This design comes from an exercise in tuning for small area, a short achievable clock period and few clock cycles on the open sky130 flow, not from production work. Function was checked by simulation only, so behaviour that the tests miss may differ from the original. Some runs may be left out. An edit can pass the tests and still lose a function that they never use. Power figures rest on the tool's default switching activity, not on a simulated workload.

<file path="design.v">
module sw(i0, i1, i2, i3, o0, o1, o2, o3, clk, rst);
  input clk, rst;
  input [9:0] i0, i1, i2, i3;
  output [9:0] o0, o1, o2, o3;
	wire [9:0] co0, co1, co2, co3;  
	wire [3:0] req0, req1, req2, req3;  
	ib ib0(i0, co0, req0, ack0, full0, clk, rst);
	ib ib1(i1, co1, req1, ack1, full1, clk, rst);
	ib ib2(i2, co2, req2, ack2, full2, clk, rst);
	ib ib3(i3, co3, req3, ack3, full3, clk, rst);
	ackor ackor0(ack00, ack10, ack20, ack30, ack0);
	ackor ackor1(ack01, ack11, ack21, ack31, ack1);
	ackor ackor2(ack02, ack12, ack22, ack32, ack2);
	ackor ackor3(ack03, ack13, ack23, ack33, ack3);
	arb arb0(req0[0], req1[0], req2[0], req3[0], ack00, ack01, ack02, ack03, clk, rst);
	arb arb1(req0[1], req1[1], req2[1], req3[1], ack10, ack11, ack12, ack13, clk, rst);
	arb arb2(req0[2], req1[2], req2[2], req3[2], ack20, ack21, ack22, ack23, clk, rst);
	arb arb3(req0[3], req1[3], req2[3], req3[3], ack30, ack31, ack32, ack33, clk, rst);
	cb cb(co0, co1, co2, co3, o0, o1, o2, o3,
		{ack03, ack02, ack01, ack00}, {ack13, ack12, ack11, ack10},
		{ack23, ack22, ack21, ack20}, {ack33, ack32, ack31, ack30});
endmodule
module ib(pkti, pkto, req, ack, full, clk, rst);
  input ack, clk, rst;
  input [9:0] pkti;
  output full;
  output [9:0] pkto;
  output [3:0] req;
	wire [3:0] reqi;
	mkwe mkwe(pkti, we);  
	fifo fifo(pkti, we, full, pkto, re, empty, clk, rst);
	isbm isbm(pkto[9:8], re, empty, reqi, req, ack, clk, rst);
	mkreq mkreq(pkto, reqi, clk, rst);
endmodule
module isbm(cmd, re, empty, reqi, req_out, ack, clk, rst);
  input clk, rst, empty, ack;
  input [1:0] cmd;
  input [3:0] reqi;
  output re;
  reg [3:0] req;
  reg [1:0] mode;
  localparam MODE_WAIT_HEAD = 2'b00;
  localparam MODE_WAIT_ACK = 2'b01;
  localparam MODE_WAIT_TAIL = 2'b10;
  localparam CMD_HEAD = 2'b10;
  localparam CMD_TAIL = 2'b11;
  output [3:0] req_out;
  assign req_out = req;
  assign re = ack;
  always @(posedge clk) begin
    if (rst) begin
      mode <= MODE_WAIT_HEAD;
      req <= 0;
    end else begin
      if (mode == MODE_WAIT_HEAD && !empty && cmd == CMD_HEAD) begin
        mode <= MODE_WAIT_ACK;
        req <= reqi;
      end else if (mode == MODE_WAIT_ACK && ack) begin
        mode <= MODE_WAIT_TAIL;
      end else if (mode == MODE_WAIT_TAIL && !empty && cmd == CMD_TAIL) begin
        mode <= MODE_WAIT_HEAD;
        req <= 0;
      end else begin
      end
    end
  end
endmodule
module fifo(in, we, full, out, re, empty, clk, rst);
  input clk, rst, we, re;
  input [9:0] in;
  output [9:0] out;
  output empty, full;
  reg [4:0] head, tail;
  reg [9:0] buffer [0:16];  
  wire [4:0] next_head;
  wire [4:0] next_tail;
  assign out = empty ? {(9+1){1'b0}} : buffer[head];
  assign next_head = (head + 1) % 17;
  assign next_tail = (tail + 1) % 17;
  assign empty = (head == tail);
  assign full = (next_tail == head);
  integer i;
  always @(posedge clk) begin
    if (rst) begin
      head <= 0;
      tail <= 0;
      for (i = 0; i <= 16; i++) begin
        buffer[i] = 0;
      end
    end else begin
      if (we & !full) begin
        buffer[tail] <= in;
        tail <= next_tail;
      end
      if (re & !empty) begin
        head <= next_head;
      end
    end
  end
endmodule
module mkreq(pkt, req, clk, rst);
  input clk, rst;
  input [9:0] pkt;
  output [3:0] req;
  assign req = pkt[9:8] == 2'b10 ? (1 << pkt[1:0]) : 0;
endmodule
module mkwe (pkt, we);
  input [9:0] pkt;
  output we;
  assign we = pkt[9:8] != 0;
endmodule
module arb (req0, req1, req2, req3, ack0, ack1, ack2, ack3, clk, rst);
  input clk, rst;
  input req0, req1, req2, req3;  
  output ack0, ack1, ack2, ack3;  
  reg [3:0] lead;  
  reg [2:0] ack;  
  wire [3:0] first, second, third, forth;
  wire [3:0] reqs;
  assign first = lead;
  assign second = (lead + 1) % 4;
  assign third = (lead + 2) % 4;
  assign forth = (lead + 3) % 4;
  assign reqs = {req3, req2, req1, req0};
  assign ack0 = (req0 && ack == 1);
  assign ack1 = (req1 && ack == 2);
  assign ack2 = (req2 && ack == 3);
  assign ack3 = (req3 && ack == 4);
  always @(posedge clk) begin
    if (rst) begin
      lead <= 0;
      ack <= 0;
    end else begin
      if (ack != 0) begin
        if ((ack == 1 && !req0) || (ack == 2 && !req1) || (ack == 3 && !req2) || (ack == 4 && !req3)) begin
          ack <= 0;
        end
      end else begin
        if (reqs[first]) begin
          ack <= first + 1;
          lead <= (lead + 1) % 4;
        end else if (reqs[second]) begin
          ack <= second + 1;
          lead <= (lead + 1) % 4;
        end else if (reqs[third]) begin
          ack <= third + 1;
          lead <= (lead + 1) % 4;
        end else if (reqs[forth]) begin
          ack <= forth + 1;
          lead <= (lead + 1) % 4;
        end else begin
        end
      end
    end
  end
endmodule
module cb(i0, i1, i2, i3, o0, o1, o2, o3, d0, d1, d2, d3);
  input [9:0] i0, i1, i2, i3;
  input [3:0] d0, d1, d2, d3;
  output [9:0] o0, o1, o2, o3;
  cbsel cbsel0(i0, i1, i2, i3, o0, d0);
  cbsel cbsel1(i0, i1, i2, i3, o1, d1);
  cbsel cbsel2(i0, i1, i2, i3, o2, d2);
  cbsel cbsel3(i0, i1, i2, i3, o3, d3);
endmodule
module cbsel (in0, in1, in2, in3, out, port);
  input [9:0] in0, in1, in2, in3;
  input [3:0] port;
  output[9:0] out;
  assign out = (port == 4'b0000) ? 0 :
               (port == 4'b0001) ? in0 :
               (port == 4'b0010) ? in1 :
               (port == 4'b0100) ? in2 :
               (port == 4'b1000) ? in3 :
               9'bx;
endmodule
module ackor (ack0, ack1, ack2, ack3, ack);
  input ack0, ack1, ack2, ack3;
  output ack;
  assign ack = ack0 || ack1 || ack2 || ack3;
endmodule
</file>
<file path="run.sh">
#!/bin/bash
# synth_recipe.tcl (not shown) runs the flow's synth.tcl, then flattens the netlist and writes it again
# the make line also repeats each setting of config.mk as NAME=value (left out here)
make -C /OpenROAD-flow-scripts/flow DESIGN_CONFIG=/design/flow/config.mk WORK_HOME=/design/flow/orfs CLKGATE_MAP_FILE= SYNTH_SCRIPT=/design/flow/synth_recipe.tcl finish
</file>
<file path="config.mk">
export PLATFORM = sky130hd
export DESIGN_NAME = sw
export DESIGN_NICKNAME = sw
export VERILOG_FILES = /design/flow/design.v
export SDC_FILE = /design/flow/constraint.sdc
export NUM_CORES = 4
export LEC_CHECK = 0
export CAP_MARGIN = 20
export CORE_MARGIN = 2
export CORE_UTILIZATION = 40
export PLACE_DENSITY = 0.6
export SLEW_MARGIN = 20
</file>
<file path="constraint.sdc">
create_clock -name core_clock -period 6.0 [get_ports {clk}]
set_input_delay 1.2000 -clock core_clock [delete_from_list [all_inputs] [get_ports {clk}]]
set_output_delay 1.2000 -clock core_clock [all_outputs]
set_load 0.01 [all_outputs]
</file>
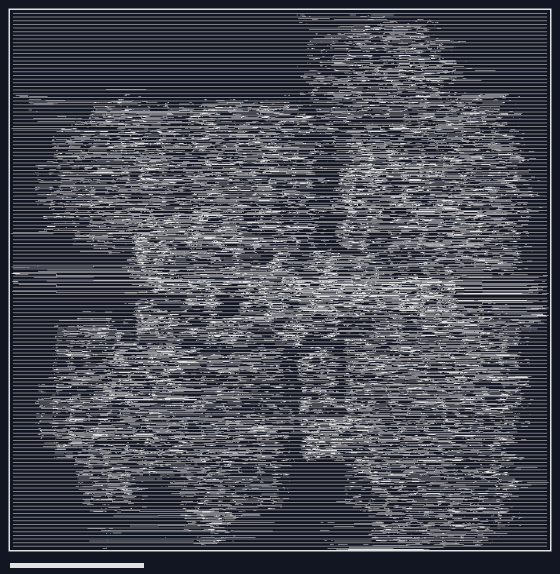
*Signal wires on met1, run 1*
Bar = 100 um. Supply wires on this layer in grey.
- share of all routed wire: 44%
- longest straight run: 115 um
GR met1 Demand/Resource: 0.2934
vias: 37700
WL final: 163000 um

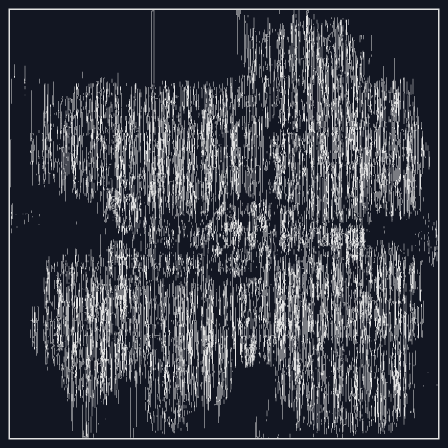
*Signal wires on met2, run 1*
- wire length on this layer: 76.6 mm
- main direction: vertical
- longest straight run: 107 um
- share of all routed wire: 47%
met2 track utilization from global routing: 0.3156

==> summary.md, run 1 <==
| Metric | Value |
|---|---|
| Result of the run | `timing/DRC/antenna clean` |
| Number of search-and-repair iterations in the first detailed-routing pass | `7` |
| Total clock sinks | `1384` |
| Path type of the worst min-delay path | `reg2reg` |
| Top cell types by occurrence after synthesis | `sky130_fd_sc_hd__edfxtp_1, sky130_fd_sc_hd__nor2_1, sky130_fd_sc_hd__mux4_2` |
| Gpl congestion | `0.8686` |
| Die Ht | `402.4 um` |
| Pwr Density | `343.1 nW/um^2` |
| Root buf cell | `sky130_fd_sc_hd__clkbuf_16` |
| Register fraction of the total cell area | `0.5637` |
| Yosys top cell by area | `sky130_fd_sc_hd__edfxtp_1` |
| Clock buf count | `190` |
| DIE WIDTH | `approximately 400 um` |
| Most common cell after layout, fill and taps aside | `sky130_fd_sc_hd__edfxtp_1` |
| Routed length on met2 | `76650 um` |
| Fill cells | `13720` |
| Tap cell instance count | `2072` |
| Synthesized netlist cell count | `4331` |
| Max transition margin | `0.2838` |
| Final Net Count | `4614` |
| Yosys synthesis warning count | `30` |
| Gr busiest metal | `met2` |
| Endpoint arrival time on the critical path | `4600 ps` |
| Final setup vio count | `0` |
| Commonest cells after routing, fill and taps aside | `sky130_fd_sc_hd__edfxtp_1, sky130_fd_sc_hd__nor2_1, sky130_fd_sc_hd__mux4_2` |
| Post-detailed-route via-to-cell ratio | `5.644` |
| Critical path class | `reg2out` |
| Fraction of layout cells with a size suffix above 1 | `0.2059` |
| Top fanout value on the critical path | `42` |
| Placeable Area | `158000 um^2` |
| Layout buffer count excluding clock buffers | `299` |
| Deepest level of the CTS H-tree | `4` |
| Final critical-path setup slack | `204.6 ps` |
| Number of clock buffers inserted by TritonCTS | `146` |
| Critical Path End Type | `output pin` |
| Top Metal Used | `met5` |
| Total of max-cap violations | `0` |
| Worst setup timing slack at the placement stage | `roughly 550 ps` |
| Number of synthesized register bits | `1384` |
| Port Buf Inserts | `81` |
| Number of global-route vias before repair | `37660` |
| Overflow left after global routing | `0` |
| Timing-limited maximum frequency | `between 0.15 and 0.2 GHz` |
| Hold bufs inserted after CTS | `0` |
| Ranking of synthesized cells by area | `sky130_fd_sc_hd__edfxtp_1, sky130_fd_sc_hd__mux4_2, sky130_fd_sc_hd__nor2_1` |
| Antenna cells | `4` |
| Max clock buf depth | `3` |
| Multi-input gate area in the final layout | `21430 um^2` |
| Drt wl/cell | `24.40 um` |
| Leak Pwr | `23.36 nW` |
| Clock Skews | `18.74 ps` |
| Die area | `161900 um^2` |
| Number of non-clock inverters in the layout | `77` |
| Startpoint type of the worst setup path | `flip-flop` |
| Setup repair after global routing missed its margin | `true` |
| Final hold violation count | `0` |
| Final clock-cell share | `0.06149` |
| CTS tree | `built` |
| Multi-input combinational cell count | `2588` |
| Sequential area share after synthesis | `0.6382` |
| Fin crit period | `5795 ps` |
| Pin count of the biggest net entering global routing | `58` |
| Post-DP HPWL | `109000 um` |
| Distinct cells, synth | `108` |
| Count of antenna-violating nets left after detailed routing | `0` |
| Sequential cell area in the final layout | `40550 um^2` |
| Area-dominant cell class after layout | `flip-flops and latches` |
| Number of nets produced by synthesis | `between 4000 and 5000` |
| CTS clock-pin slew for the worst setup and hold paths | `60 ps` |
| Max-slew violation total from the final report | `0` |
| Post-synthesis instance area | `63490 um^2` |
| Transition at the pin with the smallest max-transition slack | `1070 ps` |
| Top flip-flop cell by instance count after synthesis | `sky130_fd_sc_hd__edfxtp_1` |
| Combined global-route utilization of all metal layers | `0.2018` |
| Number of enable-type register cells in the synthesized netlist | `1280` |
| Number of DRC markers in iteration 0 | `4055` |
| Non-clock buffers, area share | `0.03665` |
| Number of antenna violations at the first check in global routing | `12` |
| Worst hold-check slack | `503.4 ps` |
| Number of flip-flops and latches | `1384` |
| Syn avg cell area | `around 15 um^2` |
| Share of synthesized registers carrying an async set or reset | `0` |
Testbench counts for the RTL of run 1, summed over its fixed seeds: cycles 3,679.
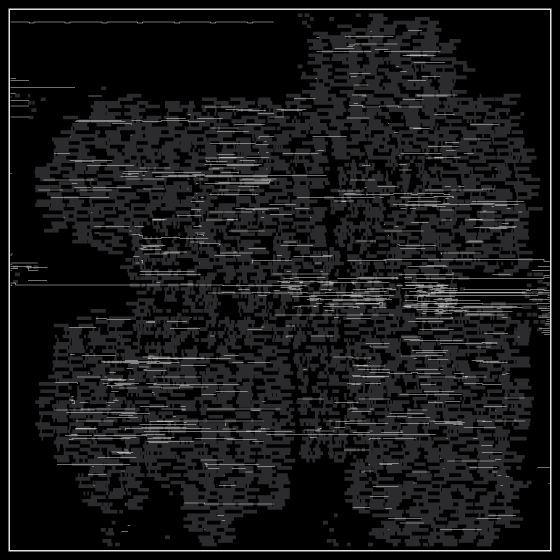
*Metal 3, run 1*
Cells faint in the background.
- share of all routed wire: 6.9%
- wire length on this layer: 11200 um
- longest straight run: 155 um
- nets with wire on the layer: 425
GR Util met3: 0.03339

==> run 1: worst paths after layout <==
check	start	end	slack (ps)	cells after the start
hold / removal	ib3.isbm.mode[0]	ib3.isbm.mode[0]	500	2
setup reg to reg	ib1.fifo.tail[1]	ib1.fifo.buffer[12][5]	500	16
setup / recovery	flip-flop	o1[0]	200	8
hold reg to reg	ib3.isbm.mode[0]	ib3.isbm.mode[0]	500	2
==> run 1: logic make-up (layout without fill, tap and decap cells) <==
| group | count (synthesis) | in the layout | synth area share |
|---|---|---|---|
| simple gates | 1497 | 1497 | 0.1027 |
| flops | 1384 | 1384 | 0.6382 |
| mux | 502 | 502 | 0.1590 |
| compound gates | 421 | 421 | 0.04517 |
| buf+inv | 359 | 632 | 0.02578 |
| xor+xnor | 92 | 92 | 0.01415 |
| fa+ha+maj | 76 | 76 | 0.01498 |
| other cells | 0 | 4 | 0 |
==> run 1: metrics by stage <==
stage	total power [W]	cells	area, um^2
after detailed placement	0.01636	6416	67400
after CTS	0.02484	6673	71840
after global routing	0.02570	6676	71920
after floorplan	0.01478	4331	63490
after global placement	0.01630	6416	67380
final	0.02468	6680	71930
==> run 1: power by group <==
| part | leakage (nW) | total, W | switching, W | internal, W |
|---|---|---|---|---|
| registers | 13.3 | 0.0115 | 0.000332 | 0.0111 |
| logic | 7.91 | 0.00470 | 0.00310 | 0.00160 |
| clock network | 2.16 | 0.00850 | 0.00372 | 0.00478 |
| total | 23.4 | 0.0247 | 0.00715 | 0.0175 |
==> run 1: repair_timing <==
item / in CTS / in global routing
resized for setup: 1 / 2
buffers inserted: 1 / 2
pin swaps: 0 / 0
cloned: 0 / 0
endpoints found under the setup margin: 3 / 27
==> run 1: critical path, stage by stage, from the launching register on <==
cell and delay [ps]:
sky130_fd_sc_hd__dfxtp_4 700, sky130_fd_sc_hd__buf_12 350, sky130_fd_sc_hd__mux4_2 360, sky130_fd_sc_hd__mux4_2 470, sky130_fd_sc_hd__mux2i_1 390, sky130_fd_sc_hd__nor2_1 230, sky130_fd_sc_hd__a22oi_1 230, sky130_fd_sc_hd__o221ai_1 420
sky130_fd_sc_hd__clkdlybuf4s50_1 630
### The metal 4 layer, run 1

Bar = 100 um. Supply wires on this layer in grey.
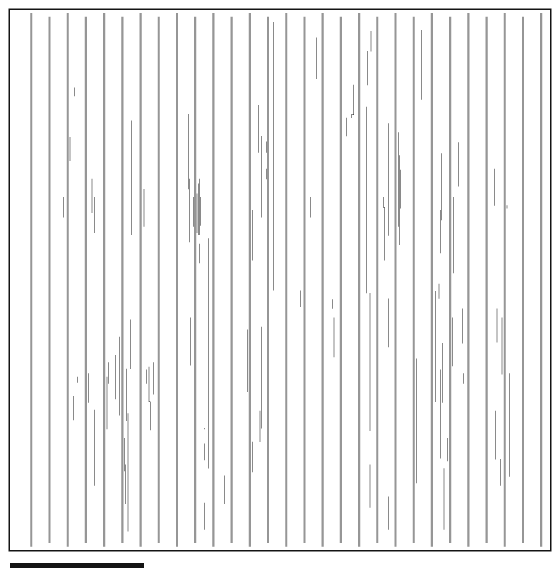

==> run 2: changes to the inputs <==
==> design.v (replaced) <==
module sw(i0, i1, i2, i3, o0, o1, o2, o3, clk, rst);
  input clk, rst;
  input [9:0] i0, i1, i2, i3;
  output [9:0] o0, o1, o2, o3;
  wire [9:0] in [0:3];
  assign in[0] = i0; assign in[1] = i1; assign in[2] = i2; assign in[3] = i3;
  wire [8:0] f [0:3];      
  wire [3:0] av;           
  reg  [3:0] hd;           
  wire [3:0] pop;
  reg  [3:0] busy;         
  reg  [3:0] own [0:3];    
  reg  [3:0] win [0:3];    
  reg  [3:0] pri [0:3];    
  reg  [9:0] ob [0:3];     
  wire [3:0] req [0:3];    
  wire [3:0] sel [0:3];    
  wire [3:0] nwin [0:3];
  genvar i, j;
  generate
    for (i = 0; i < 4; i = i + 1) begin : g_in
      fifo q(.clk(clk), .rst(rst), .din({in[i][9], in[i][7:0]}),
             .dval(in[i][9] | in[i][8]), .pop(pop[i]), .dout(f[i]), .avail(av[i]));
      assign pop[i] = sel[0][i] | sel[1][i] | sel[2][i] | sel[3][i];
    end
    for (j = 0; j < 4; j = j + 1) begin : g_out
      for (i = 0; i < 4; i = i + 1) begin : g_r
        assign req[j][i] = av[i] & hd[i] & (f[i][1:0] == j);
        assign sel[j][i] = av[i] & (busy[j] ? own[j][i] : win[j][i]);
      end
      arb a(.req(req[j]), .pri(pri[j]), .gnt(nwin[j]));
    end
  endgenerate
  function [9:0] pick;
    input [3:0] s;
    input [8:0] f0, f1, f2, f3;
    input [3:0] h;
    begin
      pick = ({10{s[0]}} & {f0[8], ~h[0], f0[7:0]}) |
             ({10{s[1]}} & {f1[8], ~h[1], f1[7:0]}) |
             ({10{s[2]}} & {f2[8], ~h[2], f2[7:0]}) |
             ({10{s[3]}} & {f3[8], ~h[3], f3[7:0]});
    end
  endfunction
  integer k, n;
  always @(posedge clk) begin
    for (k = 0; k < 4; k = k + 1)
      ob[k] <= pick(sel[k], f[0], f[1], f[2], f[3], hd);
    if (rst) begin
      hd <= 4'b1111;
      busy <= 4'b0000;
      for (k = 0; k < 4; k = k + 1) begin
        win[k] <= 4'b0000;
        pri[k] <= 4'b0001;
        ob[k][9:8] <= 2'b00;
      end
    end else begin
      for (n = 0; n < 4; n = n + 1)
        if (pop[n]) hd[n] <= ~hd[n] & f[n][8];
      for (k = 0; k < 4; k = k + 1) begin
        win[k] <= nwin[k];
        if (busy[k]) begin
          if (|(sel[k] & ~hd & {f[3][8], f[2][8], f[1][8], f[0][8]}))
            busy[k] <= 1'b0;
        end else if (|sel[k]) begin
          busy[k] <= 1'b1;
          own[k] <= win[k];
          pri[k] <= {win[k][2:0], win[k][3]};
        end
      end
    end
  end
  assign o0 = ob[0];
  assign o1 = ob[1];
  assign o2 = ob[2];
  assign o3 = ob[3];
endmodule
module fifo(clk, rst, din, dval, pop, dout, avail);
  input clk, rst, dval, pop;
  input [8:0] din;
  output [8:0] dout;
  output avail;
  reg [4:0] rp, wp;
  reg [8:0] mem [0:15];
  wire full = (rp[3:0] == wp[3:0]) && (rp[4] != wp[4]);
  assign avail = (rp != wp);
  assign dout = mem[rp[3:0]];
  integer k;
  always @(posedge clk) begin
    for (k = 0; k < 16; k = k + 1)
      if (!full && wp[3:0] == k) mem[k] <= din;
    if (rst) begin
      rp <= 5'd0;
      wp <= 5'd0;
    end else begin
      if (dval) wp <= wp + 5'd1;
      if (pop) rp <= rp + 5'd1;
    end
  end
endmodule
module arb(req, pri, gnt);
  input [3:0] req, pri;
  output [3:0] gnt;
  wire [7:0] d = {req, req} & ~({req, req} - {4'b0000, pri});
  assign gnt = d[3:0] | d[7:4];
endmodule
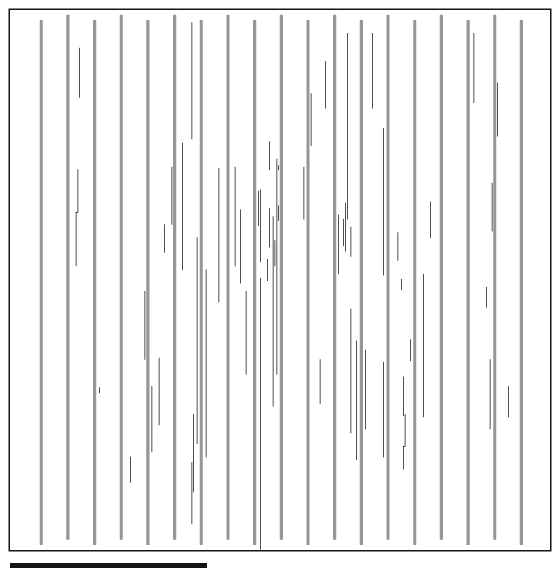
*The metal 4 layer, run 2*
Bar = 100 um. Supply wires on this layer in grey.
- longest straight run: 138 um
- share of all routed wire: 2.7%
vias: 19110
WL final: 81050 um

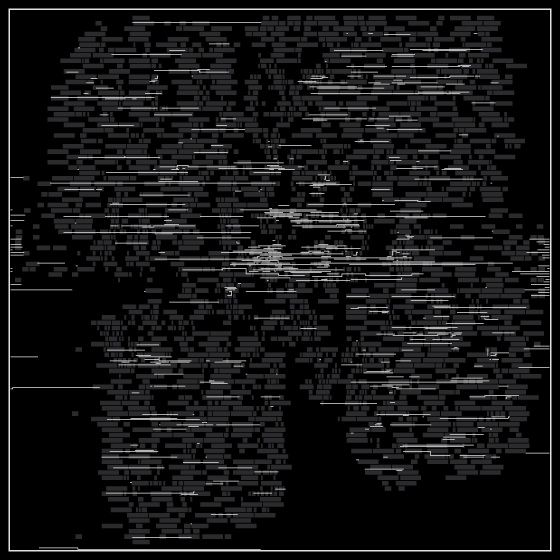
*Metal 3, run 2*
Cells faint in the background.
- nets with wire on the layer: 293
- main direction: horizontal
- share of all routed wire: 7.4%
GR Util met3: 0.03884

==> run 2 against run 1 <==
  * Sequential share of layout area is 3.1 points higher
  * Critical path depth is 6 higher
  * Cell count is 51% lower
  * Area after synthesis is 54% lower
  * Non-clock buffer count is 152 lower
  * Synthesized cell count is 51% lower
  * Sequential power is 49% lower
  * Wire length is 50% lower
  * Utilization is 1.2 points higher
  * Critical endpoint is now win[0][2]
==> summary.md, run 2 <==
| Metric | Value |
|---|---|
| Number of enable-type register cells in the synthesized netlist | `592 (-54%)` |
| Final Net Count | `2318 (-50%)` |
| Distinct cells, synth | `72 (-33%)` |
| Hold_sp | `win[2][1]` |
| Post-detailed-route via-to-cell ratio | `5.882 (+4.2%)` |
| Cell depth of the worst min-delay path | `0 (-2)` |
| Top flip-flop cell by instance count after synthesis | `sky130_fd_sc_hd__edfxtp_1` |
| Worst setup timing slack at the placement stage | `1713 ps (+1165 ps)` |
| Sum of buffers and inverters on the critical path | `2 (unchanged)` |
| Total clock sinks | `712 (-49%)` |
| Number of clock buffers inserted by TritonCTS | `76 (-48%)` |
| Global-route wire length before repair | `120300 um` |
| Top cell types by occurrence after synthesis | `sky130_fd_sc_hd__edfxtp_1, sky130_fd_sc_hd__nor2_1, sky130_fd_sc_hd__nand2_1` |
| Worst hold endpoint | `own[2][1]` |
| Timing startpoint of the critical path | `g_in[0].q.rp[3]` |
| Final critical-path setup slack | `1564 ps (+1359 ps)` |
| Synthesized netlist cell count | `2136 (-51%)` |
| Number of nets produced by synthesis | `2226 (-50%)` |
| Setup repair after global routing missed its margin | `false` |
| Number of global-route vias before repair | `18760 (-50%)` |
| Port Buf Inserts | `81 (unchanged)` |
| Combined global-route utilization of all metal layers | `0.2123 (+0.01051)` |
| Post-DP HPWL | `52150 um (-52%)` |
| Antenna cells | `0 (-4)` |
| Area share of the leading cell type in the synthesized netlist | `0.6066` |
| Fraction of layout cells with a size suffix above 1 | `0.1223 (-0.08364)` |
| Number of top-level design ports | `82` |
| Floorplan row count | `99` |
| Number of synthesized register bits | `712 (-49%)` |
| Number of cells after detailed placement | `3109 (-52%)` |
| Total power consumption of the routed design | `0.01363 W (-45%)` |
| Worst hold-check slack | `464.6 ps (-38.85 ps)` |
| Total of max-cap violations | `0 (unchanged)` |
| Die Ht | `274.7 um (-32%)` |
| Crit Reg-Reg Endpoint | `win[0][2]` |
| Result of the run | `timing/DRC/antenna clean` |
| Hold bufs inserted after CTS | `0 (unchanged)` |
| Endpoint arrival time on the critical path | `4890 ps (+290 ps)` |
| Final hold violation count | `0 (unchanged)` |
| Clock Skews | `29.13 ps (+10.38 ps)` |
| Endpoint of the most critical setup path | `win[0][2]` |
| Fin crit period | `4436 ps (-1359 ps)` |
| Critical path class | `reg2reg` |
| Top fanout value on the critical path | `38 (-9.5%)` |
| Pwr Density | `401.5 nW/um^2 (+17%)` |
| Post-CTS Setup Repair Bufs | `0 (-1)` |
| Max transition margin | `0.2377 (-0.04615)` |
| Leak Pwr | `11.05 nW (-53%)` |
| Die area | `75440 um^2 (-53%)` |
| Share of synthesized registers carrying an async set or reset | `0 (unchanged)` |
| Max-slew violation total from the final report | `0 (unchanged)` |
| Root buf cell | `sky130_fd_sc_hd__clkbuf_16` |
| R2r setup slk | `1560 ps (+1060 ps)` |
| Deepest level of the CTS H-tree | `3 (-1)` |
| Number of antenna violations at the first check in global routing | `4 (-8)` |
| Number of search-and-repair iterations in the first detailed-routing pass | `7 (unchanged)` |
| Synthesis-to-layout area growth | `15.87%` |
| Post-synthesis instance area | `29300 um^2 (-54%)` |
| DIE WIDTH | `274.7 um (-32%)` |
| Final design area excluding fillers | `33960 um^2 (-53%)` |
| Critical Path End Type | `flip-flop` |
| Skew-Pair Late Insertion Delay | `620 ps` |
| Most common cell after layout, fill and taps aside | `sky130_fd_sc_hd__edfxtp_1` |
| Post-cts repair resize count | `0 (-1)` |
| Dpl cell area | `31340 um^2 (-54%)` |
| Placeable Area | `72710 um^2 (-54%)` |
| Gpl congestion | `0.9299 (+7.1%)` |
| Required arrival time at the worst endpoint | `6460 ps` |
| Ranking of synthesized cells by area | `sky130_fd_sc_hd__edfxtp_1, sky130_fd_sc_hd__dfxtp_1, sky130_fd_sc_hd__a22oi_1` |
| Critical path depth | `14 (+6)` |
| CTS tree | `built` |
| Yosys synthesis warning count | `11 (-63%)` |
| Timing-limited maximum frequency | `0.2254 GHz (+31%)` |
| Syn avg cell area | `13.72 um^2 (-6.4%)` |
| Transition at the pin with the smallest max-transition slack | `1139 ps (+68.97 ps)` |
| Largest stage delay, worst path | `850 ps (+150 ps)` |
| Count of antenna-violating nets left after detailed routing | `0 (unchanged)` |
| Reg2Reg Depth | `14 (-2)` |
| Max clock buf depth | `3 (unchanged)` |
| Cell type of the slowest stage on the worst timing path | `sky130_fd_sc_hd__dfxtp_2` |
| Yosys top cell by area | `sky130_fd_sc_hd__edfxtp_1` |
| CTS clock-pin slew for the worst setup and hold paths | `60 ps (about the same)` |
| Commonest cells after routing, fill and taps aside | `sky130_fd_sc_hd__edfxtp_1, sky130_fd_sc_hd__nor2_1, sky130_fd_sc_hd__nand2_1` |
| Final setup vio count | `0 (unchanged)` |
| Drt wl/cell | `24.95 um (+2.2%)` |
| Final instance count without filler cells | `3249 (-51%)` |
| Overflow left after global routing | `0 (unchanged)` |
| Sequential area share after synthesis | `0.6886 (+0.05039)` |
| Crit Reg-Reg Startpoint | `g_in[0].q.rp[3]` |
| Initial cell density of the core | `0.4030` |
| Pin count of the biggest net entering global routing | `65 (+12%)` |
| Cell-by-cell listing of the critical path | `buf_4, mux2i_1, o22ai_1, a211oi_1, nand3_1, or3_1, and2_1, fa_1, nor2b_1, o21ai_0, nand2b_1, inv_1, a31oi_1, nor3_1` |
| CP top delay family | `simple AND/OR/NAND/NOR gates` |
| Path type of the worst min-delay path | `reg2reg` |
| Startpoint type of the worst setup path | `flip-flop` |
| Number of DRC markers in iteration 0 | `2634 (-35%)` |
Testbench counts for the RTL of run 2, summed over its fixed seeds: cycles 2,897.
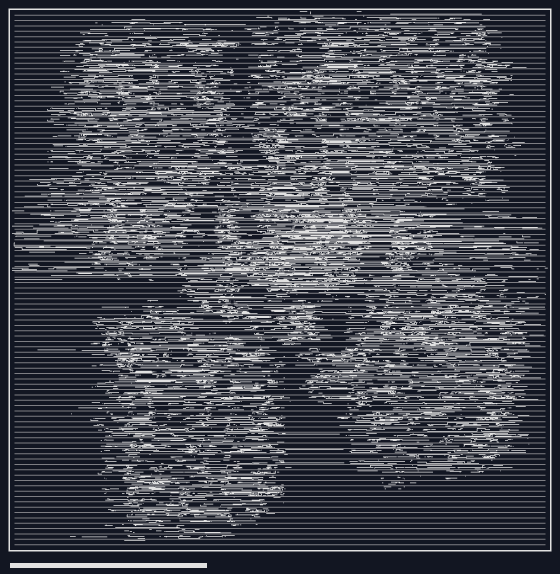
*Signal wires on met1, run 2*
Bar = 100 um. Supply wires on this layer in grey.
- nets with wire on the layer: 2209
- main direction: horizontal
GR met1 Demand/Resource: 0.3029

-- run 2: changes by cell type after synthesis, sizes merged, moves of 52 or more --
cell / change
clkbuf: -52
nor2: -714
mux4: -389
a22oi: +81
a222oi: +55
nand2: -200
buf: -97
edfxtp: -688
-- run 2: metal layers --
metal  track usage  up-vias  routed length, um
li1              -     8540                  -
met1        0.3029     9559              35620
met2        0.3273      875              37170
met3       0.03884      134               6027
met4       0.07294        2               2214
met5             0        -                 16
-- run 2: final cells by class --
type / instances / area, um^2
fill: 6278 / 38760
sequential: 712 / 20180
multi-input combinational: 1245 / 8484
clock buffer: 106 / 2285
timing repair buffer: 147 / 1311
tap: 959 / 1200
clock inverter: 34 / 317.8
inverter: 46 / 172.7
-- run 2: worst register-to-register path, cell delays in order, from the launching register on --
cell and delay (ps):
sky130_fd_sc_hd__dfxtp_2 850, sky130_fd_sc_hd__buf_4 370, sky130_fd_sc_hd__mux2i_1 220, sky130_fd_sc_hd__o22ai_1 90
sky130_fd_sc_hd__a211oi_1 240, sky130_fd_sc_hd__nand3_1 550, sky130_fd_sc_hd__or3_1 640, sky130_fd_sc_hd__and2_1 220
sky130_fd_sc_hd__fa_1 430, sky130_fd_sc_hd__nor2b_1 120, sky130_fd_sc_hd__o21ai_0 80, sky130_fd_sc_hd__nand2b_1 100
sky130_fd_sc_hd__inv_1 70, sky130_fd_sc_hd__a31oi_1 210, sky130_fd_sc_hd__nor3_1 70
-- run 2: cells by family (layout without fill, tap and decap cells) --
| kind of cell | Yosys count | after routing | share of synthesized area |
|---|---|---|---|
| flip-flops | 712 | 712 | 0.6886 |
| AO/OA/AOI/OAI | 547 | 547 | 0.1335 |
| AND/OR/NAND/NOR | 525 | 525 | 0.08492 |
| buffers and inverters | 179 | 333 | 0.02382 |
| multiplexers | 77 | 77 | 0.03330 |
| adder cells (fa/ha/maj) | 48 | 48 | 0.02152 |
| XOR/XNOR | 48 | 48 | 0.01435 |
-- run 2: power by group --
part | switching [W] | internal [W]
clock | 0.00196 | 0.00285
combinational | 0.00201 | 0.00101
sequential | 0.000162 | 0.00565
total | 0.00413 | 0.00950
### The worst timing path, run 2

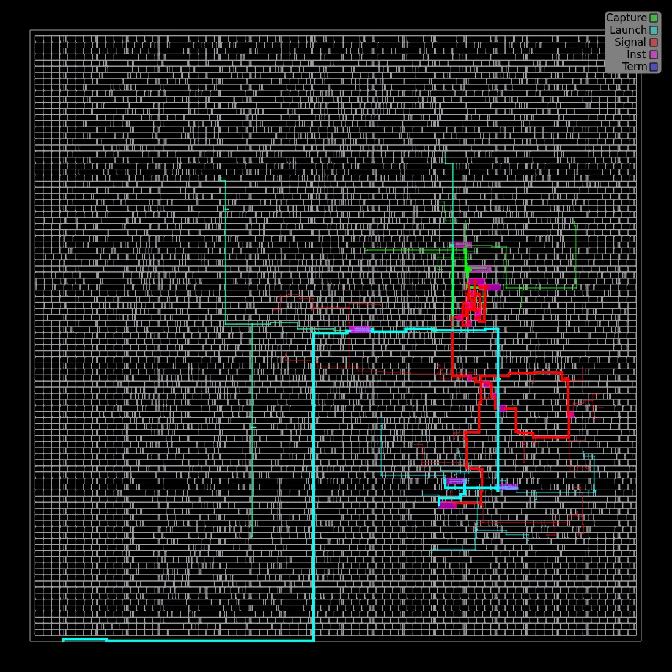

==> run 3: changes to the inputs <==
==> design.v (replaced) <==
module sw(i0, i1, i2, i3, o0, o1, o2, o3, clk, rst);
  input clk, rst;
  input [9:0] i0, i1, i2, i3;
  output [9:0] o0, o1, o2, o3;
  wire [9:0] in [0:3];
  assign in[0] = i0; assign in[1] = i1; assign in[2] = i2; assign in[3] = i3;
  wire [8:0] f [0:3];      
  wire [3:0] av;           
  reg  [3:0] hd;           
  wire [3:0] pop;
  reg  [3:0] busy;         
  reg  [3:0] own [0:3];    
  reg  [3:0] pri [0:3];    
  reg  [9:0] ob [0:3];     
  wire [3:0] req [0:3];    
  wire [3:0] gnt [0:3];
  wire [3:0] sel [0:3];    
  genvar i, j;
  generate
    for (i = 0; i < 4; i = i + 1) begin : g_in
      fifo q(.clk(clk), .rst(rst), .din({in[i][9], in[i][7:0]}),
             .dval(in[i][9] | in[i][8]), .pop(pop[i]), .h(f[i]), .hv(av[i]));
      assign pop[i] = sel[0][i] | sel[1][i] | sel[2][i] | sel[3][i];
    end
    for (j = 0; j < 4; j = j + 1) begin : g_out
      for (i = 0; i < 4; i = i + 1) begin : g_r
        assign req[j][i] = av[i] & hd[i] & (f[i][1:0] == j);
        assign sel[j][i] = busy[j] ? (own[j][i] & av[i]) : gnt[j][i];
      end
      arb a(.req(req[j]), .pri(pri[j]), .gnt(gnt[j]));
    end
  endgenerate
  function [9:0] pick;
    input [3:0] s;
    input [8:0] f0, f1, f2, f3;
    input [3:0] h;
    begin
      pick = ({10{s[0]}} & {f0[8], ~h[0], f0[7:0]}) |
             ({10{s[1]}} & {f1[8], ~h[1], f1[7:0]}) |
             ({10{s[2]}} & {f2[8], ~h[2], f2[7:0]}) |
             ({10{s[3]}} & {f3[8], ~h[3], f3[7:0]});
    end
  endfunction
  integer k, n;
  always @(posedge clk) begin
    for (k = 0; k < 4; k = k + 1)
      ob[k] <= pick(sel[k], f[0], f[1], f[2], f[3], hd);
    if (rst) begin
      hd <= 4'b1111;
      busy <= 4'b0000;
      for (k = 0; k < 4; k = k + 1) begin
        pri[k] <= 4'b0001;
        ob[k][9:8] <= 2'b00;
      end
    end else begin
      for (n = 0; n < 4; n = n + 1)
        if (pop[n]) hd[n] <= ~hd[n] & f[n][8];
      for (k = 0; k < 4; k = k + 1) begin
        if (busy[k]) begin
          if (|(sel[k] & {f[3][8], f[2][8], f[1][8], f[0][8]}))
            busy[k] <= 1'b0;
        end else if (|gnt[k]) begin
          busy[k] <= 1'b1;
          own[k] <= gnt[k];
          pri[k] <= {gnt[k][2:0], gnt[k][3]};
        end
      end
    end
  end
  assign o0 = ob[0];
  assign o1 = ob[1];
  assign o2 = ob[2];
  assign o3 = ob[3];
endmodule
module fifo(clk, rst, din, dval, pop, h, hv);
  input clk, rst, dval, pop;
  input [8:0] din;
  output reg [8:0] h;    
  output reg hv;         
  reg [8:0] mem [0:14];
  reg [3:0] rp, wp;      
  reg [3:0] cnt;         
  wire empty = (cnt == 4'd0);
  wire full = (cnt == 4'd15);
  wire take = ~hv | pop;
  wire fromm = take & ~empty;
  wire byp = take & empty & dval;
  wire wr = dval & ~byp;
  function [3:0] nx;
    input [3:0] p;
    nx = {p[2:0], p[3] ^ p[2]};
  endfunction
  function [3:0] st;
    input integer k;
    integer n;
    reg [3:0] p;
    begin
      p = 4'b0001;
      for (n = 0; n < k; n = n + 1) p = nx(p);
      st = p;
    end
  endfunction
  reg [8:0] rd;
  integer k;
  always @* begin
    rd = mem[0];
    for (k = 1; k < 15; k = k + 1)
      if (rp == st(k)) rd = mem[k];
  end
  always @(posedge clk) begin
    for (k = 0; k < 15; k = k + 1)
      if (!full && wp == st(k)) mem[k] <= din;
    if (fromm) h <= rd;
    else if (byp) h <= din;
    if (rst) begin
      rp <= 4'b0001;
      wp <= 4'b0001;
      cnt <= 4'd0;
      hv <= 1'b0;
    end else begin
      if (wr) wp <= nx(wp);
      if (fromm) rp <= nx(rp);
      cnt <= cnt + {3'b000, wr} - {3'b000, fromm};
      hv <= (hv & ~pop) | ~empty | dval;
    end
  end
endmodule
module arb(req, pri, gnt);
  input [3:0] req, pri;
  output [3:0] gnt;
  genvar i;
  generate
    for (i = 0; i < 4; i = i + 1) begin : g
      assign gnt[i] = req[i] & (pri[i] |
                        (pri[(i+3)%4] & ~req[(i+3)%4]) |
                        (pri[(i+2)%4] & ~req[(i+2)%4] & ~req[(i+3)%4]) |
                        (pri[(i+1)%4] & ~req[(i+1)%4] & ~req[(i+2)%4] & ~req[(i+3)%4]));
    end
  endgenerate
endmodule
--- a/config.mk
+++ b/config.mk
@@ -10,3 +10,4 @@
 export CORE_UTILIZATION = 40
 export PLACE_DENSITY = 0.6
+export SETUP_SLACK_MARGIN = 3.6
 export SLEW_MARGIN = 20
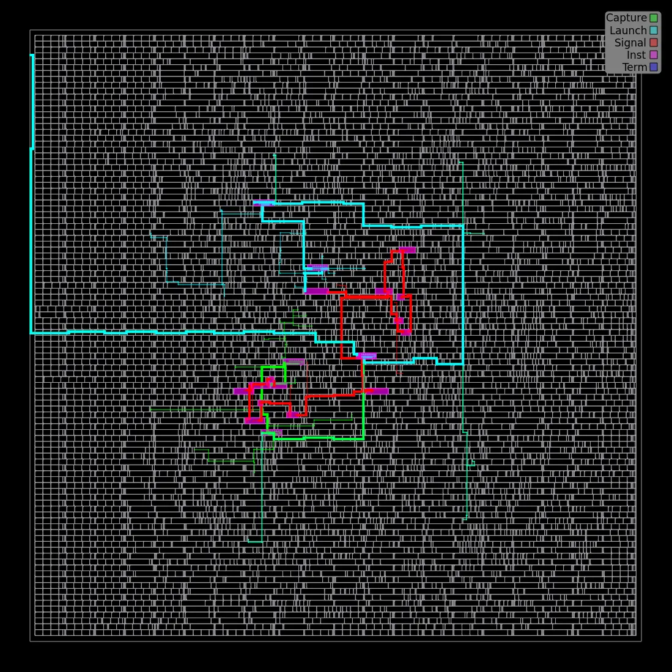
*The worst timing path, run 3*
fin util: 0.5120
final instance count without filler cells: 3865

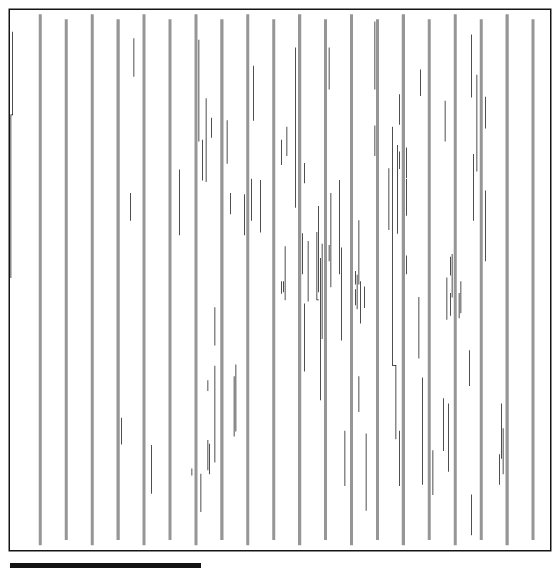
*The metal 4 layer, run 3*
Bar = 100 um. Supply wires on this layer in grey.
- nets with wire on the layer: 61
- main direction: vertical
- wire length on this layer: 2480 um
- share of all routed wire: 2.8%
WL final: 87380 um
vias: 22440

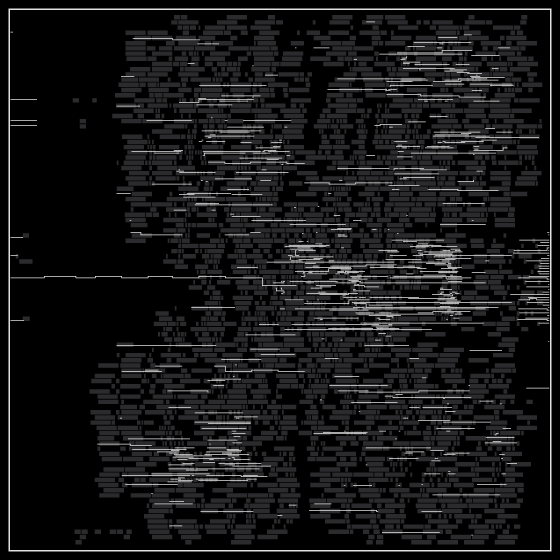
*Metal 3, run 3*
Cells faint in the background.
- nets with wire on the layer: 357
- longest straight run: 83.3 um
GR Util met3: 0.03552

==> run 3 against run 2 <==
  * Still clean
  * First-iteration DRC count decreased by 5.0%
  * Critical path depth shrank 1
  * Register-to-register slack improved by 1300 ps
  * Setup slack improved by 1300 ps
  * Area after synthesis up 5.9%
  * Hold slack better by 78 ps
  * Flip-flop and latch count decreased by 4
  * Count of clock-buffer cells in the layout grew 1
  * Fmax grew 43%
  * Synthesized cell count increased by 16%
  * Largest cell class unchanged
  * Largest power group is now combinational logic
==> summary.md, run 3 <==
| Metric | Value |
|---|---|
| Final setup vio count | `0 (unchanged)` |
| Worst setup timing slack at the placement stage | `1993 ps (+280.1 ps)` |
| Post-detailed-route via-to-cell ratio | `5.805 (-1.3%)` |
| Post-DP HPWL | `53800 um (+3.2%)` |
| Syn avg cell area | `12.49 um^2 (-9.0%)` |
| Critical path class | `reg2reg` |
| Number of cells after detailed placement | `3489 (+12%)` |
| Post-synthesis instance area | `31040 um^2 (+5.9%)` |
| Share of synthesized registers carrying an async set or reset | `0 (unchanged)` |
| Cell depth of the worst min-delay path | `2 (+2)` |
| Sequential area share after synthesis | `0.6475 (-0.04113)` |
| Pin count of the biggest net entering global routing | `86 (+32%)` |
| Die area | `79850 um^2 (+5.8%)` |
| Gpl congestion | `0.9106 (-2.1%)` |
| R2r setup slk | `2910 ps (+1340 ps)` |
| Hold bufs inserted after CTS | `0 (unchanged)` |
| Port Buf Inserts | `81 (unchanged)` |
| Drt wl/cell | `22.61 um (-9.4%)` |
| Pwr Density | `501.2 nW/um^2 (+25%)` |
| Count of antenna-violating nets left after detailed routing | `0 (unchanged)` |
| Ranking of synthesized cells by area | `sky130_fd_sc_hd__edfxtp_1, sky130_fd_sc_hd__dfxtp_1, sky130_fd_sc_hd__nor2_1` |
| Max clock buf depth | `3 (unchanged)` |
| Number of DRC markers in iteration 0 | `2503 (-5.0%)` |
| Endpoint of the most critical setup path | `g_in[1].q.cnt[1]` |
| Final Net Count | `2862 (+23%)` |
| Number of top-level design ports | `82 (unchanged)` |
| Top fanout value on the critical path | `4 (-89%)` |
| Clock Skews | `31.68 ps (+2.555 ps)` |
| Largest stage delay, worst path | `510 ps (-340 ps)` |
| Total clock sinks | `708 (-0.56%)` |
| Max-slew violation total from the final report | `0 (unchanged)` |
| Number of enable-type register cells in the synthesized netlist | `592 (unchanged)` |
| Number of global-route vias before repair | `22040 (+17%)` |
| Final hold violation count | `0 (unchanged)` |
| Reg2Reg Depth | `13 (-1)` |
| Endpoint arrival time on the critical path | `3640 ps (-1250 ps)` |
| Startpoint type of the worst setup path | `flip-flop` |
| Critical Path End Type | `flip-flop` |
| Timing-limited maximum frequency | `0.3233 GHz (+43%)` |
| Number of synthesized register bits | `708 (-0.56%)` |
| Number of antenna violations at the first check in global routing | `0 (-4)` |
| Max transition margin | `0.2805 (+0.04287)` |
| Overflow left after global routing | `0 (unchanged)` |
| Dpl cell area | `32980 um^2 (+5.2%)` |
| Fill cells | `6457 (+2.9%)` |
| Number of nets produced by synthesis | `2588 (+16%)` |
| Result of the run | `timing/DRC/antenna clean` |
| Fin crit period | `3093 ps (-1343 ps)` |
| Path type of the worst min-delay path | `reg2reg` |
| Global-route wire length before repair | `132100 um (+9.8%)` |
| Fraction of layout cells with a size suffix above 1 | `0.2753 (+0.1531)` |
| Multi-input gate area in the final layout | `12050 um^2 (+42%)` |
| Die Ht | `282.6 um (+2.9%)` |
| Crit Reg-Reg Endpoint | `g_in[1].q.cnt[1]` |
| Timing startpoint of the critical path | `g_in[0].q.h[0]` |
| Transition at the pin with the smallest max-transition slack | `1075 ps (-64.07 ps)` |
| Sequential cell area in the final layout | `20160 um^2 (-0.14%)` |
| DIE WIDTH | `282.6 um (+2.9%)` |
| Skew-Pair Late Insertion Delay | `640 ps (+20 ps)` |
| Synthesized netlist cell count | `2486 (+16%)` |
| Cell type of the slowest stage on the worst timing path | `sky130_fd_sc_hd__edfxtp_1` |
| Final critical-path setup slack | `2907 ps (+1343 ps)` |
| Leak Pwr | `13.82 nW (+25%)` |
| Synthesis-to-layout area growth | `27.13%` |
Testbench counts for the RTL of run 3, summed over its fixed seeds: cycles 2,639.
run 3: cell count changes in the layout (fill, tap and decap cells not counted), sizes merged, moves of 37 or more:
| cell | before | now |
|---|---|---|
| a22oi | 100 | 21 |
| nand2 | 121 | 216 |
| clkdlybuf4s50 | 80 | 38 |
| nor2 | 176 | 232 |
| inv | 46 | 87 |
| a21oi | 94 | 142 |
| mux2i | 30 | 81 |
| buf | 67 | 271 |
| o22ai | 7 | 54 |
| o31ai | 4 | 41 |
run 3: final cells by class:
class                      instances  area share
sequential                       708      0.5107
multi-input combinational       1552      0.3054
timing repair buffer             334     0.07682
clock inverter                    32    0.008116
antenna                            3   0.0001902
clock buffer                     107     0.05634
inverter                          89    0.009416
tap                             1040     0.03297
run 3: metal layers:
layer	part of all wire	track usage	up-vias
li1	-	-	10140
met5	0	0	-
met1	0.43	0.2962	11130
met3	0.075	0.03552	197
met4	0.028	0.06661	0
met2	0.47	0.3489	972
run 3: worst max-delay path: cells and delay by family (launching register included):
| kind | cells | cell delay [ps] |
|---|---|---|
| buffers and inverters | 4 | 320 |
| adder cells (fa/ha/maj) | 3 | 900 |
| AO/OA/AOI/OAI | 4 | 1010 |
| flip-flops | 1 | 510 |
| AND/OR/NAND/NOR | 2 | 290 |
run 3: logic make-up (layout without fill, tap and decap cells):
kind of cell,count (synthesis),after routing,synth area share
and+or+nand+nor,711,712,0.1103
DFF,708,708,0.6475
AOI/OAI and AO/OA,681,689,0.1568
buffers and inverters,235,562,0.03116
muxes,83,83,0.02684
adders and majority gates,60,60,0.02515
xor gates and xnor gates,8,8,0.002257
other,0,3,0
run 3: power breakdown:
group / total [W] / switching, W / internal, W
combinational: 0.00797 / 0.00437 / 0.00360
sequential: 0.00707 / 0.000726 / 0.00634
clock: 0.00474 / 0.00197 / 0.00277
total: 0.0198 / 0.00706 / 0.0127
run 3: what timing repair did:
item,in CTS,in global routing
gates resized for setup,487,121
endpoints found under the hold margin,0,0
pin swaps,111,65
endpoints found under the setup margin,215,212
buffers inserted,179,42
cloned,9,4
run 3: worst min path at each step:
stage                          startpoint               to  slack [ps]
final                      g_in[2].q.h[6]         ob[2][6]         540
after global routing      g_in[3].q.rp[2]  g_in[3].q.rp[3]         570
after floorplan            g_in[0].q.h[2]         ob[0][2]         480
after CTS                  g_in[2].q.h[6]         ob[2][6]         530
after detailed placement        pri[1][0]        pri[1][0]         520
after global placement          pri[1][0]        pri[1][0]         530
### Signal wires on met2, run 3

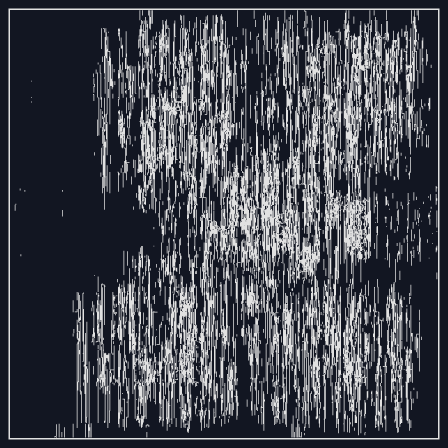

==> run 4: changes to the inputs <==
--- a/config.mk
+++ b/config.mk
@@ -10,4 +10,3 @@
 export CORE_UTILIZATION = 40
 export PLACE_DENSITY = 0.6
-export SETUP_SLACK_MARGIN = 3.6
 export SLEW_MARGIN = 20
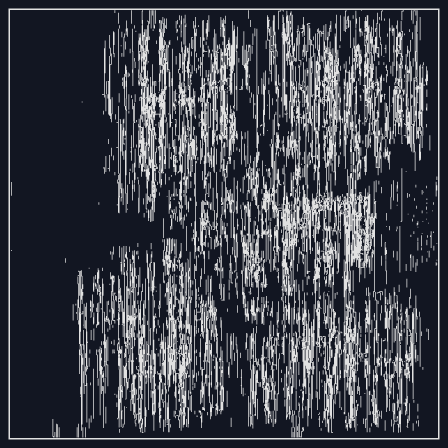
*Signal wires on met2, run 4*
- share of all routed wire: 47%
- longest straight run: 78.5 um
- main direction: vertical
- wire length on this layer: 37.3 mm
met2 track utilization from global routing: 0.3183
WL final: 80140 um
vias: 20860

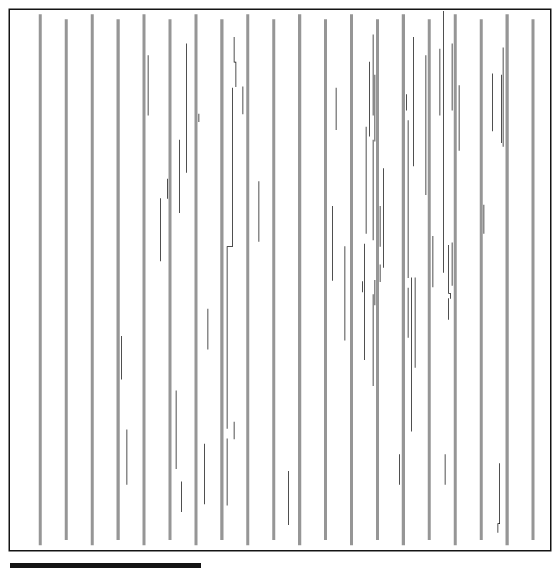
*The metal 4 layer, run 4*
Bar = 100 um. Supply wires on this layer in grey.
- longest straight run: 137 um
- share of all routed wire: 2.7%

==> run 4 against run 3 <==
  * Critical path depth unchanged
  * Clock power is essentially flat
  * Flip-flop and latch count did not move
  * Wire length is 8.3% lower
  * Sequential share of layout area increased by 5.9 points
  * Hold slack improved by 6.8 ps
  * Fmax decreased by 22%
  * Utilization shrank 5.4 points
  * Setup slack worse by 880 ps
  * Global-route usage down 1.7 points
  * Register-to-register slack worse by 880 ps
  * First-iteration DRC count fell by 6.4%
  * Largest cell class unchanged
==> summary.md, run 4 <==
| Metric | Value |
|---|---|
| Result of the run | `timing/DRC/antenna clean` |
| Initial cell density of the core | `0.4027` |
| Max clock buf depth | `3 (unchanged)` |
| Final Net Count | `2630 (-8.1%)` |
| Distinct cells, synth | `99` |
| Number of enable-type register cells in the synthesized netlist | `592 (unchanged)` |
| Skew-Pair Late Insertion Delay | `630 ps (about the same)` |
| Number of global-route vias before repair | `20260 (-8.1%)` |
| Syn avg cell area | `12.49 um^2 (unchanged)` |
| Timing startpoint of the critical path | `g_in[0].q.hv` |
| DIE WIDTH | `282.6 um (unchanged)` |
| Final instance count without filler cells | `3625 (-6.2%)` |
| Synthesis-to-layout area growth | `13.70%` |
| Drt wl/cell | `22.11 um (-2.2%)` |
| Combined global-route utilization of all metal layers | `0.1984` |
| Final hold violation count | `0 (unchanged)` |
| CTS tree | `built` |
| Post-synthesis instance area | `31040 um^2 (unchanged)` |
| Hold bufs inserted after CTS | `0 (unchanged)` |
| Number of search-and-repair iterations in the first detailed-routing pass | `10` |
| Root buf cell | `sky130_fd_sc_hd__clkbuf_16` |
| Gpl congestion | `0.8922 (-2.0%)` |
| Required arrival time at the worst endpoint | `between 6000 and 7000 ps` |
| Area share of the leading cell type in the synthesized netlist | `0.5727` |
| Top fanout value on the critical path | `22 (+18)` |
| Leak Pwr | `12.08 nW (-13%)` |
| Setup repair after global routing missed its margin | `false` |
| Deepest level of the CTS H-tree | `3` |
| Cell-by-cell listing of the critical path | `nand4bb_2, o41ai_2, buf_4, nor3_2, a21o_2, inv_2, ha_1, inv_1, ha_1, inv_1, fa_1, xor2_1, nor2_1` |
| Floorplan row count | `102` |
| Sum of buffers and inverters on the critical path | `4 (unchanged)` |
| Fraction of layout cells with a size suffix above 1 | `0.09014 (-0.1852)` |
| Most common cell in the synthesized netlist | `sky130_fd_sc_hd__edfxtp_1` |
| Fin crit period | `3971 ps (+877.4 ps)` |
| Startpoint type of the worst setup path | `flip-flop` |
| Crit Reg-Reg Startpoint | `g_in[0].q.hv` |
| Post-CTS Setup Repair Bufs | `0 (-100%)` |
| Die Ht | `282.6 um (unchanged)` |
| Post-DP HPWL | `53900 um (+0.17%)` |
| Total clock sinks | `708 (unchanged)` |
| Final setup vio count | `0 (unchanged)` |
| Largest stage delay, worst path | `850 ps (+340 ps)` |
| Max VDD drop | `196.4 uV` |
| Number of DRC markers in iteration 0 | `2344 (-6.4%)` |
| Pin count of the biggest net entering global routing | `80 (-7.0%)` |
| Overflow left after global routing | `0 (unchanged)` |
| Yosys synthesis warning count | `9` |
| Clock Skews | `37.20 ps (+5.517 ps)` |
| Fill cells | `6935 (+7.4%)` |
| Dpl cell area | `32770 um^2 (-0.62%)` |
| Register with the highest flop count | `g_in.q.mem` |
| Pwr Density | `484.2 nW/um^2 (-3.4%)` |
| Largest registers | `g_in.q.mem (540), ob (40), g_in.q.h (36)` |
| Global-route wire length before repair | `122300 um (-7.4%)` |
| Synthesized netlist cell count | `2486 (unchanged)` |
| Hold_sp | `pri[1][0]` |
| Ranking of synthesized cells by area | `sky130_fd_sc_hd__edfxtp_1, sky130_fd_sc_hd__dfxtp_1, sky130_fd_sc_hd__nor2_1` |
| Number of synthesized register bits | `708 (unchanged)` |
| Transition at the pin with the smallest max-transition slack | `1085 ps (+9.669 ps)` |
| Top flip-flop cell by instance count after synthesis | `sky130_fd_sc_hd__edfxtp_1` |
| Total power consumption of the routed design | `0.01709 W` |
| Post-cts repair resize count | `0 (-100%)` |
| Critical Path End Type | `flip-flop` |
| Number of antenna violations at the first check in global routing | `1 (+1)` |
| Yosys top cell by area | `sky130_fd_sc_hd__edfxtp_1` |
| Post-detailed-route via-to-cell ratio | `5.756 (-0.85%)` |
| Critical path class | `reg2reg` |
| Sequential area share after synthesis | `0.6475 (unchanged)` |
| Endpoint arrival time on the critical path | `4440 ps (+800 ps)` |
| Total of max-cap violations | `0` |
| Number of clock buffers inserted by TritonCTS | `75` |
| Number of cells after detailed placement | `3490 (+0.029%)` |
| Port Buf Inserts | `81 (unchanged)` |
| Most common cell after layout, fill and taps aside | `sky130_fd_sc_hd__edfxtp_1` |
| Die area | `79850 um^2 (unchanged)` |
| Top cell types by occurrence after synthesis | `sky130_fd_sc_hd__edfxtp_1, sky130_fd_sc_hd__nor2_1, sky130_fd_sc_hd__nand2_1` |
| Final design area excluding fillers | `approximately 35000 um^2` |
| CTS clock-pin slew for the worst setup and hold paths | `~60 ps` |
| DRC Markers | `0` |
| Commonest cells after routing, fill and taps aside | `sky130_fd_sc_hd__edfxtp_1, sky130_fd_sc_hd__nor2_1, sky130_fd_sc_hd__nand2_1` |
| Placeable Area | `77080 um^2` |
| Number of nets produced by synthesis | `2588 (unchanged)` |
| CP top delay family | `compound AO/OA/AOI/OAI gates` |
| Final-layout setup total negative slack | `0 ps` |
| Timing-limited maximum frequency | `0.2519 GHz (-22%)` |
| Path type of the worst min-delay path | `reg2reg` |
| Count of antenna-violating nets left after detailed routing | `0 (unchanged)` |
| Share of the clock period used by the worst path after layout | `0.6618` |
| Max-slew violation total from the final report | `0 (unchanged)` |
| Cell type of the slowest stage on the worst timing path | `sky130_fd_sc_hd__o41ai_2` |
| Number of top-level design ports | `82 (unchanged)` |
| Share of synthesized registers carrying an async set or reset | `0 (unchanged)` |
| Largest register FFs | `540` |
| Max transition margin | `0.2741 (-0.006470)` |
| Antenna cells | `0 (-3)` |
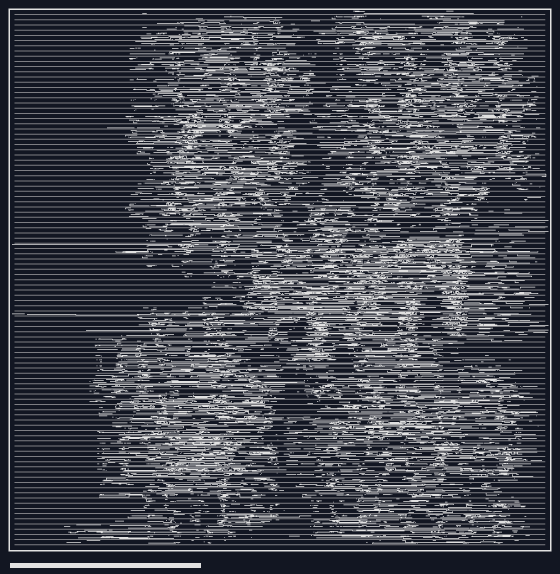
*Signal wires on met1, run 4*
Bar = 100 um. Supply wires on this layer in grey.
- wire length on this layer: 35.4 mm
- main direction: horizontal
- share of all routed wire: 44%
- nets with wire on the layer: 2491
GR met1 Demand/Resource: 0.2754

-- run 4: changes by cell type in the layout (fill, tap and decap cells not counted), sizes merged, moves of 4 or more --
cell           change
inv                +4
a31o               -4
clkinvlp           -5
bufinv             +7
clkdlybuf4s15      -8
clkbuf            -29
buf              -240
clkdlybuf4s50     +42
clkinv             +5
-- run 4: routing by layer --
| layer | track usage | routed length [um] | vias up |
|---|---|---|---|
| li1 | - | - | 9637 |
| met1 | 0.2754 | 35450 | 10320 |
| met2 | 0.3183 | 37290 | 775 |
| met3 | 0.02965 | 5283 | 129 |
| met4 | 0.06756 | 2121 | 0 |
| met5 | 0 | 0 | - |
-- run 4: kinds of logic after synthesis --
| kind of cell | share of synthesized area |
|---|---|
| buffers and inverters | 0.03116 |
| multiplexers | 0.02684 |
| AO/OA/AOI/OAI | 0.1568 |
| AND/OR/NAND/NOR | 0.1103 |
| XOR/XNOR | 0.002257 |
| flip-flops | 0.6475 |
| adder cells (fa/ha/maj) | 0.02515 |
-- run 4: path summary, 6_finish.rpt --
path / endpoint / slack (ps) / cells after the start
min: pri[1][0] / 550 / 1
max: g_in[0].q.cnt[2] / 2030 / 13
min reg2reg: pri[1][0] / 550 / 1
max reg2reg: g_in[0].q.cnt[2] / 2030 / 13
-- run 4: power by group --
part / switching (W) / internal, W
clock network: 0.00190 / 0.00283
logic: 0.00330 / 0.00199
registers: 0.000736 / 0.00633
total: 0.00594 / 0.0111
-- run 4: area by class of cell --
cell class | instances | area, um^2 | area share
Timing Repair Buffer | 111 | 1033 | 0.02928
Clock inverter | 43 | 533.0 | 0.01510
Clock buffer | 91 | 1979 | 0.05608
Multi-Input combinational cell | 1543 | 10010 | 0.2837
Sequential cell | 708 | 20100 | 0.5695
Tap cell | 1040 | 1301 | 0.03687
Inverter | 89 | 334.1 | 0.009465
-- run 4: stage by stage --
stage	util	hold slack (ps)	setup WS, ps
after floorplan	-	481.3	2812
after global placement	0.4248	529.2	2020
after detailed placement	0.4252	544.2	1979
after CTS	0.4578	558.1	2023
after global routing	0.4579	586.0	1764
final	0.4579	549.8	2029
### Metal 3, run 4

Cells faint in the background.
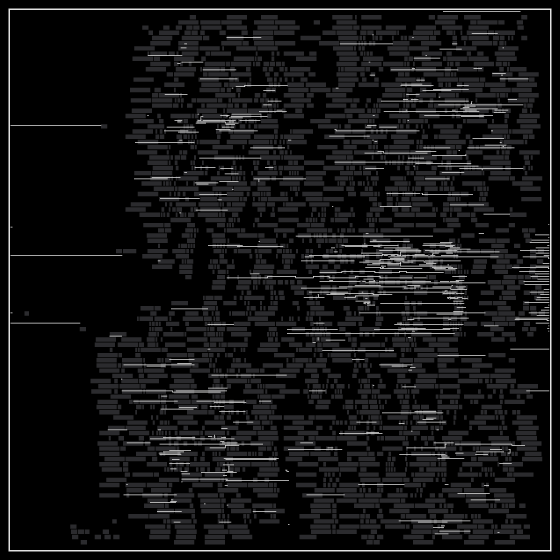

## Run 5: files that changed since run 4, shown whole
==> design.v <==
module sw(i0, i1, i2, i3, o0, o1, o2, o3, clk, rst);
  input clk, rst;
  input [9:0] i0, i1, i2, i3;
  output [9:0] o0, o1, o2, o3;
  wire [9:0] in [0:3];
  assign in[0] = i0; assign in[1] = i1; assign in[2] = i2; assign in[3] = i3;
  wire [8:0] f [0:3];      
  wire [3:0] av;           
  wire [3:0] rq [0:3];     
  reg  [3:0] hd;           
  reg  [3:0] str;          
  wire [3:0] pop;
  reg  [3:0] busy;         
  reg  [3:0] own [0:3];    
  reg  [3:0] pri [0:3];    
  reg  [9:0] ob [0:3];     
  wire [3:0] req [0:3];    
  wire [3:0] gnt [0:3];
  wire [3:0] sel [0:3];    
  wire [3:0] gin;          
  genvar i, j;
  generate
    for (i = 0; i < 4; i = i + 1) begin : g_in
      fifo q(.clk(clk), .rst(rst), .din({in[i][9], in[i][7:0]}),
             .dval(in[i][9] | in[i][8]), .pop(pop[i]), .h(f[i]), .hv(av[i]), .req(rq[i]));
      assign gin[i] = gnt[0][i] | gnt[1][i] | gnt[2][i] | gnt[3][i];
      assign pop[i] = (str[i] & av[i]) | gin[i];
    end
    for (j = 0; j < 4; j = j + 1) begin : g_out
      for (i = 0; i < 4; i = i + 1) begin : g_r
        assign req[j][i] = rq[i][j];
        assign sel[j][i] = busy[j] ? (own[j][i] & av[i]) : gnt[j][i];
      end
      arb a(.req(req[j]), .pri(pri[j]), .busy(busy[j]), .gnt(gnt[j]));
    end
  endgenerate
  function [9:0] pick;
    input [3:0] s;
    input [8:0] f0, f1, f2, f3;
    input [3:0] h;
    begin
      pick = ({10{s[0]}} & {f0[8], ~h[0], f0[7:0]}) |
             ({10{s[1]}} & {f1[8], ~h[1], f1[7:0]}) |
             ({10{s[2]}} & {f2[8], ~h[2], f2[7:0]}) |
             ({10{s[3]}} & {f3[8], ~h[3], f3[7:0]});
    end
  endfunction
  wire [3:0] tl = av & {f[3][8], f[2][8], f[1][8], f[0][8]};
  integer k, n;
  always @(posedge clk) begin
    for (k = 0; k < 4; k = k + 1)
      ob[k] <= pick(sel[k], f[0], f[1], f[2], f[3], str ^ 4'b1111);
    if (rst) begin
      str <= 4'b0000;
      busy <= 4'b0000;
      for (k = 0; k < 4; k = k + 1) begin
        pri[k] <= 4'b0001;
        ob[k][9:8] <= 2'b00;
      end
    end else begin
      str <= (str & ~tl) | gin;
      for (k = 0; k < 4; k = k + 1) begin
        if (busy[k]) begin
          if (|(own[k] & tl)) busy[k] <= 1'b0;
        end else if (|gnt[k]) begin
          busy[k] <= 1'b1;
          own[k] <= gnt[k];
          pri[k] <= {gnt[k][2:0], gnt[k][3]};
        end
      end
    end
  end
  assign o0 = ob[0];
  assign o1 = ob[1];
  assign o2 = ob[2];
  assign o3 = ob[3];
endmodule
module fifo(clk, rst, din, dval, pop, h, hv, req);
  input clk, rst, dval, pop;
  input [8:0] din;
  output reg [8:0] h;    
  output reg hv;         
  output reg [3:0] req;  
  reg [8:0] mem [0:14];
  reg [3:0] rp, wp;      
  reg hd;                
  reg empty, full;       
  wire take = ~hv | pop;
  wire fromm = take & ~empty;
  wire byp = take & empty & dval;
  wire wr = dval & ~byp;
  function [3:0] nx;
    input [3:0] p;
    nx = {p[2:0], p[3] ^ p[2]};
  endfunction
  function [3:0] st;
    input integer k;
    integer n;
    reg [3:0] p;
    begin
      p = 4'b0001;
      for (n = 0; n < k; n = n + 1) p = nx(p);
      st = p;
    end
  endfunction
  function [3:0] dec;
    input [1:0] d;
    dec = 4'b0001 << d;
  endfunction
  reg [8:0] rd;
  integer k;
  always @* begin
    rd = mem[0];
    for (k = 1; k < 15; k = k + 1)
      if (rp == st(k)) rd = mem[k];
  end
  wire [3:0] rq_pop = (~hd & h[8]) ? (empty ? (dval ? dec(din[1:0]) : 4'b0000) : dec(rd[1:0])) : 4'b0000;
  wire [3:0] rq_idle = (hd & dval) ? dec(din[1:0]) : 4'b0000;
  always @(posedge clk) begin
    for (k = 0; k < 15; k = k + 1)
      if (!full && wp == st(k)) mem[k] <= din;
    if (fromm) h <= rd;
    else if (byp) h <= din;
    if (rst) begin
      rp <= 4'b0001;
      wp <= 4'b0001;
      empty <= 1'b1;
      full <= 1'b0;
      hv <= 1'b0;
      hd <= 1'b1;
      req <= 4'b0000;
    end else begin
      if (wr) wp <= nx(wp);
      if (fromm) rp <= nx(rp);
      if (wr & ~fromm) begin
        empty <= 1'b0;
        full <= (nx(wp) == rp);
      end else if (fromm & ~wr) begin
        empty <= (nx(rp) == wp);
        full <= 1'b0;
      end
      hv <= (hv & ~pop) | ~empty | dval;
      if (pop) begin
        hd <= ~hd & h[8];
        req <= rq_pop;
      end else if (!hv) begin
        req <= rq_idle;
      end
    end
  end
endmodule
module arb(req, pri, busy, gnt);
  input [3:0] req, pri;
  input busy;
  output [3:0] gnt;
  genvar i;
  generate
    for (i = 0; i < 4; i = i + 1) begin : g
      assign gnt[i] = req[i] & ~busy & (pri[i] |
                        (pri[(i+3)%4] & ~req[(i+3)%4]) |
                        (pri[(i+2)%4] & ~req[(i+2)%4] & ~req[(i+3)%4]) |
                        (pri[(i+1)%4] & ~req[(i+1)%4] & ~req[(i+2)%4] & ~req[(i+3)%4]));
    end
  endgenerate
endmodule
==> config.mk <==
export PLATFORM = sky130hd
export DESIGN_NAME = sw
export DESIGN_NICKNAME = sw
export VERILOG_FILES = /design/flow/design.v
export SDC_FILE = /design/flow/constraint.sdc
export NUM_CORES = 4
export LEC_CHECK = 0
export CAP_MARGIN = 20
export CORE_MARGIN = 2
export CORE_UTILIZATION = 40
export PLACE_DENSITY = 0.6
export SETUP_SLACK_MARGIN = 3.6
export SLEW_MARGIN = 20
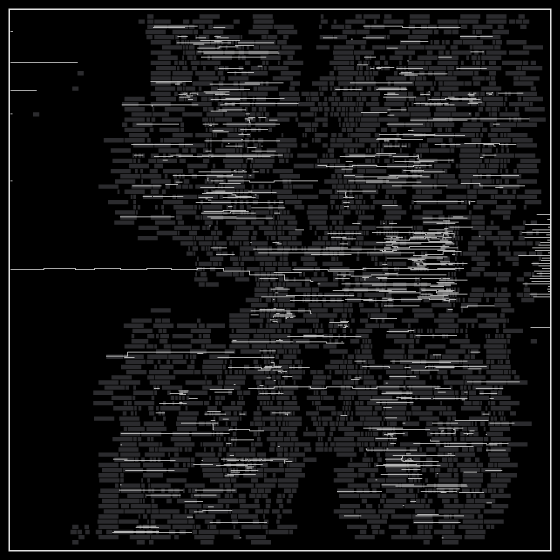
*Metal 3, run 5*
Cells faint in the background.
- main direction: horizontal
- wire length on this layer: 7110 um
GR Util met3: 0.03528
vias: 23210
WL final: 90320 um

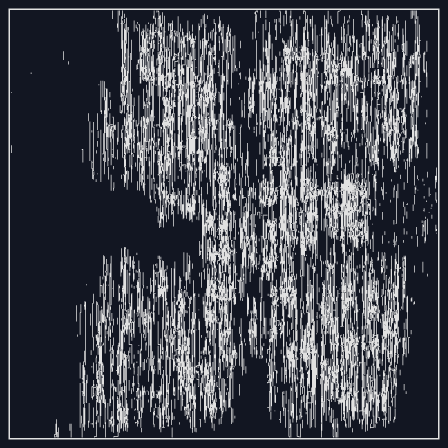
*Signal wires on met2, run 5*
- share of all routed wire: 47%
- nets with wire on the layer: 2437
- main direction: vertical
met2 track utilization from global routing: 0.3334

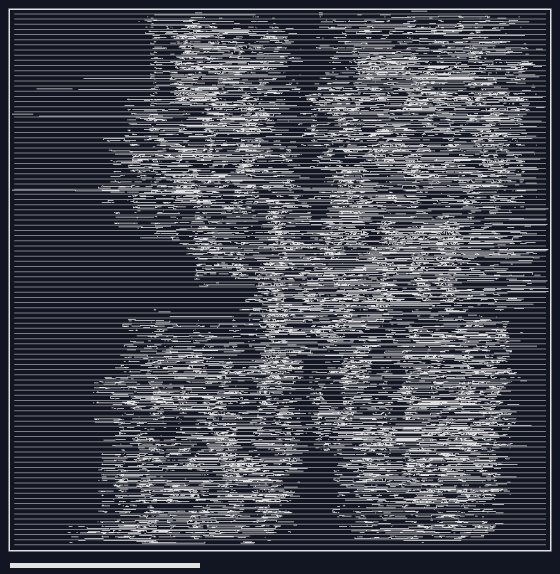
*Signal wires on met1, run 5*
Bar = 100 um. Supply wires on this layer in grey.
- share of all routed wire: 43%
- main direction: horizontal
- nets with wire on the layer: 2742
- longest straight run: 70.4 um
- wire length on this layer: 39.0 mm
GR met1 Demand/Resource: 0.2988

==> run 5 against run 4 <==
  * Flip-flop and latch count is 12 higher
  * Critical path depth shrank 2
  * Utilization grew 4.3 points
  * Register-to-register slack improved by 1500 ps
  * Clock skew down 13 ps
  * Die area rose by 1.7%
  * Design area increased by 11%
  * Count of clock-buffer cells in the layout is 10 higher
  * Wire length rose by 13%
  * Hold slack worse by 32 ps
  * Critical endpoint is now g_in[1].q.req[0]
  * Largest power group unchanged
==> summary.md, run 5 <==
| Metric | Value |
|---|---|
| Result of the run | `timing/DRC/antenna clean` |
| Port Buf Inserts | `81 (unchanged)` |
| Register fraction of the total cell area | `0.5198 (-0.04969)` |
| Number of antenna violations at the first check in global routing | `1 (unchanged)` |
| Total clock sinks | `720 (+1.7%)` |
| Number of clock buffers inserted by TritonCTS | `75 (unchanged)` |
| Largest registers | `g_in.q.mem (540), ob (40), g_in.q.h (36)` |
| Skew-Pair Late Insertion Delay | `620 ps (about the same)` |
| Post-cts repair resize count | `401 (+401)` |
| Non-clock buffers, area share | `0.07118 (+0.04190)` |
| Number of nets produced by synthesis | `2645 (+2.2%)` |
| Transition at the pin with the smallest max-transition slack | `1157 ps (+72.34 ps)` |
| Worst hold-check slack | `517.4 ps (-32.47 ps)` |
| Gr busiest metal | `met2` |
| Distinct cells, synth | `97 (-2.0%)` |
| Number of flip-flops and latches | `720 (+1.7%)` |
| Final hold violation count | `0 (unchanged)` |
| Initial cell density of the core | `0.4016 (-0.001068)` |
| Final setup vio count | `0 (unchanged)` |
| DRC Markers | `0 (unchanged)` |
| Sequential cell area in the final layout | `20450 um^2 (+1.7%)` |
| Fill cells | `6642 (-4.2%)` |
| Max clock buf depth | `3 (unchanged)` |
| Synthesized netlist cell count | `2567 (+3.3%)` |
| Total of max-cap violations | `0 (unchanged)` |
| Final Net Count | `2872 (+9.2%)` |
| Die Ht | `285.0 um (+0.84%)` |
| Post-CTS Setup Repair Bufs | `118 (+118)` |
| Number of search-and-repair iterations in the first detailed-routing pass | `11 (+1)` |
| Drt wl/cell | `23.14 um (+4.7%)` |
| Fraction of layout cells with a size suffix above 1 | `0.2461 (+0.1559)` |
| Pin count of the biggest net entering global routing | `69 (-14%)` |
| Clock buf count | `101 (+11%)` |
| Sequential area share after synthesis | `0.6442 (-0.003296)` |
| Number of non-clock inverters in the layout | `61 (-31%)` |
| Startpoint type of the worst setup path | `flip-flop` |
| Number of top-level design ports | `82 (unchanged)` |
| Top cell types by occurrence after synthesis | `sky130_fd_sc_hd__edfxtp_1, sky130_fd_sc_hd__nand2_1, sky130_fd_sc_hd__nor2_1` |
| Max-slew violation total from the final report | `0 (unchanged)` |
| Global-route wire length before repair | `133700 um (+9.2%)` |
| CTS tree | `built` |
| Setup repair after global routing missed its margin | `true` |
| Ranking of synthesized cells by area | `sky130_fd_sc_hd__edfxtp_1, sky130_fd_sc_hd__dfxtp_1, sky130_fd_sc_hd__a21oi_1` |
| Final-layout setup total negative slack | `0 ps (unchanged)` |
| Top Metal Used | `met5` |
| Largest register FFs | `540 (unchanged)` |
| Share of the clock period used by the worst path after layout | `0.4199 (-0.2419)` |
| Gpl congestion | `0.8954 (+0.36%)` |
| Multi-input gate area in the final layout | `12000 um^2 (+20%)` |
| Post-synthesis instance area | `31570 um^2 (+1.7%)` |
| Endpoint arrival time on the critical path | `3000 ps (-1440 ps)` |
| Overflow left after global routing | `0 (unchanged)` |
| Floorplan row count | `103 (+0.98%)` |
| Critical Path End Type | `flip-flop` |
| Hold_sp | `pri[3][2]` |
| Timing-limited maximum frequency | `0.3969 GHz (+58%)` |
| Timing startpoint of the critical path | `g_in[1].q.rp[2]` |
| Top fanout value on the critical path | `5 (-77%)` |
| Path type of the worst min-delay path | `reg2reg` |
| Combined global-route utilization of all metal layers | `0.2096 (+0.01121)` |
| Leak Pwr | `13.32 nW (+10%)` |
| Max VDD drop | `202.4 uV (+3.0%)` |
| Syn avg cell area | `12.30 um^2 (-1.5%)` |
| Top flip-flop cell by instance count after synthesis | `sky130_fd_sc_hd__edfxtp_1` |
| Count of antenna-violating nets left after detailed routing | `0 (unchanged)` |
| Commonest cells after routing, fill and taps aside | `sky130_fd_sc_hd__edfxtp_1, sky130_fd_sc_hd__nand2_1, sky130_fd_sc_hd__nor2_1` |
| Hold bufs inserted after CTS | `0 (unchanged)` |
| Register with the highest flop count | `g_in.q.mem` |
| Final clock-cell share | `0.06342 (-0.007765)` |
| Die area | `81200 um^2 (+1.7%)` |
| Layout buffer count excluding clock buffers | `297 (+170%)` |
| Antenna cells | `0 (unchanged)` |
| Number of enable-type register cells in the synthesized netlist | `592 (unchanged)` |
| Tap cell instance count | `1050 (+0.96%)` |
| CTS clock-pin slew for the worst setup and hold paths | `60 ps (about the same)` |
| Fin crit period | `2519 ps (-1451 ps)` |
| Area share of the leading cell type in the synthesized netlist | `0.5630 (-0.009645)` |
| Number of global-route vias before repair | `22240 (+9.8%)` |
| Clock Skews | `24.25 ps (-12.94 ps)` |
| Crit Reg-Reg Startpoint | `g_in[1].q.rp[2]` |
| Fin util | `0.5004 (+0.04255)` |
| Number of synthesized register bits | `720 (+1.7%)` |
| Root buf cell | `sky130_fd_sc_hd__clkbuf_16` |
| M1 wire length | `38960 um (+9.9%)` |
| Placeable Area | `78610 um^2 (+2.0%)` |
| Multi-input gate share of the layout cell area | `0.3051 (+0.02140)` |
| Max transition margin | `0.2257 (-0.04841)` |
| Area-dominant cell class after layout | `flip-flops and latches` |
| Sum of met3 wire segment lengths after detailed routing | `7109 um (+35%)` |
| Post-DP HPWL | `56290 um (+4.4%)` |
| Most common cell in the synthesized netlist | `sky130_fd_sc_hd__edfxtp_1` |
| DIE WIDTH | `285.0 um (+0.84%)` |
| Multi-input combinational cell count | `1639 (+6.2%)` |
| Required arrival time at the worst endpoint | `6480 ps (about the same)` |
| Share of synthesized registers carrying an async set or reset | `0 (unchanged)` |
| Most common cell after layout, fill and taps aside | `sky130_fd_sc_hd__edfxtp_1` |
| Routed length on met2 | `42280 um (+13%)` |
Testbench counts for the RTL of run 5, summed over its fixed seeds: cycles 2,639.
[run 5: cell count changes in the layout (fill, tap and decap cells not counted), sizes merged, moves of 21 or more]
cell / delta
inv: -36
a21oi: +45
buf: +182
nand2b: +34
o22ai: +25
o21ai: +23
clkbuf: +30
o2bb2ai: +21
o31ai: -37
clkdlybuf4s50: -45
xnor2: +23
nor2: -33
[run 5: critical path, cell delays in order, from the launching register on]
cell and delay (ps):
sky130_fd_sc_hd__dfxtp_4 370, sky130_fd_sc_hd__ha_4 170, sky130_fd_sc_hd__buf_12 120, sky130_fd_sc_hd__buf_8 120, sky130_fd_sc_hd__nand3b_1 140, sky130_fd_sc_hd__o21ai_1 90
sky130_fd_sc_hd__o211ai_1 300, sky130_fd_sc_hd__o311ai_4 180, sky130_fd_sc_hd__a222oi_1 380, sky130_fd_sc_hd__a21oi_2 80, sky130_fd_sc_hd__buf_6 150, sky130_fd_sc_hd__a311o_1 260
[run 5: worst paths after layout]
kind | endpoint | slack (ps) | depth (start not counted)
worst min-delay path | pri[3][2] | 520 | 2
worst max-delay path | g_in[1].q.req[0] | 3480 | 11
worst max register to register | g_in[1].q.req[0] | 3480 | 11
worst min register to register | pri[3][2] | 520 | 2
[run 5: stage by stage]
stage / power, W / instance area [um^2] / instances / setup slack, ps
floorplan: 0.009535 / 31650 / 2567 / 3548
global placement: 0.01097 / 33400 / 3579 / 2440
detailed placement: 0.01107 / 33400 / 3579 / 2419
CTS: 0.01652 / 38170 / 3840 / 3515
global route: 0.01775 / 39340 / 3903 / 3402
finish: 0.01710 / 39340 / 3903 / 3481
[run 5: kinds of logic (layout without fill, tap and decap cells)]
| group | Yosys count | count (layout) | synth area share |
|---|---|---|---|
| DFF | 720 | 720 | 0.6442 |
| buffers and inverters | 210 | 494 | 0.02671 |
| xor gates and xnor gates | 32 | 32 | 0.008877 |
| and+or+nand+nor | 737 | 739 | 0.1161 |
| adders and majority gates | 36 | 36 | 0.01427 |
| AOI/OAI and AO/OA | 757 | 757 | 0.1657 |
| muxes | 75 | 75 | 0.02413 |
[run 5: power by group]
group	total (W)	switching [W]	internal [W]
logic	0.00533	0.00310	0.00223
clock network	0.00471	0.00194	0.00277
registers	0.00706	0.000799	0.00626
total	0.0171	0.00584	0.0113
### The worst timing path, run 5

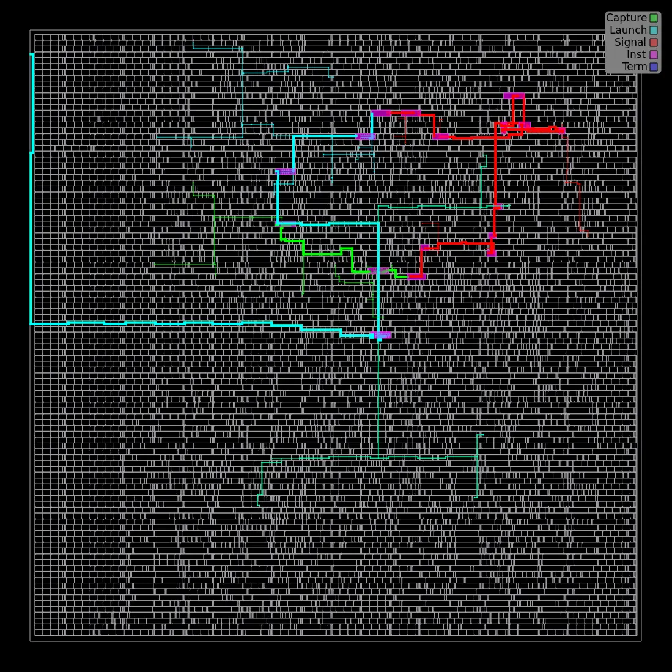

==> run 6: changes to the inputs <==
--- a/config.mk
+++ b/config.mk
@@ -10,4 +10,4 @@
 export CORE_UTILIZATION = 40
 export PLACE_DENSITY = 0.6
-export SETUP_SLACK_MARGIN = 3.6
+export SETUP_SLACK_MARGIN = 3.0
 export SLEW_MARGIN = 20
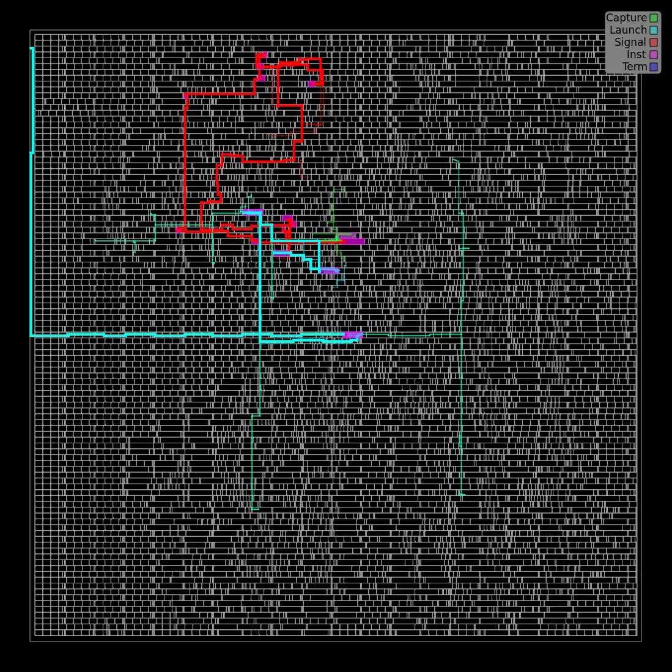
*The worst timing path, run 6*
fin crit period: 2976 ps
final-layout setup total negative slack: 0 ps
fin util: 0.4618

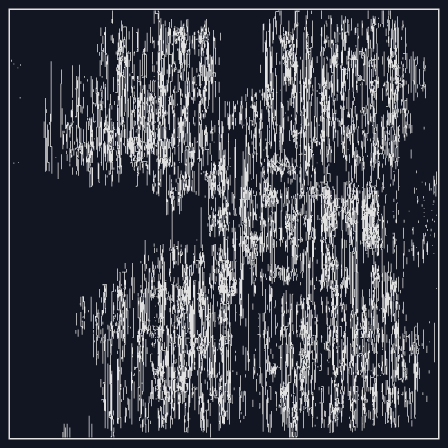
*Signal wires on met2, run 6*
- share of all routed wire: 45%
- wire length on this layer: 37.8 mm
- nets with wire on the layer: 2237
vias: 22190
met2 track utilization from global routing: 0.3108
WL final: 83140 um

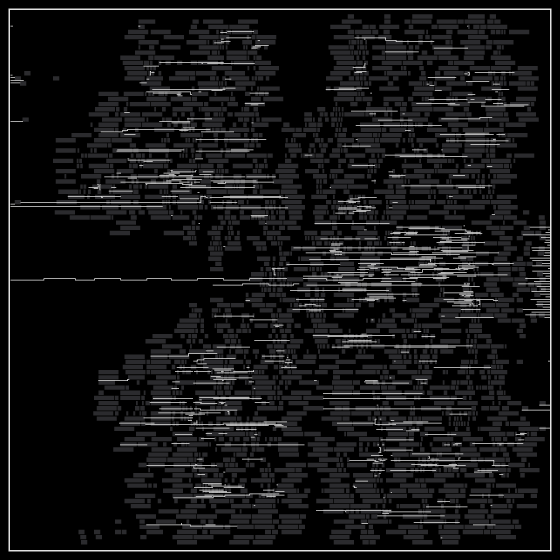
*Metal 3, run 6*
Cells faint in the background.
- main direction: horizontal
- longest straight run: 95.0 um
- nets with wire on the layer: 371
GR Util met3: 0.03760

==> run 6 against run 5 <==
  * Hold slack got worse by 32 ps
  * Clock power barely moved
  * Fmax fell by 15%
  * Largest power group unchanged
  * Cell count fell by 4.1%
  * Count of clock-buffer cells in the layout did not move
  * Highest routed layer unchanged
  * Setup slack got worse by 460 ps
  * Largest cell class unchanged
  * Combinational power fell by 22%
  * Register-to-register slack got worse by 460 ps
  * Global-route usage fell by 1.0 points
  * Synthesized cell count did not move
==> summary.md, run 6 <==
| Metric | Value |
|---|---|
| Result of the run | `timing/DRC/antenna clean` |
| Syn avg cell area | `12.30 um^2 (unchanged)` |
| Most common cell in the synthesized netlist | `sky130_fd_sc_hd__edfxtp_1` |
| Ranking of synthesized cells by area | `sky130_fd_sc_hd__edfxtp_1, sky130_fd_sc_hd__dfxtp_1, sky130_fd_sc_hd__a21oi_1` |
| Commonest cells after routing, fill and taps aside | `sky130_fd_sc_hd__edfxtp_1, sky130_fd_sc_hd__nand2_1, sky130_fd_sc_hd__nor2_1` |
| Timing-limited maximum frequency | `0.3361 GHz (-15%)` |
| Largest registers | `g_in.q.mem (540), ob (40), g_in.q.h (36)` |
| Most common cell after layout, fill and taps aside | `sky130_fd_sc_hd__edfxtp_1` |
| Worst setup timing slack at the placement stage | `2310 ps (-109.4 ps)` |
| Critical Path End Type | `flip-flop` |
| Dominant combinational cell family by area after synthesis | `compound AO/OA/AOI/OAI gates` |
| Gr busiest metal | `met2` |
| CTS clock-pin slew for the worst setup and hold paths | `50 ps (about the same)` |
| Cell type of the slowest stage on the worst timing path | `sky130_fd_sc_hd__a221oi_1` |
| Die area | `81200 um^2 (unchanged)` |
| Hold bufs inserted after CTS | `0 (unchanged)` |
| Post-DP HPWL | `55420 um (-1.6%)` |
| Top fanout value on the critical path | `22 (+17)` |
| Number of antenna violations at the first check in global routing | `1 (unchanged)` |
| Sum of buffers and inverters on the critical path | `2 (-1)` |
| Pin count of the biggest net entering global routing | `49 (-29%)` |
| Max VDD drop | `230.9 uV (+14%)` |
| Most Frequent Cell on Critical Path | `sky130_fd_sc_hd__o21ai_0` |
| Die Ht | `285.0 um (unchanged)` |
| Final Net Count | `2705 (-5.8%)` |
| Multiplexer fraction of the synthesized cell area | `0.02413 (unchanged)` |
| Path type of the worst min-delay path | `reg2reg` |
| Final setup vio count | `0 (unchanged)` |
| Skew-Pair Late Insertion Delay | `620 ps (about the same)` |
| Number of enable-type register cells in the synthesized netlist | `592 (unchanged)` |
| Gpl congestion | `0.9050 (+1.1%)` |
| Post-synthesis instance area | `31570 um^2 (unchanged)` |
| DRC Markers | `0 (unchanged)` |
| Number of synthesized register bits | `720 (unchanged)` |
| Share of the clock period used by the worst path after layout | `0.4959 (+0.07605)` |
| Leak Pwr | `12.00 nW (-9.8%)` |
| Cell-by-cell listing of the critical path | `inv_1, ha_1, buf_4, nand2b_2, o22ai_1, o21ai_0, a221oi_1, o21ai_0, a21oi_1, o2bb2ai_1` |
| Max clock buf depth | `3 (unchanged)` |
| Sequential area share after synthesis | `0.6442 (unchanged)` |
| Root buf cell | `sky130_fd_sc_hd__clkbuf_16` |
| Number of global-route vias before repair | `21510 (-3.3%)` |
| Startpoint type of the worst setup path | `flip-flop` |
| Antenna cells | `0 (unchanged)` |
| Number of nets produced by synthesis | `2645 (unchanged)` |
| Final hold violation count | `0 (unchanged)` |
| Clock Skews | `23.77 ps (-0.4851 ps)` |
| Area share of the leading cell type in the synthesized netlist | `0.5630 (unchanged)` |
| Register with the highest flop count | `g_in.q.mem` |
| Simple-gate area share of the yosys netlist | `0.1161 (unchanged)` |
| Number of top-level design ports | `82 (unchanged)` |
| Global-route wire length before repair | `127200 um (-4.8%)` |
| Total of max-cap violations | `0 (unchanged)` |
| Total clock sinks | `720 (unchanged)` |
| Top cell types by occurrence after synthesis | `sky130_fd_sc_hd__edfxtp_1, sky130_fd_sc_hd__nand2_1, sky130_fd_sc_hd__nor2_1` |
| Number of clock buffers inserted by TritonCTS | `78 (+4.0%)` |
| Synthesized netlist cell count | `2567 (unchanged)` |
| Distinct cells, synth | `97 (unchanged)` |
| Overflow left after global routing | `0 (unchanged)` |
| Max-slew violation total from the final report | `0 (unchanged)` |
| Top flip-flop cell by instance count after synthesis | `sky130_fd_sc_hd__edfxtp_1` |
| Share of synthesized registers carrying an async set or reset | `0 (unchanged)` |
| Number of search-and-repair iterations in the first detailed-routing pass | `12 (+1)` |
| Post-Synth Adder-Cell Area | `0.01427 (unchanged)` |
| Port Buf Inserts | `81 (unchanged)` |
| Max transition margin | `0.2746 (+0.04891)` |
| Fraction of layout cells with a size suffix above 1 | `0.1077 (-0.1383)` |
| CP top delay family | `compound AO/OA/AOI/OAI gates` |
| Largest stage delay, worst path | `450 ps (+70 ps)` |
| DIE WIDTH | `285.0 um (unchanged)` |
| Setup repair after global routing missed its margin | `true` |
| Share of the synthesized area in compound gates (AO/OA/AOI/OAI) | `0.1657 (unchanged)` |
| Required arrival time at the worst endpoint | `6340 ps (-140 ps)` |
| Yosys synthesis warning count | `9` |
| GR met1 Demand/Resource | `0.2805 (-0.01825)` |
| Floorplan row count | `103 (unchanged)` |
| Transition at the pin with the smallest max-transition slack | `1074 ps (-83.14 ps)` |
| Largest register FFs | `540 (unchanged)` |
| Combined global-route utilization of all metal layers | `0.1993 (-0.01030)` |
| Count of antenna-violating nets left after detailed routing | `0 (unchanged)` |
| Drt wl/cell | `22.22 um (-4.0%)` |
| Share of the synthesized netlist area taken by xor and xnor gates | `0.008877 (unchanged)` |
| Placeable Area | `78610 um^2 (unchanged)` |
| Initial cell density of the core | `0.4016 (unchanged)` |
| Endpoint arrival time on the critical path | `3310 ps (+310 ps)` |
| Final critical-path setup slack | `3024 ps (-456.3 ps)` |
==> run 6: logic make-up (layout without fill, tap and decap cells) <==
group / after synthesis / in the layout
buffers and inverters: 210 / 335
adder cells (fa/ha/maj): 36 / 36
AND/OR/NAND/NOR: 737 / 737
flip-flops: 720 / 720
XOR/XNOR: 32 / 32
multiplexers: 75 / 75
AO/OA/AOI/OAI: 757 / 757
==> run 6: final timing paths <==
path	start	to	slack, ps	cells past startpoint
max	g_in[0].q.rp[3]	g_in[0].q.h[6]	3020	10
min	pri[1][0]	pri[1][0]	490	1
max reg2reg	g_in[0].q.rp[3]	g_in[0].q.h[6]	3020	10
min reg2reg	pri[1][0]	pri[1][0]	490	1
==> run 6: routing by layer <==
layer | vias up | routed length, um | part of all wire
met4 | 2 | 2251 | 0.027
met5 | - | 9 | 0.00011
met2 | 1022 | 37760 | 0.45
met3 | 155 | 6689 | 0.080
met1 | 10960 | 36420 | 0.44
li1 | 10050 | - | -
==> run 6: what timing repair did <==
| action | CTS | global route |
|---|---|---|
| pin swaps | 4 | 7 |
| hold endpoints to repair | 0 | 0 |
| endpoints found under the setup margin | 65 | 70 |
| setup buffers | 7 | 12 |
| resized for setup | 34 | 45 |
==> run 6: area by class of cell <==
class                           instances  area (um^2)
Sequential cell                       720        20360
Tap cell                             1050         1314
Inverter                               60        231.5
Timing Repair Buffer                  130         1190
Fill cell                            6921        42310
Clock buffer                          101         2100
Clock inverter                         44        426.7
Multi-Input combinational cell       1637        10680
==> run 6: where the power goes <==
part	switching, W	leakage, nW	internal, W	total, W
sequential	0.000809	6.46	0.00625	0.00706
clock	0.00197	1.24	0.00275	0.00473
combinational	0.00256	4.31	0.00160	0.00416
total	0.00534	12.0	0.0106	0.0159
==> run 6: metrics by stage <==
stage / area, um^2 / hold WS [ps] / total power (W) / cells
finish: 36310 / 485.7 / 0.01595 / 3742
global route: 36310 / 502.7 / 0.01664 / 3742
CTS: 36030 / 486.2 / 0.01583 / 3730
detailed placement: 33320 / 473.2 / 0.01102 / 3578
global placement: 33320 / 472.1 / 0.01090 / 3578
floorplan: 31570 / 451.9 / 0.009498 / 2567
### Signal wires on met1, run 6

Bar = 100 um. Supply wires on this layer in grey.
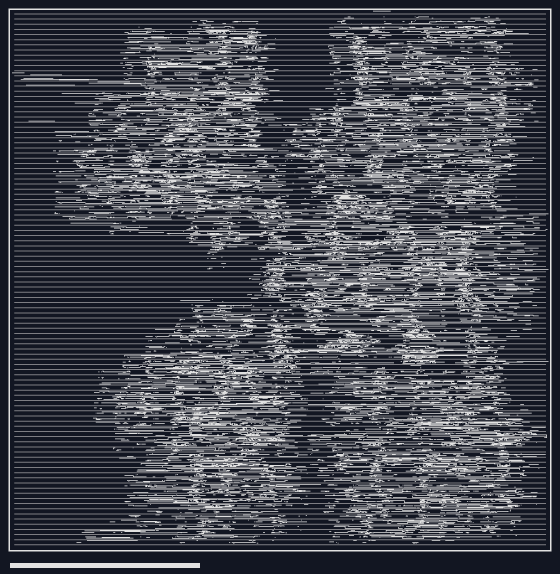

==> run 7: changes to the inputs <==
--- a/design.v
+++ b/design.v
@@ -92,15 +92,5 @@
   function [3:0] nx;
     input [3:0] p;
-    nx = {p[2:0], p[3] ^ p[2]};
-  endfunction
-  function [3:0] st;
-    input integer k;
-    integer n;
-    reg [3:0] p;
-    begin
-      p = 4'b0001;
-      for (n = 0; n < k; n = n + 1) p = nx(p);
-      st = p;
-    end
+    nx = (p == 4'd14) ? 4'd0 : p + 4'd1;
   endfunction
   function [3:0] dec;
@@ -108,21 +98,16 @@
     dec = 4'b0001 << d;
   endfunction
-  reg [8:0] rd;
+  wire [8:0] rd = mem[rp];
   integer k;
-  always @* begin
-    rd = mem[0];
-    for (k = 1; k < 15; k = k + 1)
-      if (rp == st(k)) rd = mem[k];
-  end
   wire [3:0] rq_pop = (~hd & h[8]) ? (empty ? (dval ? dec(din[1:0]) : 4'b0000) : dec(rd[1:0])) : 4'b0000;
   wire [3:0] rq_idle = (hd & dval) ? dec(din[1:0]) : 4'b0000;
   always @(posedge clk) begin
     for (k = 0; k < 15; k = k + 1)
-      if (!full && wp == st(k)) mem[k] <= din;
+      if (!full && wp == k) mem[k] <= din;
     if (fromm) h <= rd;
     else if (byp) h <= din;
     if (rst) begin
-      rp <= 4'b0001;
-      wp <= 4'b0001;
+      rp <= 4'd0;
+      wp <= 4'd0;
       empty <= 1'b1;
       full <= 1'b0;
--- a/config.mk
+++ b/config.mk
@@ -10,4 +10,4 @@
 export CORE_UTILIZATION = 40
 export PLACE_DENSITY = 0.6
-export SETUP_SLACK_MARGIN = 3.0
+export SETUP_SLACK_MARGIN = 3.6
 export SLEW_MARGIN = 20
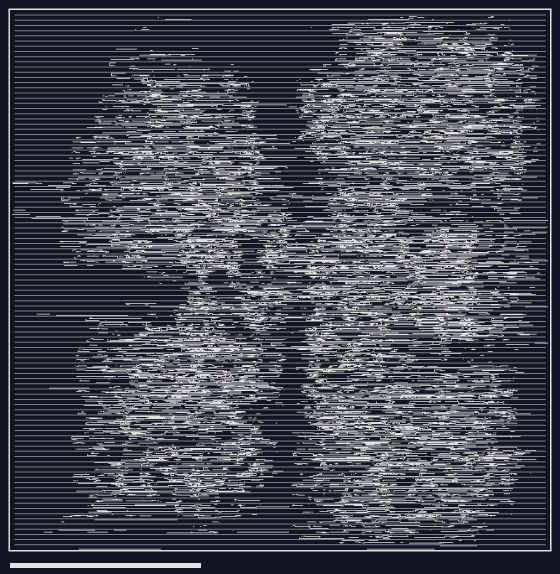
*Signal wires on met1, run 7*
Bar = 100 um. Supply wires on this layer in grey.
- longest straight run: 69.0 um
- main direction: horizontal
- nets with wire on the layer: 2644
GR met1 Demand/Resource: 0.3231
WL final: 94270 um
vias: 23140

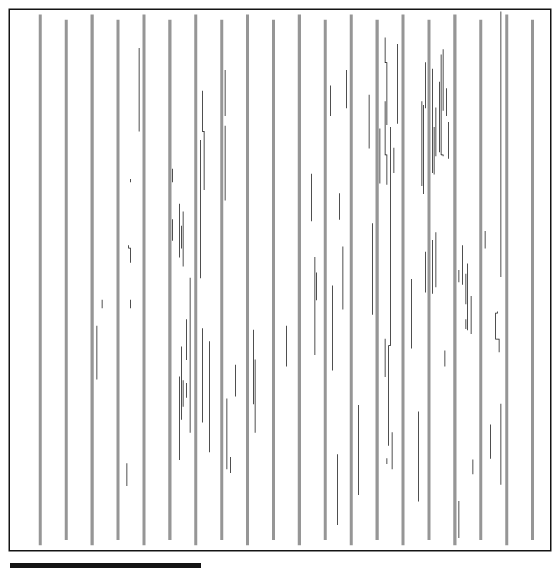
*The metal 4 layer, run 7*
Bar = 100 um. Supply wires on this layer in grey.
- main direction: vertical
- longest straight run: 139 um

==> run 7 against run 6 <==
  * Hold slack worse by 20 ps
  * Clock skew up 12 ps
  * Still clean
  * Synthesized cell count down 1.8%
==> summary.md, run 7 <==
| Metric | Value |
|---|---|
| Cell depth of the worst min-delay path | `1 (unchanged)` |
| Post-DP HPWL | `57080 um (+3.0%)` |
| Total of max-cap violations | `0 (unchanged)` |
| Crit Reg-Reg Startpoint | `g_in[2].q.req[2]` |
| Ranking of synthesized cells by area | `sky130_fd_sc_hd__edfxtp_1, sky130_fd_sc_hd__dfxtp_1, sky130_fd_sc_hd__a22oi_1` |
| Port Buf Inserts | `81 (unchanged)` |
| Antenna cells | `0 (unchanged)` |
| Pin count of the biggest net entering global routing | `62 (+27%)` |
| Timing-limited maximum frequency | `0.3928 GHz (+17%)` |
| Largest registers | `g_in.q.mem (540), ob (40), g_in.q.h (36)` |
| Top fanout value on the critical path | `5 (-77%)` |
| Final instance count without filler cells | `3818 (+2.0%)` |
| R2r setup slk | `3450 ps (+430 ps)` |
| Worst setup timing slack at the placement stage | `2089 ps (-221.2 ps)` |
| Fin crit period | `2546 ps (-429.7 ps)` |
| Dpl cell area | `33310 um^2 (about the same)` |
| Initial cell density of the core | `0.4027 (+0.001099)` |
| Startpoint type of the worst setup path | `flip-flop` |
| Max-slew violation total from the final report | `0 (unchanged)` |
| Most common cell in the synthesized netlist | `sky130_fd_sc_hd__edfxtp_1` |
| Register with the highest flop count | `g_in.q.mem` |
| Fraction of layout cells with a size suffix above 1 | `0.2383 (+0.1306)` |
| Skew-Pair Late Insertion Delay | `630 ps (about the same)` |
| Root buf cell | `sky130_fd_sc_hd__clkbuf_16` |
| Final-layout setup total negative slack | `0 ps (unchanged)` |
| Number of synthesized register bits | `720 (unchanged)` |
| Leak Pwr | `12.66 nW (+5.4%)` |
| Floorplan row count | `102 (-0.97%)` |
| Total clock sinks | `720 (unchanged)` |
| Yosys synthesis warning count | `9 (unchanged)` |
| Yosys top cell by area | `sky130_fd_sc_hd__edfxtp_1` |
| Number of nets produced by synthesis | `2566 (-3.0%)` |
| Synthesized netlist cell count | `2520 (-1.8%)` |
| Hold bufs inserted after CTS | `0 (unchanged)` |
| Post-synthesis instance area | `31100 um^2 (-1.5%)` |
| Most common cell after layout, fill and taps aside | `sky130_fd_sc_hd__edfxtp_1` |
| Number of global-route vias before repair | `22080 (+2.7%)` |
| Share of synthesized registers carrying an async set or reset | `0 (unchanged)` |
| CTS clock-pin slew for the worst setup and hold paths | `70 ps (+20 ps)` |
| Number of enable-type register cells in the synthesized netlist | `592 (unchanged)` |
| Reg2Reg Depth | `10 (unchanged)` |
| Clock Skews | `35.54 ps (+11.78 ps)` |
| Commonest cells after routing, fill and taps aside | `sky130_fd_sc_hd__edfxtp_1, sky130_fd_sc_hd__nand2_1, sky130_fd_sc_hd__buf_4` |
| Share of the clock period used by the worst path after layout | `0.4243 (-0.07162)` |
| Number of antenna violations at the first check in global routing | `1 (unchanged)` |
| Top flip-flop cell by instance count after synthesis | `sky130_fd_sc_hd__edfxtp_1` |
| Largest register FFs | `540 (unchanged)` |
| Required arrival time at the worst endpoint | `6510 ps (+170 ps)` |
| Final Net Count | `2766 (+2.3%)` |
| Number of search-and-repair iterations in the first detailed-routing pass | `6 (-6)` |
| Final setup vio count | `0 (unchanged)` |
| Die Ht | `282.8 um (-0.75%)` |
| Global-route wire length before repair | `139600 um (+9.7%)` |
| Transition at the pin with the smallest max-transition slack | `1134 ps (+59.51 ps)` |
| Endpoint arrival time on the critical path | `3050 ps (-260 ps)` |
| Result of the run | `timing/DRC/antenna clean` |
| Drt wl/cell | `24.69 um (+11%)` |
| Number of clock buffers inserted by TritonCTS | `76 (-2.6%)` |
| Area share of the leading cell type in the synthesized netlist | `0.5717 (+0.008654)` |
| DRC Markers | `0 (unchanged)` |
| Timing startpoint of the critical path | `g_in[2].q.req[2]` |
| Fin util | `0.4953 (+0.03347)` |
| Max clock buf depth | `3 (unchanged)` |
| Path type of the worst min-delay path | `reg2reg` |
| Distinct cells, synth | `90 (-7.2%)` |
| Setup repair after global routing missed its margin | `true` |
| Number of cells after detailed placement | `3541 (-1.0%)` |
| Placeable Area | `77210 um^2 (-1.8%)` |
| Syn avg cell area | `12.34 um^2 (+0.32%)` |
| DIE WIDTH | `282.8 um (-0.75%)` |
| Final hold violation count | `0 (unchanged)` |
| Final design area excluding fillers | `38240 um^2 (+5.3%)` |
| Endpoint of the most critical setup path | `g_in[3].q.empty` |
| Worst hold endpoint | `g_in[0].q.hd` |
| Gpl congestion | `0.9078 (+0.31%)` |
| Die area | `79990 um^2 (-1.5%)` |
| Max transition margin | `0.2401 (-0.03442)` |
| Crit Reg-Reg Endpoint | `g_in[3].q.empty` |
| Max VDD drop | `256.0 uV (+11%)` |
| Overflow left after global routing | `0 (unchanged)` |
| Critical Path End Type | `flip-flop` |
| Number of top-level design ports | `82 (unchanged)` |
| Sequential area share after synthesis | `0.6541 (+0.009901)` |
| Count of antenna-violating nets left after detailed routing | `0 (unchanged)` |
| Hold_sp | `g_in[0].q.hd` |
Testbench counts for the RTL of run 7, summed over its fixed seeds: cycles 2,639.
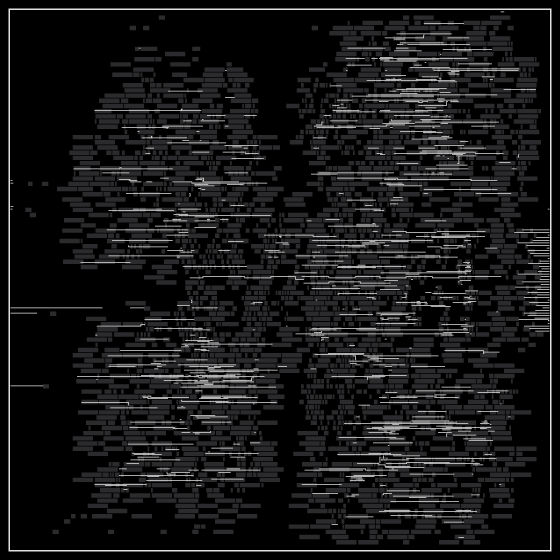
*Metal 3, run 7*
Cells faint in the background.
- nets with wire on the layer: 401
- main direction: horizontal
- longest straight run: 81.4 um
- share of all routed wire: 8.5%
- wire length on this layer: 7960 um
GR Util met3: 0.03861

==> run 7: critical path, stage by stage, from the launching register on <==
cell and delay, ps:
sky130_fd_sc_hd__dfxtp_4 370, sky130_fd_sc_hd__or4b_4 540, sky130_fd_sc_hd__a21oi_4 220, sky130_fd_sc_hd__nor4_4 80, sky130_fd_sc_hd__buf_4 180, sky130_fd_sc_hd__buf_6 110
sky130_fd_sc_hd__a21oi_4 170, sky130_fd_sc_hd__clkinv_4 110, sky130_fd_sc_hd__ha_4 300, sky130_fd_sc_hd__nor4_4 40, sky130_fd_sc_hd__a221o_1 290
==> run 7: cells by family after synthesis <==
family | synth area share
AO/OA/AOI/OAI | 0.1689
XOR/XNOR | 0.003943
adder cells (fa/ha/maj) | 0.001610
buffers and inverters | 0.02837
flip-flops | 0.6541
multiplexers | 0.03118
AND/OR/NAND/NOR | 0.1119
==> run 7: final cells by class <==
class / count / area, um^2 / share of cell area
clock inverters: 23 / 235.2 / 0.006151
well taps: 1040 / 1301 / 0.03403
inverters: 59 / 250.2 / 0.006543
multi-input cells: 1573 / 11050 / 0.2890
clock buffers: 113 / 2208 / 0.05775
flip-flops and latches: 720 / 20450 / 0.5349
repair buffers: 290 / 2743 / 0.07172
==> run 7: repair_timing <==
item	4_1_cts	5_1_grt
gates cloned	5	5
endpoints found under the setup margin	230	168
buffers inserted	82	49
gates resized for setup	327	162
pin swaps	57	53
==> run 7: per-layer routing <==
metal | vias up | part of all wire | GRT usage
met1 | 11600 | 0.42 | 0.3231
li1 | 10180 | - | -
met5 | - | 0.00015 | 0
met3 | 180 | 0.084 | 0.03861
met2 | 1187 | 0.47 | 0.3642
met4 | 2 | 0.027 | 0.07204
==> run 7: power breakdown <==
| group | internal (W) | switching, W |
|---|---|---|
| sequential | 0.00607 | 0.000627 |
| clock | 0.00269 | 0.00196 |
| combinational | 0.00163 | 0.00228 |
==> run 7: through the flow <==
stage / power [W] / hold slack [ps]
2_1_floorplan: 0.008451 / 435.4
3_3_place_gp: 0.009597 / 443.0
3_5_place_dp: 0.009698 / 449.3
4_1_cts: 0.01482 / 463.7
5_1_grt: 0.01583 / 474.2
6_report: 0.01526 / 465.5
### Signal wires on met2, run 7

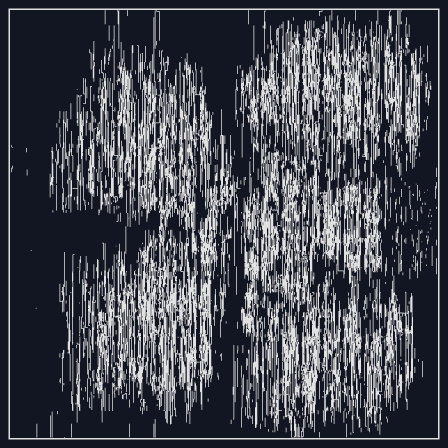

==> run 8: changes to the inputs <==
--- a/config.mk
+++ b/config.mk
@@ -10,4 +10,4 @@
 export CORE_UTILIZATION = 40
 export PLACE_DENSITY = 0.6
-export SETUP_SLACK_MARGIN = 3.6
+export SETUP_SLACK_MARGIN = 4.0
 export SLEW_MARGIN = 20
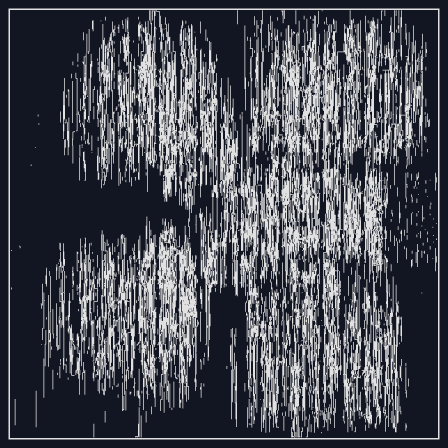
*Signal wires on met2, run 8*
- longest straight run: 95.2 um
- main direction: vertical
WL final: 97710 um
met2 track utilization from global routing: 0.3738
vias: 23670

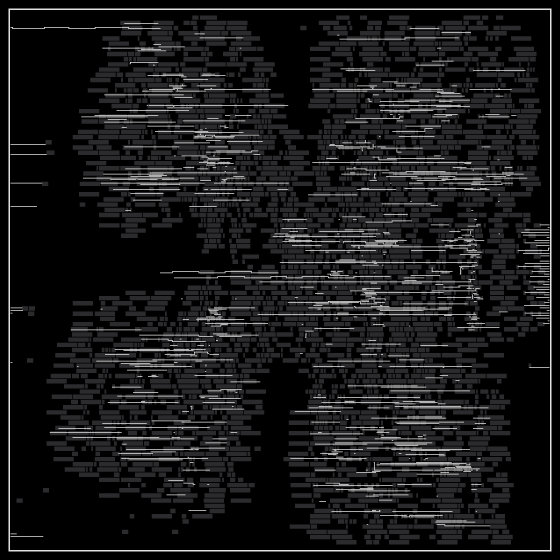
*Metal 3, run 8*
Cells faint in the background.
- nets with wire on the layer: 415
- longest straight run: 114 um
GR Util met3: 0.04215

==> run 8 against run 7 <==
  * Sequential share of layout area decreased by 3.4 points
  * Utilization up 3.5 points
  * Clock skew about the same
  * Setup slack lost 19 ps
  * Flip-flop and latch count did not move
  * Synthesized cell count is the same
  * Hold slack lost 6.1 ps
==> summary.md, run 8 <==
| Metric | Value |
|---|---|
| Result of the run | `timing/DRC/antenna clean` |
| Synthesized netlist cell count | `2520 (unchanged)` |
| Number of cells after detailed placement | `3519 (-0.62%)` |
| Initial cell density of the core | `0.4027 (unchanged)` |
| Dpl cell area | `33510 um^2 (+0.60%)` |
| Pin count of the biggest net entering global routing | `56 (-9.7%)` |
| Skew-Pair Late Insertion Delay | `650 ps (+20 ps)` |
| Critical Path End Type | `flip-flop` |
| Number of search-and-repair iterations in the first detailed-routing pass | `6 (unchanged)` |
| Ranking of synthesized cells by area | `sky130_fd_sc_hd__edfxtp_1, sky130_fd_sc_hd__dfxtp_1, sky130_fd_sc_hd__a22oi_1` |
| Number of enable-type register cells in the synthesized netlist | `592 (unchanged)` |
| Number of global-route vias before repair | `22520 (+2.0%)` |
| Max clock buf depth | `3 (unchanged)` |
| Max transition margin | `0.3825 (+0.1423)` |
| Count of antenna-violating nets left after detailed routing | `0 (unchanged)` |
| Final Net Count | `2846 (+2.9%)` |
| DIE WIDTH | `282.8 um (unchanged)` |
| Setup repair after global routing missed its margin | `true` |
| Max-slew violation total from the final report | `0 (unchanged)` |
| Distinct cells, synth | `90 (unchanged)` |
| Port Buf Inserts | `81 (unchanged)` |
| Most common cell in the synthesized netlist | `sky130_fd_sc_hd__edfxtp_1` |
| Most Frequent Cell on Critical Path | `sky130_fd_sc_hd__a21oi_4` |
| Post-DP HPWL | `57030 um (-0.10%)` |
| Startpoint type of the worst setup path | `flip-flop` |
| Yosys synthesis warning count | `9 (unchanged)` |
| Antenna cells | `0 (unchanged)` |
| Fraction of layout cells with a size suffix above 1 | `0.3339 (+0.09562)` |
| Gpl congestion | `0.8823 (-2.8%)` |
| Required arrival time at the worst endpoint | `6520 ps (about the same)` |
| Timing-limited maximum frequency | `0.3899 GHz (-0.73%)` |
| Sum of buffers and inverters on the critical path | `3 (unchanged)` |
| Clock Skews | `35.19 ps (-0.3492 ps)` |
| Most common cell after layout, fill and taps aside | `sky130_fd_sc_hd__edfxtp_1` |
| Sequential area share after synthesis | `0.6541 (unchanged)` |
| Global-route wire length before repair | `143300 um (+2.6%)` |
| Final instance count without filler cells | `3900 (+2.1%)` |
| Floorplan row count | `102 (unchanged)` |
| Yosys top cell by area | `sky130_fd_sc_hd__edfxtp_1` |
| Final hold violation count | `0 (unchanged)` |
| Root buf cell | `sky130_fd_sc_hd__clkbuf_16` |
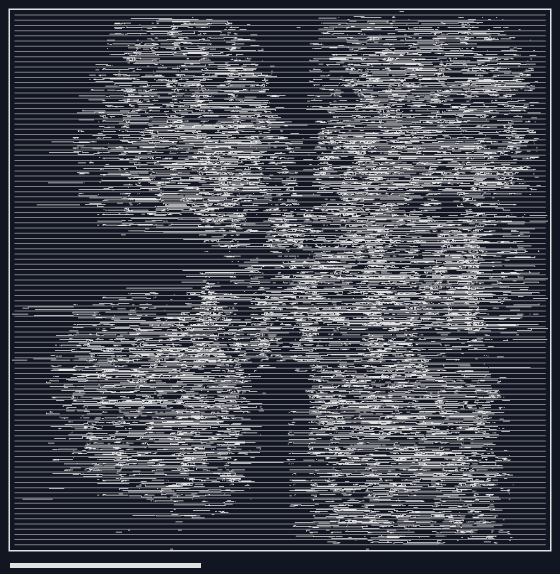
*Signal wires on met1, run 8*
Bar = 100 um. Supply wires on this layer in grey.
- share of all routed wire: 41%
- longest straight run: 69.9 um
- main direction: horizontal
- wire length on this layer: 40.2 mm
- nets with wire on the layer: 2715
GR met1 Demand/Resource: 0.3278

[run 8: cell count changes in the layout (fill, tap and decap cells not counted), sizes merged]
cell / delta
bufbuf: +5
dlygate4sd2: +1
clkdlybuf4s50: -1
inv: -2
buf: +110
clkinvlp: +4
clkinv: +13
dlymetal6s2s: -1
clkdlybuf4s15: -22
clkbuf: -25
[run 8: worst paths after layout]
path         slack, ps  cells after the start              from              end
max reg2reg       3440                     10  g_in[2].q.req[2]  g_in[3].q.empty
min                460                      1      g_in[0].q.hd     g_in[0].q.hd
max               3440                     10  g_in[2].q.req[2]  g_in[3].q.empty
min reg2reg        460                      1      g_in[0].q.hd     g_in[0].q.hd
[run 8: layer usage]
layer | global-route usage | vias to the layer above | part of all wire
met3 | 0.04215 | 233 | 0.086
met4 | 0.08303 | 2 | 0.032
met2 | 0.3738 | 1189 | 0.47
li1 | - | 10370 | -
met1 | 0.3278 | 11870 | 0.41
met5 | 0 | - | 0.00013
[run 8: cells by family after synthesis]
| family | share of synthesized area |
|---|---|
| AO/OA/AOI/OAI | 0.1689 |
| flip-flops | 0.6541 |
| AND/OR/NAND/NOR | 0.1119 |
| buffers and inverters | 0.02837 |
| multiplexers | 0.03118 |
| XOR/XNOR | 0.003943 |
| adder cells (fa/ha/maj) | 0.001610 |
[run 8: power by group]
part	internal, W	leakage [nW]	switching (W)	total, W
clock network	0.00265	1.21	0.00202	0.00467
logic	0.00222	5.89	0.00267	0.00489
registers	0.00608	6.51	0.000700	0.00678
total	0.0109	13.6	0.00539	0.0163
[run 8: area by class of cell]
type,count,area (um^2)
Clock buffer,101,2125
Clock inverter,38,337.8
Fill cell,6239,36240
Inverter,59,259.0
Multi-Input combinational cell,1573,12400
Sequential cell,720,20510
Tap cell,1040,1301
Timing Repair Buffer,369,4040
[run 8: repair_timing]
action,CTS,global route
setup buffers,159,70
endpoints found under the hold margin,0,0
gates resized for setup,614,254
setup endpoints to repair,602,425
pin swaps,117,105
hold buffers,0,0
gates cloned,11,2
### The worst timing path, run 8

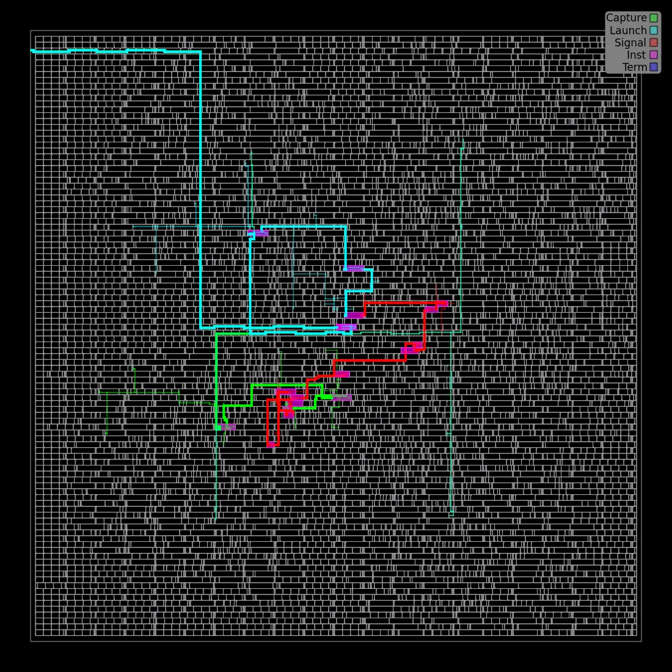

--- run 9: outline of the changes from run 8 ---
design.v: 150 -> 161 lines; modules unchanged: 0
  sw: edited, 77 -> 74 lines
  fifo: edited, 59 -> 53 lines
  inc15: new, 5 lines
  arb: edited, 14 -> 29 lines
==> module inc15 as of run 9 <==
module inc15(p, n);
  input [3:0] p;
  output [3:0] n;
  assign n = (p == 4'd14) ? 4'd0 : p + 4'd1;
endmodule
==> module sw as of run 9 <==
module sw(i0, i1, i2, i3, o0, o1, o2, o3, clk, rst);
  input clk, rst;
  input [9:0] i0, i1, i2, i3;
  output [9:0] o0, o1, o2, o3;
  wire [9:0] in [0:3];
  assign in[0] = i0; assign in[1] = i1; assign in[2] = i2; assign in[3] = i3;
  wire [8:0] f [0:3];      
  wire [3:0] av;           
  wire [3:0] rq [0:3];     
  reg  [3:0] hd;           
  reg  [3:0] str;          
  wire [3:0] pop;
  reg  [3:0] busy;         
  reg  [3:0] own [0:3];    
  reg  [9:0] ob [0:3];     
  wire [3:0] req [0:3];    
  wire [3:0] gnt [0:3];
  wire [3:0] sel [0:3];    
  wire [3:0] gin;          
  genvar i, j;
  generate
    for (i = 0; i < 4; i = i + 1) begin : g_in
      fifo q(.clk(clk), .rst(rst), .din({in[i][9], in[i][7:0]}),
             .dval(in[i][9] | in[i][8]), .pop(pop[i]), .h(f[i]), .hv(av[i]), .req(rq[i]));
      assign gin[i] = gnt[0][i] | gnt[1][i] | gnt[2][i] | gnt[3][i];
      assign pop[i] = (str[i] & av[i]) | gin[i];
    end
    for (j = 0; j < 4; j = j + 1) begin : g_out
      for (i = 0; i < 4; i = i + 1) begin : g_r
        assign req[j][i] = rq[i][j];
        assign sel[j][i] = busy[j] ? (own[j][i] & av[i]) : gnt[j][i];
      end
      arb a(.clk(clk), .rst(rst), .req(req[j]), .busy(busy[j]), .gnt(gnt[j]));
    end
  endgenerate
  function [9:0] pick;
    input [3:0] s;
    input [8:0] f0, f1, f2, f3;
    input [3:0] h;
    begin
      pick = ({10{s[0]}} & {f0[8], ~h[0], f0[7:0]}) |
             ({10{s[1]}} & {f1[8], ~h[1], f1[7:0]}) |
             ({10{s[2]}} & {f2[8], ~h[2], f2[7:0]}) |
             ({10{s[3]}} & {f3[8], ~h[3], f3[7:0]});
    end
  endfunction
  wire [3:0] tl = av & {f[3][8], f[2][8], f[1][8], f[0][8]};
  integer k, n;
  always @(posedge clk) begin
    for (k = 0; k < 4; k = k + 1)
      ob[k] <= pick(sel[k], f[0], f[1], f[2], f[3], str ^ 4'b1111);
    if (rst) begin
      str <= 4'b0000;
      busy <= 4'b0000;
      for (k = 0; k < 4; k = k + 1) begin
        ob[k][9:8] <= 2'b00;
      end
    end else begin
      str <= (str & ~tl) | gin;
      for (k = 0; k < 4; k = k + 1) begin
        if (busy[k]) begin
          if (|(own[k] & tl)) busy[k] <= 1'b0;
        end else if (|gnt[k]) begin
          busy[k] <= 1'b1;
          own[k] <= gnt[k];
        end
      end
    end
  end
  assign o0 = ob[0];
  assign o1 = ob[1];
  assign o2 = ob[2];
  assign o3 = ob[3];
endmodule
--- a/config.mk
+++ b/config.mk
@@ -10,4 +10,4 @@
 export CORE_UTILIZATION = 40
 export PLACE_DENSITY = 0.6
-export SETUP_SLACK_MARGIN = 4.0
+export SETUP_SLACK_MARGIN = 3.6
 export SLEW_MARGIN = 20
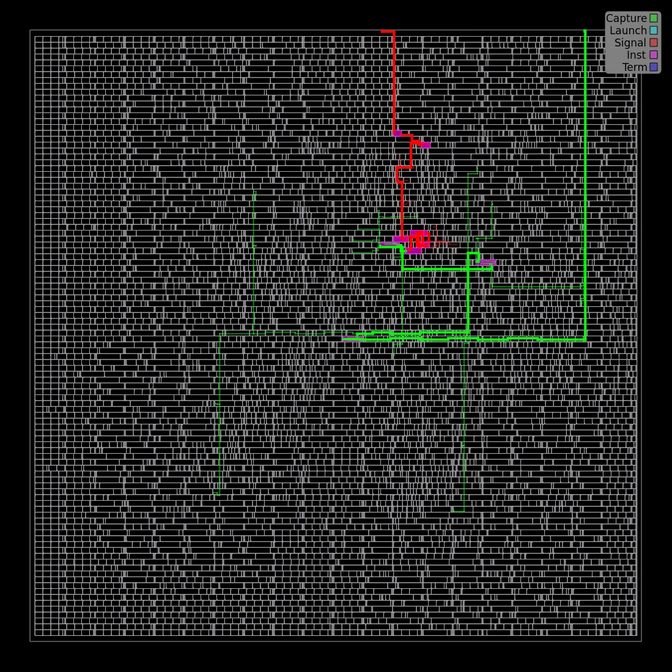
*The worst timing path, run 9*
fin crit period: 2364 ps
final critical-path setup slack: 3636 ps
final instance count without filler cells: 3351

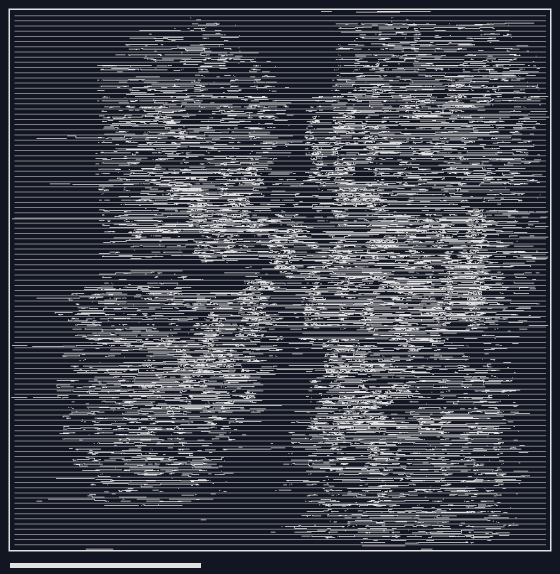
*Signal wires on met1, run 9*
Bar = 100 um. Supply wires on this layer in grey.
- longest straight run: 80.0 um
- main direction: horizontal
WL final: 76810 um
GR met1 Demand/Resource: 0.2684
vias: 19330

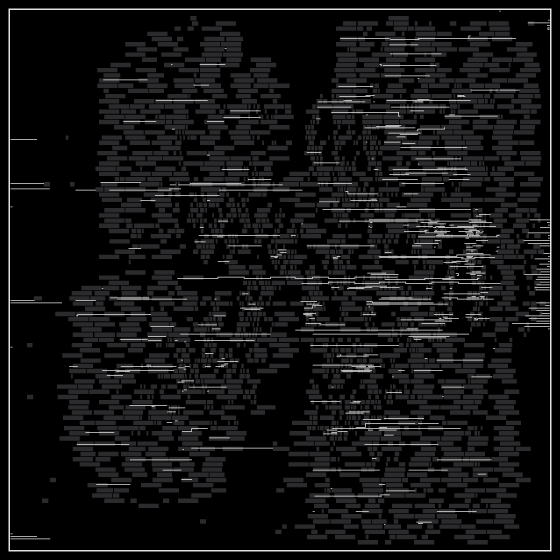
*Metal 3, run 9*
Cells faint in the background.
- wire length on this layer: 4690 um
- nets with wire on the layer: 245
- share of all routed wire: 6.1%
GR Util met3: 0.02899

==> run 9 against run 8 <==
  * Non-clock buffer count decreased by 206
  * Flip-flop and latch count rose by 8
  * Sequential power grew 2%
  * Design area decreased by 12%
  * Global-route usage down 4.8 points
  * Synthesized cell count fell by 15%
  * Critical path depth shrank 3
  * Total power down 6.5%
  * Area after synthesis up 0.23%
  * Count of clock-buffer cells in the layout decreased by 4
  * Clock power is essentially flat
  * Critical endpoint is now g_in[1].q.req[2]
  * Largest power group unchanged
==> summary.md, run 9 <==
| Metric | Value |
|---|---|
| Gate power share | `0.241 (-0.058)` |
| Result of the run | `timing/DRC/antenna clean` |
| Critical Path End Type | `flip-flop` |
| Root buf cell | `sky130_fd_sc_hd__clkbuf_16` |
| Hold bufs inserted after CTS | `0 (unchanged)` |
| Gpl congestion | `0.8620 (-2.3%)` |
| Sequential Power Share | `0.452 (+0.037)` |
| Distinct cells, synth | `84 (-6.7%)` |
| Top Metal Used | `met5` |
| Ranking of synthesized cells by area | `sky130_fd_sc_hd__edfxtp_1, sky130_fd_sc_hd__mux4_2, sky130_fd_sc_hd__dfxtp_1` |
| Required arrival time at the worst endpoint | `6520 ps (about the same)` |
| Global-route wire length before repair | `117300 um (-18%)` |
| Clock Skews | `17.74 ps (-17.45 ps)` |
| Sequential cell area in the final layout | `20530 um^2 (about the same)` |
| Max-slew violation total from the final report | `0 (unchanged)` |
| Sequential area share after synthesis | `0.6578 (+0.003668)` |
| Number of enable-type register cells in the synthesized netlist | `592 (unchanged)` |
| Most common cell in the synthesized netlist | `sky130_fd_sc_hd__edfxtp_1` |
| Yosys top cell by area | `sky130_fd_sc_hd__edfxtp_1` |
| Timing startpoint of the critical path | `i1[8]` |
| Fill cells | `6639 (+6.4%)` |
| R2r setup slk | `3670 ps (+230 ps)` |
| Timing-limited maximum frequency | `0.4230 GHz (+8.5%)` |
| Final hold violation count | `0 (unchanged)` |
| Endpoint of the most critical setup path | `g_in[1].q.req[2]` |
Testbench counts for the RTL of run 9, summed over its fixed seeds: cycles 2,639.
[run 9: cell count changes in the layout (fill, tap and decap cells not counted), sizes merged, moves of 14 or more]
| cell | change |
|---|---|
| o22ai | -30 |
| a221oi | -14 |
| a22oi | -27 |
| nand2 | +18 |
| o21ai | -67 |
| a32oi | -27 |
| mux2 | -20 |
| clkdlybuf4s15 | +19 |
| buf | -236 |
| mux4 | +123 |
| a21oi | -78 |
| inv | -19 |
| nor2 | -77 |
[run 9: logic make-up after synthesis]
kind of cell / after synthesis / share of synthesized area
AOI/OAI and AO/OA: 431 / 0.1011
xor gates and xnor gates: 14 / 0.003934
buffers and inverters: 180 / 0.02565
DFF: 728 / 0.6578
muxes: 196 / 0.1167
and+or+nand+nor: 604 / 0.09487
[run 9: what timing repair did]
action,4_1_cts,5_1_grt
hold endpoints to repair,0,0
endpoints found under the setup margin,155,182
gates cloned,0,1
pin swaps,4,7
gates resized for setup,138,62
buffers inserted,10,10
[run 9: layout make-up]
type                       instances  area share
clock inverter                    41     0.01286
inverter                          37    0.003847
multi-input combinational       1245      0.2812
clock buffer                      97     0.05631
sequential                       728      0.5686
tap                             1040     0.03604
timing repair buffer             163     0.04120
[run 9: critical path, cell delays in order]
cell and delay [ps]:
sky130_fd_sc_hd__clkdlybuf4s50_1 530, sky130_fd_sc_hd__nor2_4 110, sky130_fd_sc_hd__nor3b_4 270, sky130_fd_sc_hd__nand3b_1 110
sky130_fd_sc_hd__a21oi_1 240, sky130_fd_sc_hd__a21oi_1 80, sky130_fd_sc_hd__a2111oi_2 330
[run 9: worst min-delay path by stage]
stage	end	slack [ps]	from
after floorplan	g_out[0].a.p[2]	430	g_out[0].a.p[2]
after global placement	g_out[0].a.p[2]	450	g_out[0].a.p[2]
after detailed placement	g_out[1].a.p[2]	470	g_out[1].a.p[2]
after CTS	g_out[1].a.p[2]	470	g_out[1].a.p[2]
after global routing	g_out[0].a.p[2]	520	g_out[0].a.p[2]
final	g_out[1].a.p[2]	480	g_out[1].a.p[2]

==> screenshots <==
The worst timing path.
shot_01.png
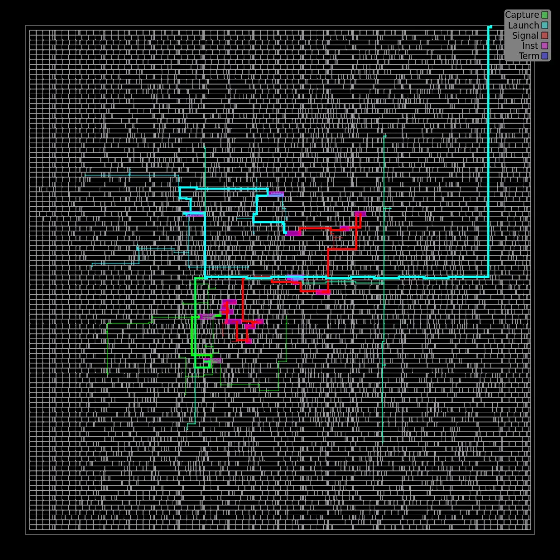
shot_02.png
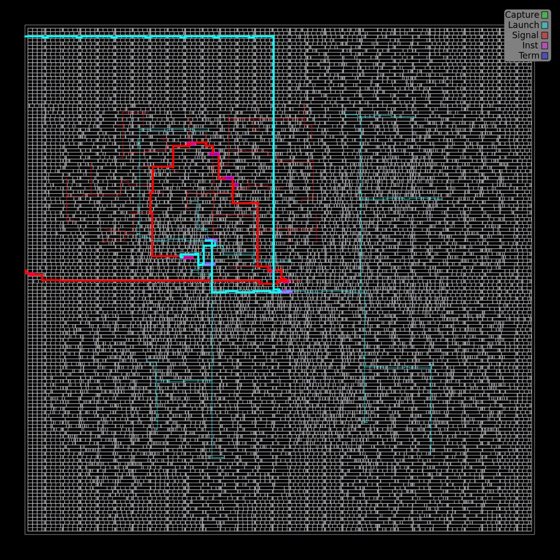
shot_01.png is run 7.
shot_02.png is run 1.

[separate check: timing with driven ports]
Ports are ideal in the flow. The routed layouts listed here were re-timed in OpenROAD. Step 1 sets driving cells, clkbuf_16 on the clock port and buf_2 on the other inputs (assumed; they add their load-dependent delay and slew). Step 2 moves the port delays by t, midway between the first and last clock arrival at a register: inputs arrive t later, outputs are due t later. That takes back most of the time a late clock gives input paths. Three values: no drivers, after step 1, after step 2; two values: the first two.
| run | shift t [ns] | slack for setup (ns) | worst data-port slew with drivers (ns) |
|---|---|---|---|
| run 1 | 0.849 | 0.205 / 0.126 / 0.495 | 0.09 |
| run 2 | 0.671 | 1.564 / 1.564 / 1.564 | 0.07 |
| run 3 | 0.685 | 2.907 / 2.907 / 2.413 | 0.04 |
| run 4 | 0.679 | 2.029 / 2.029 / 1.966 | 0.13 |
| run 5 | 0.667 | 3.481 / 3.481 / 2.848 | 0.09 |
| run 6 | 0.667 | 3.024 / 3.024 / 2.601 | 0.10 |
| run 7 | 0.679 | 3.454 / 3.454 / 2.834 | 0.07 |
| run 8 | 0.700 | 3.435 / 3.435 / 2.827 | 0.09 |
| run 9 | 0.682 | 3.636 / 3.570 / 2.973 | 0.09 |
After both steps setup and hold are still met in every run listed. The setup slack of run 9, which loses most, moves by -0.066 ns with the drivers and by -0.663 ns with both steps.
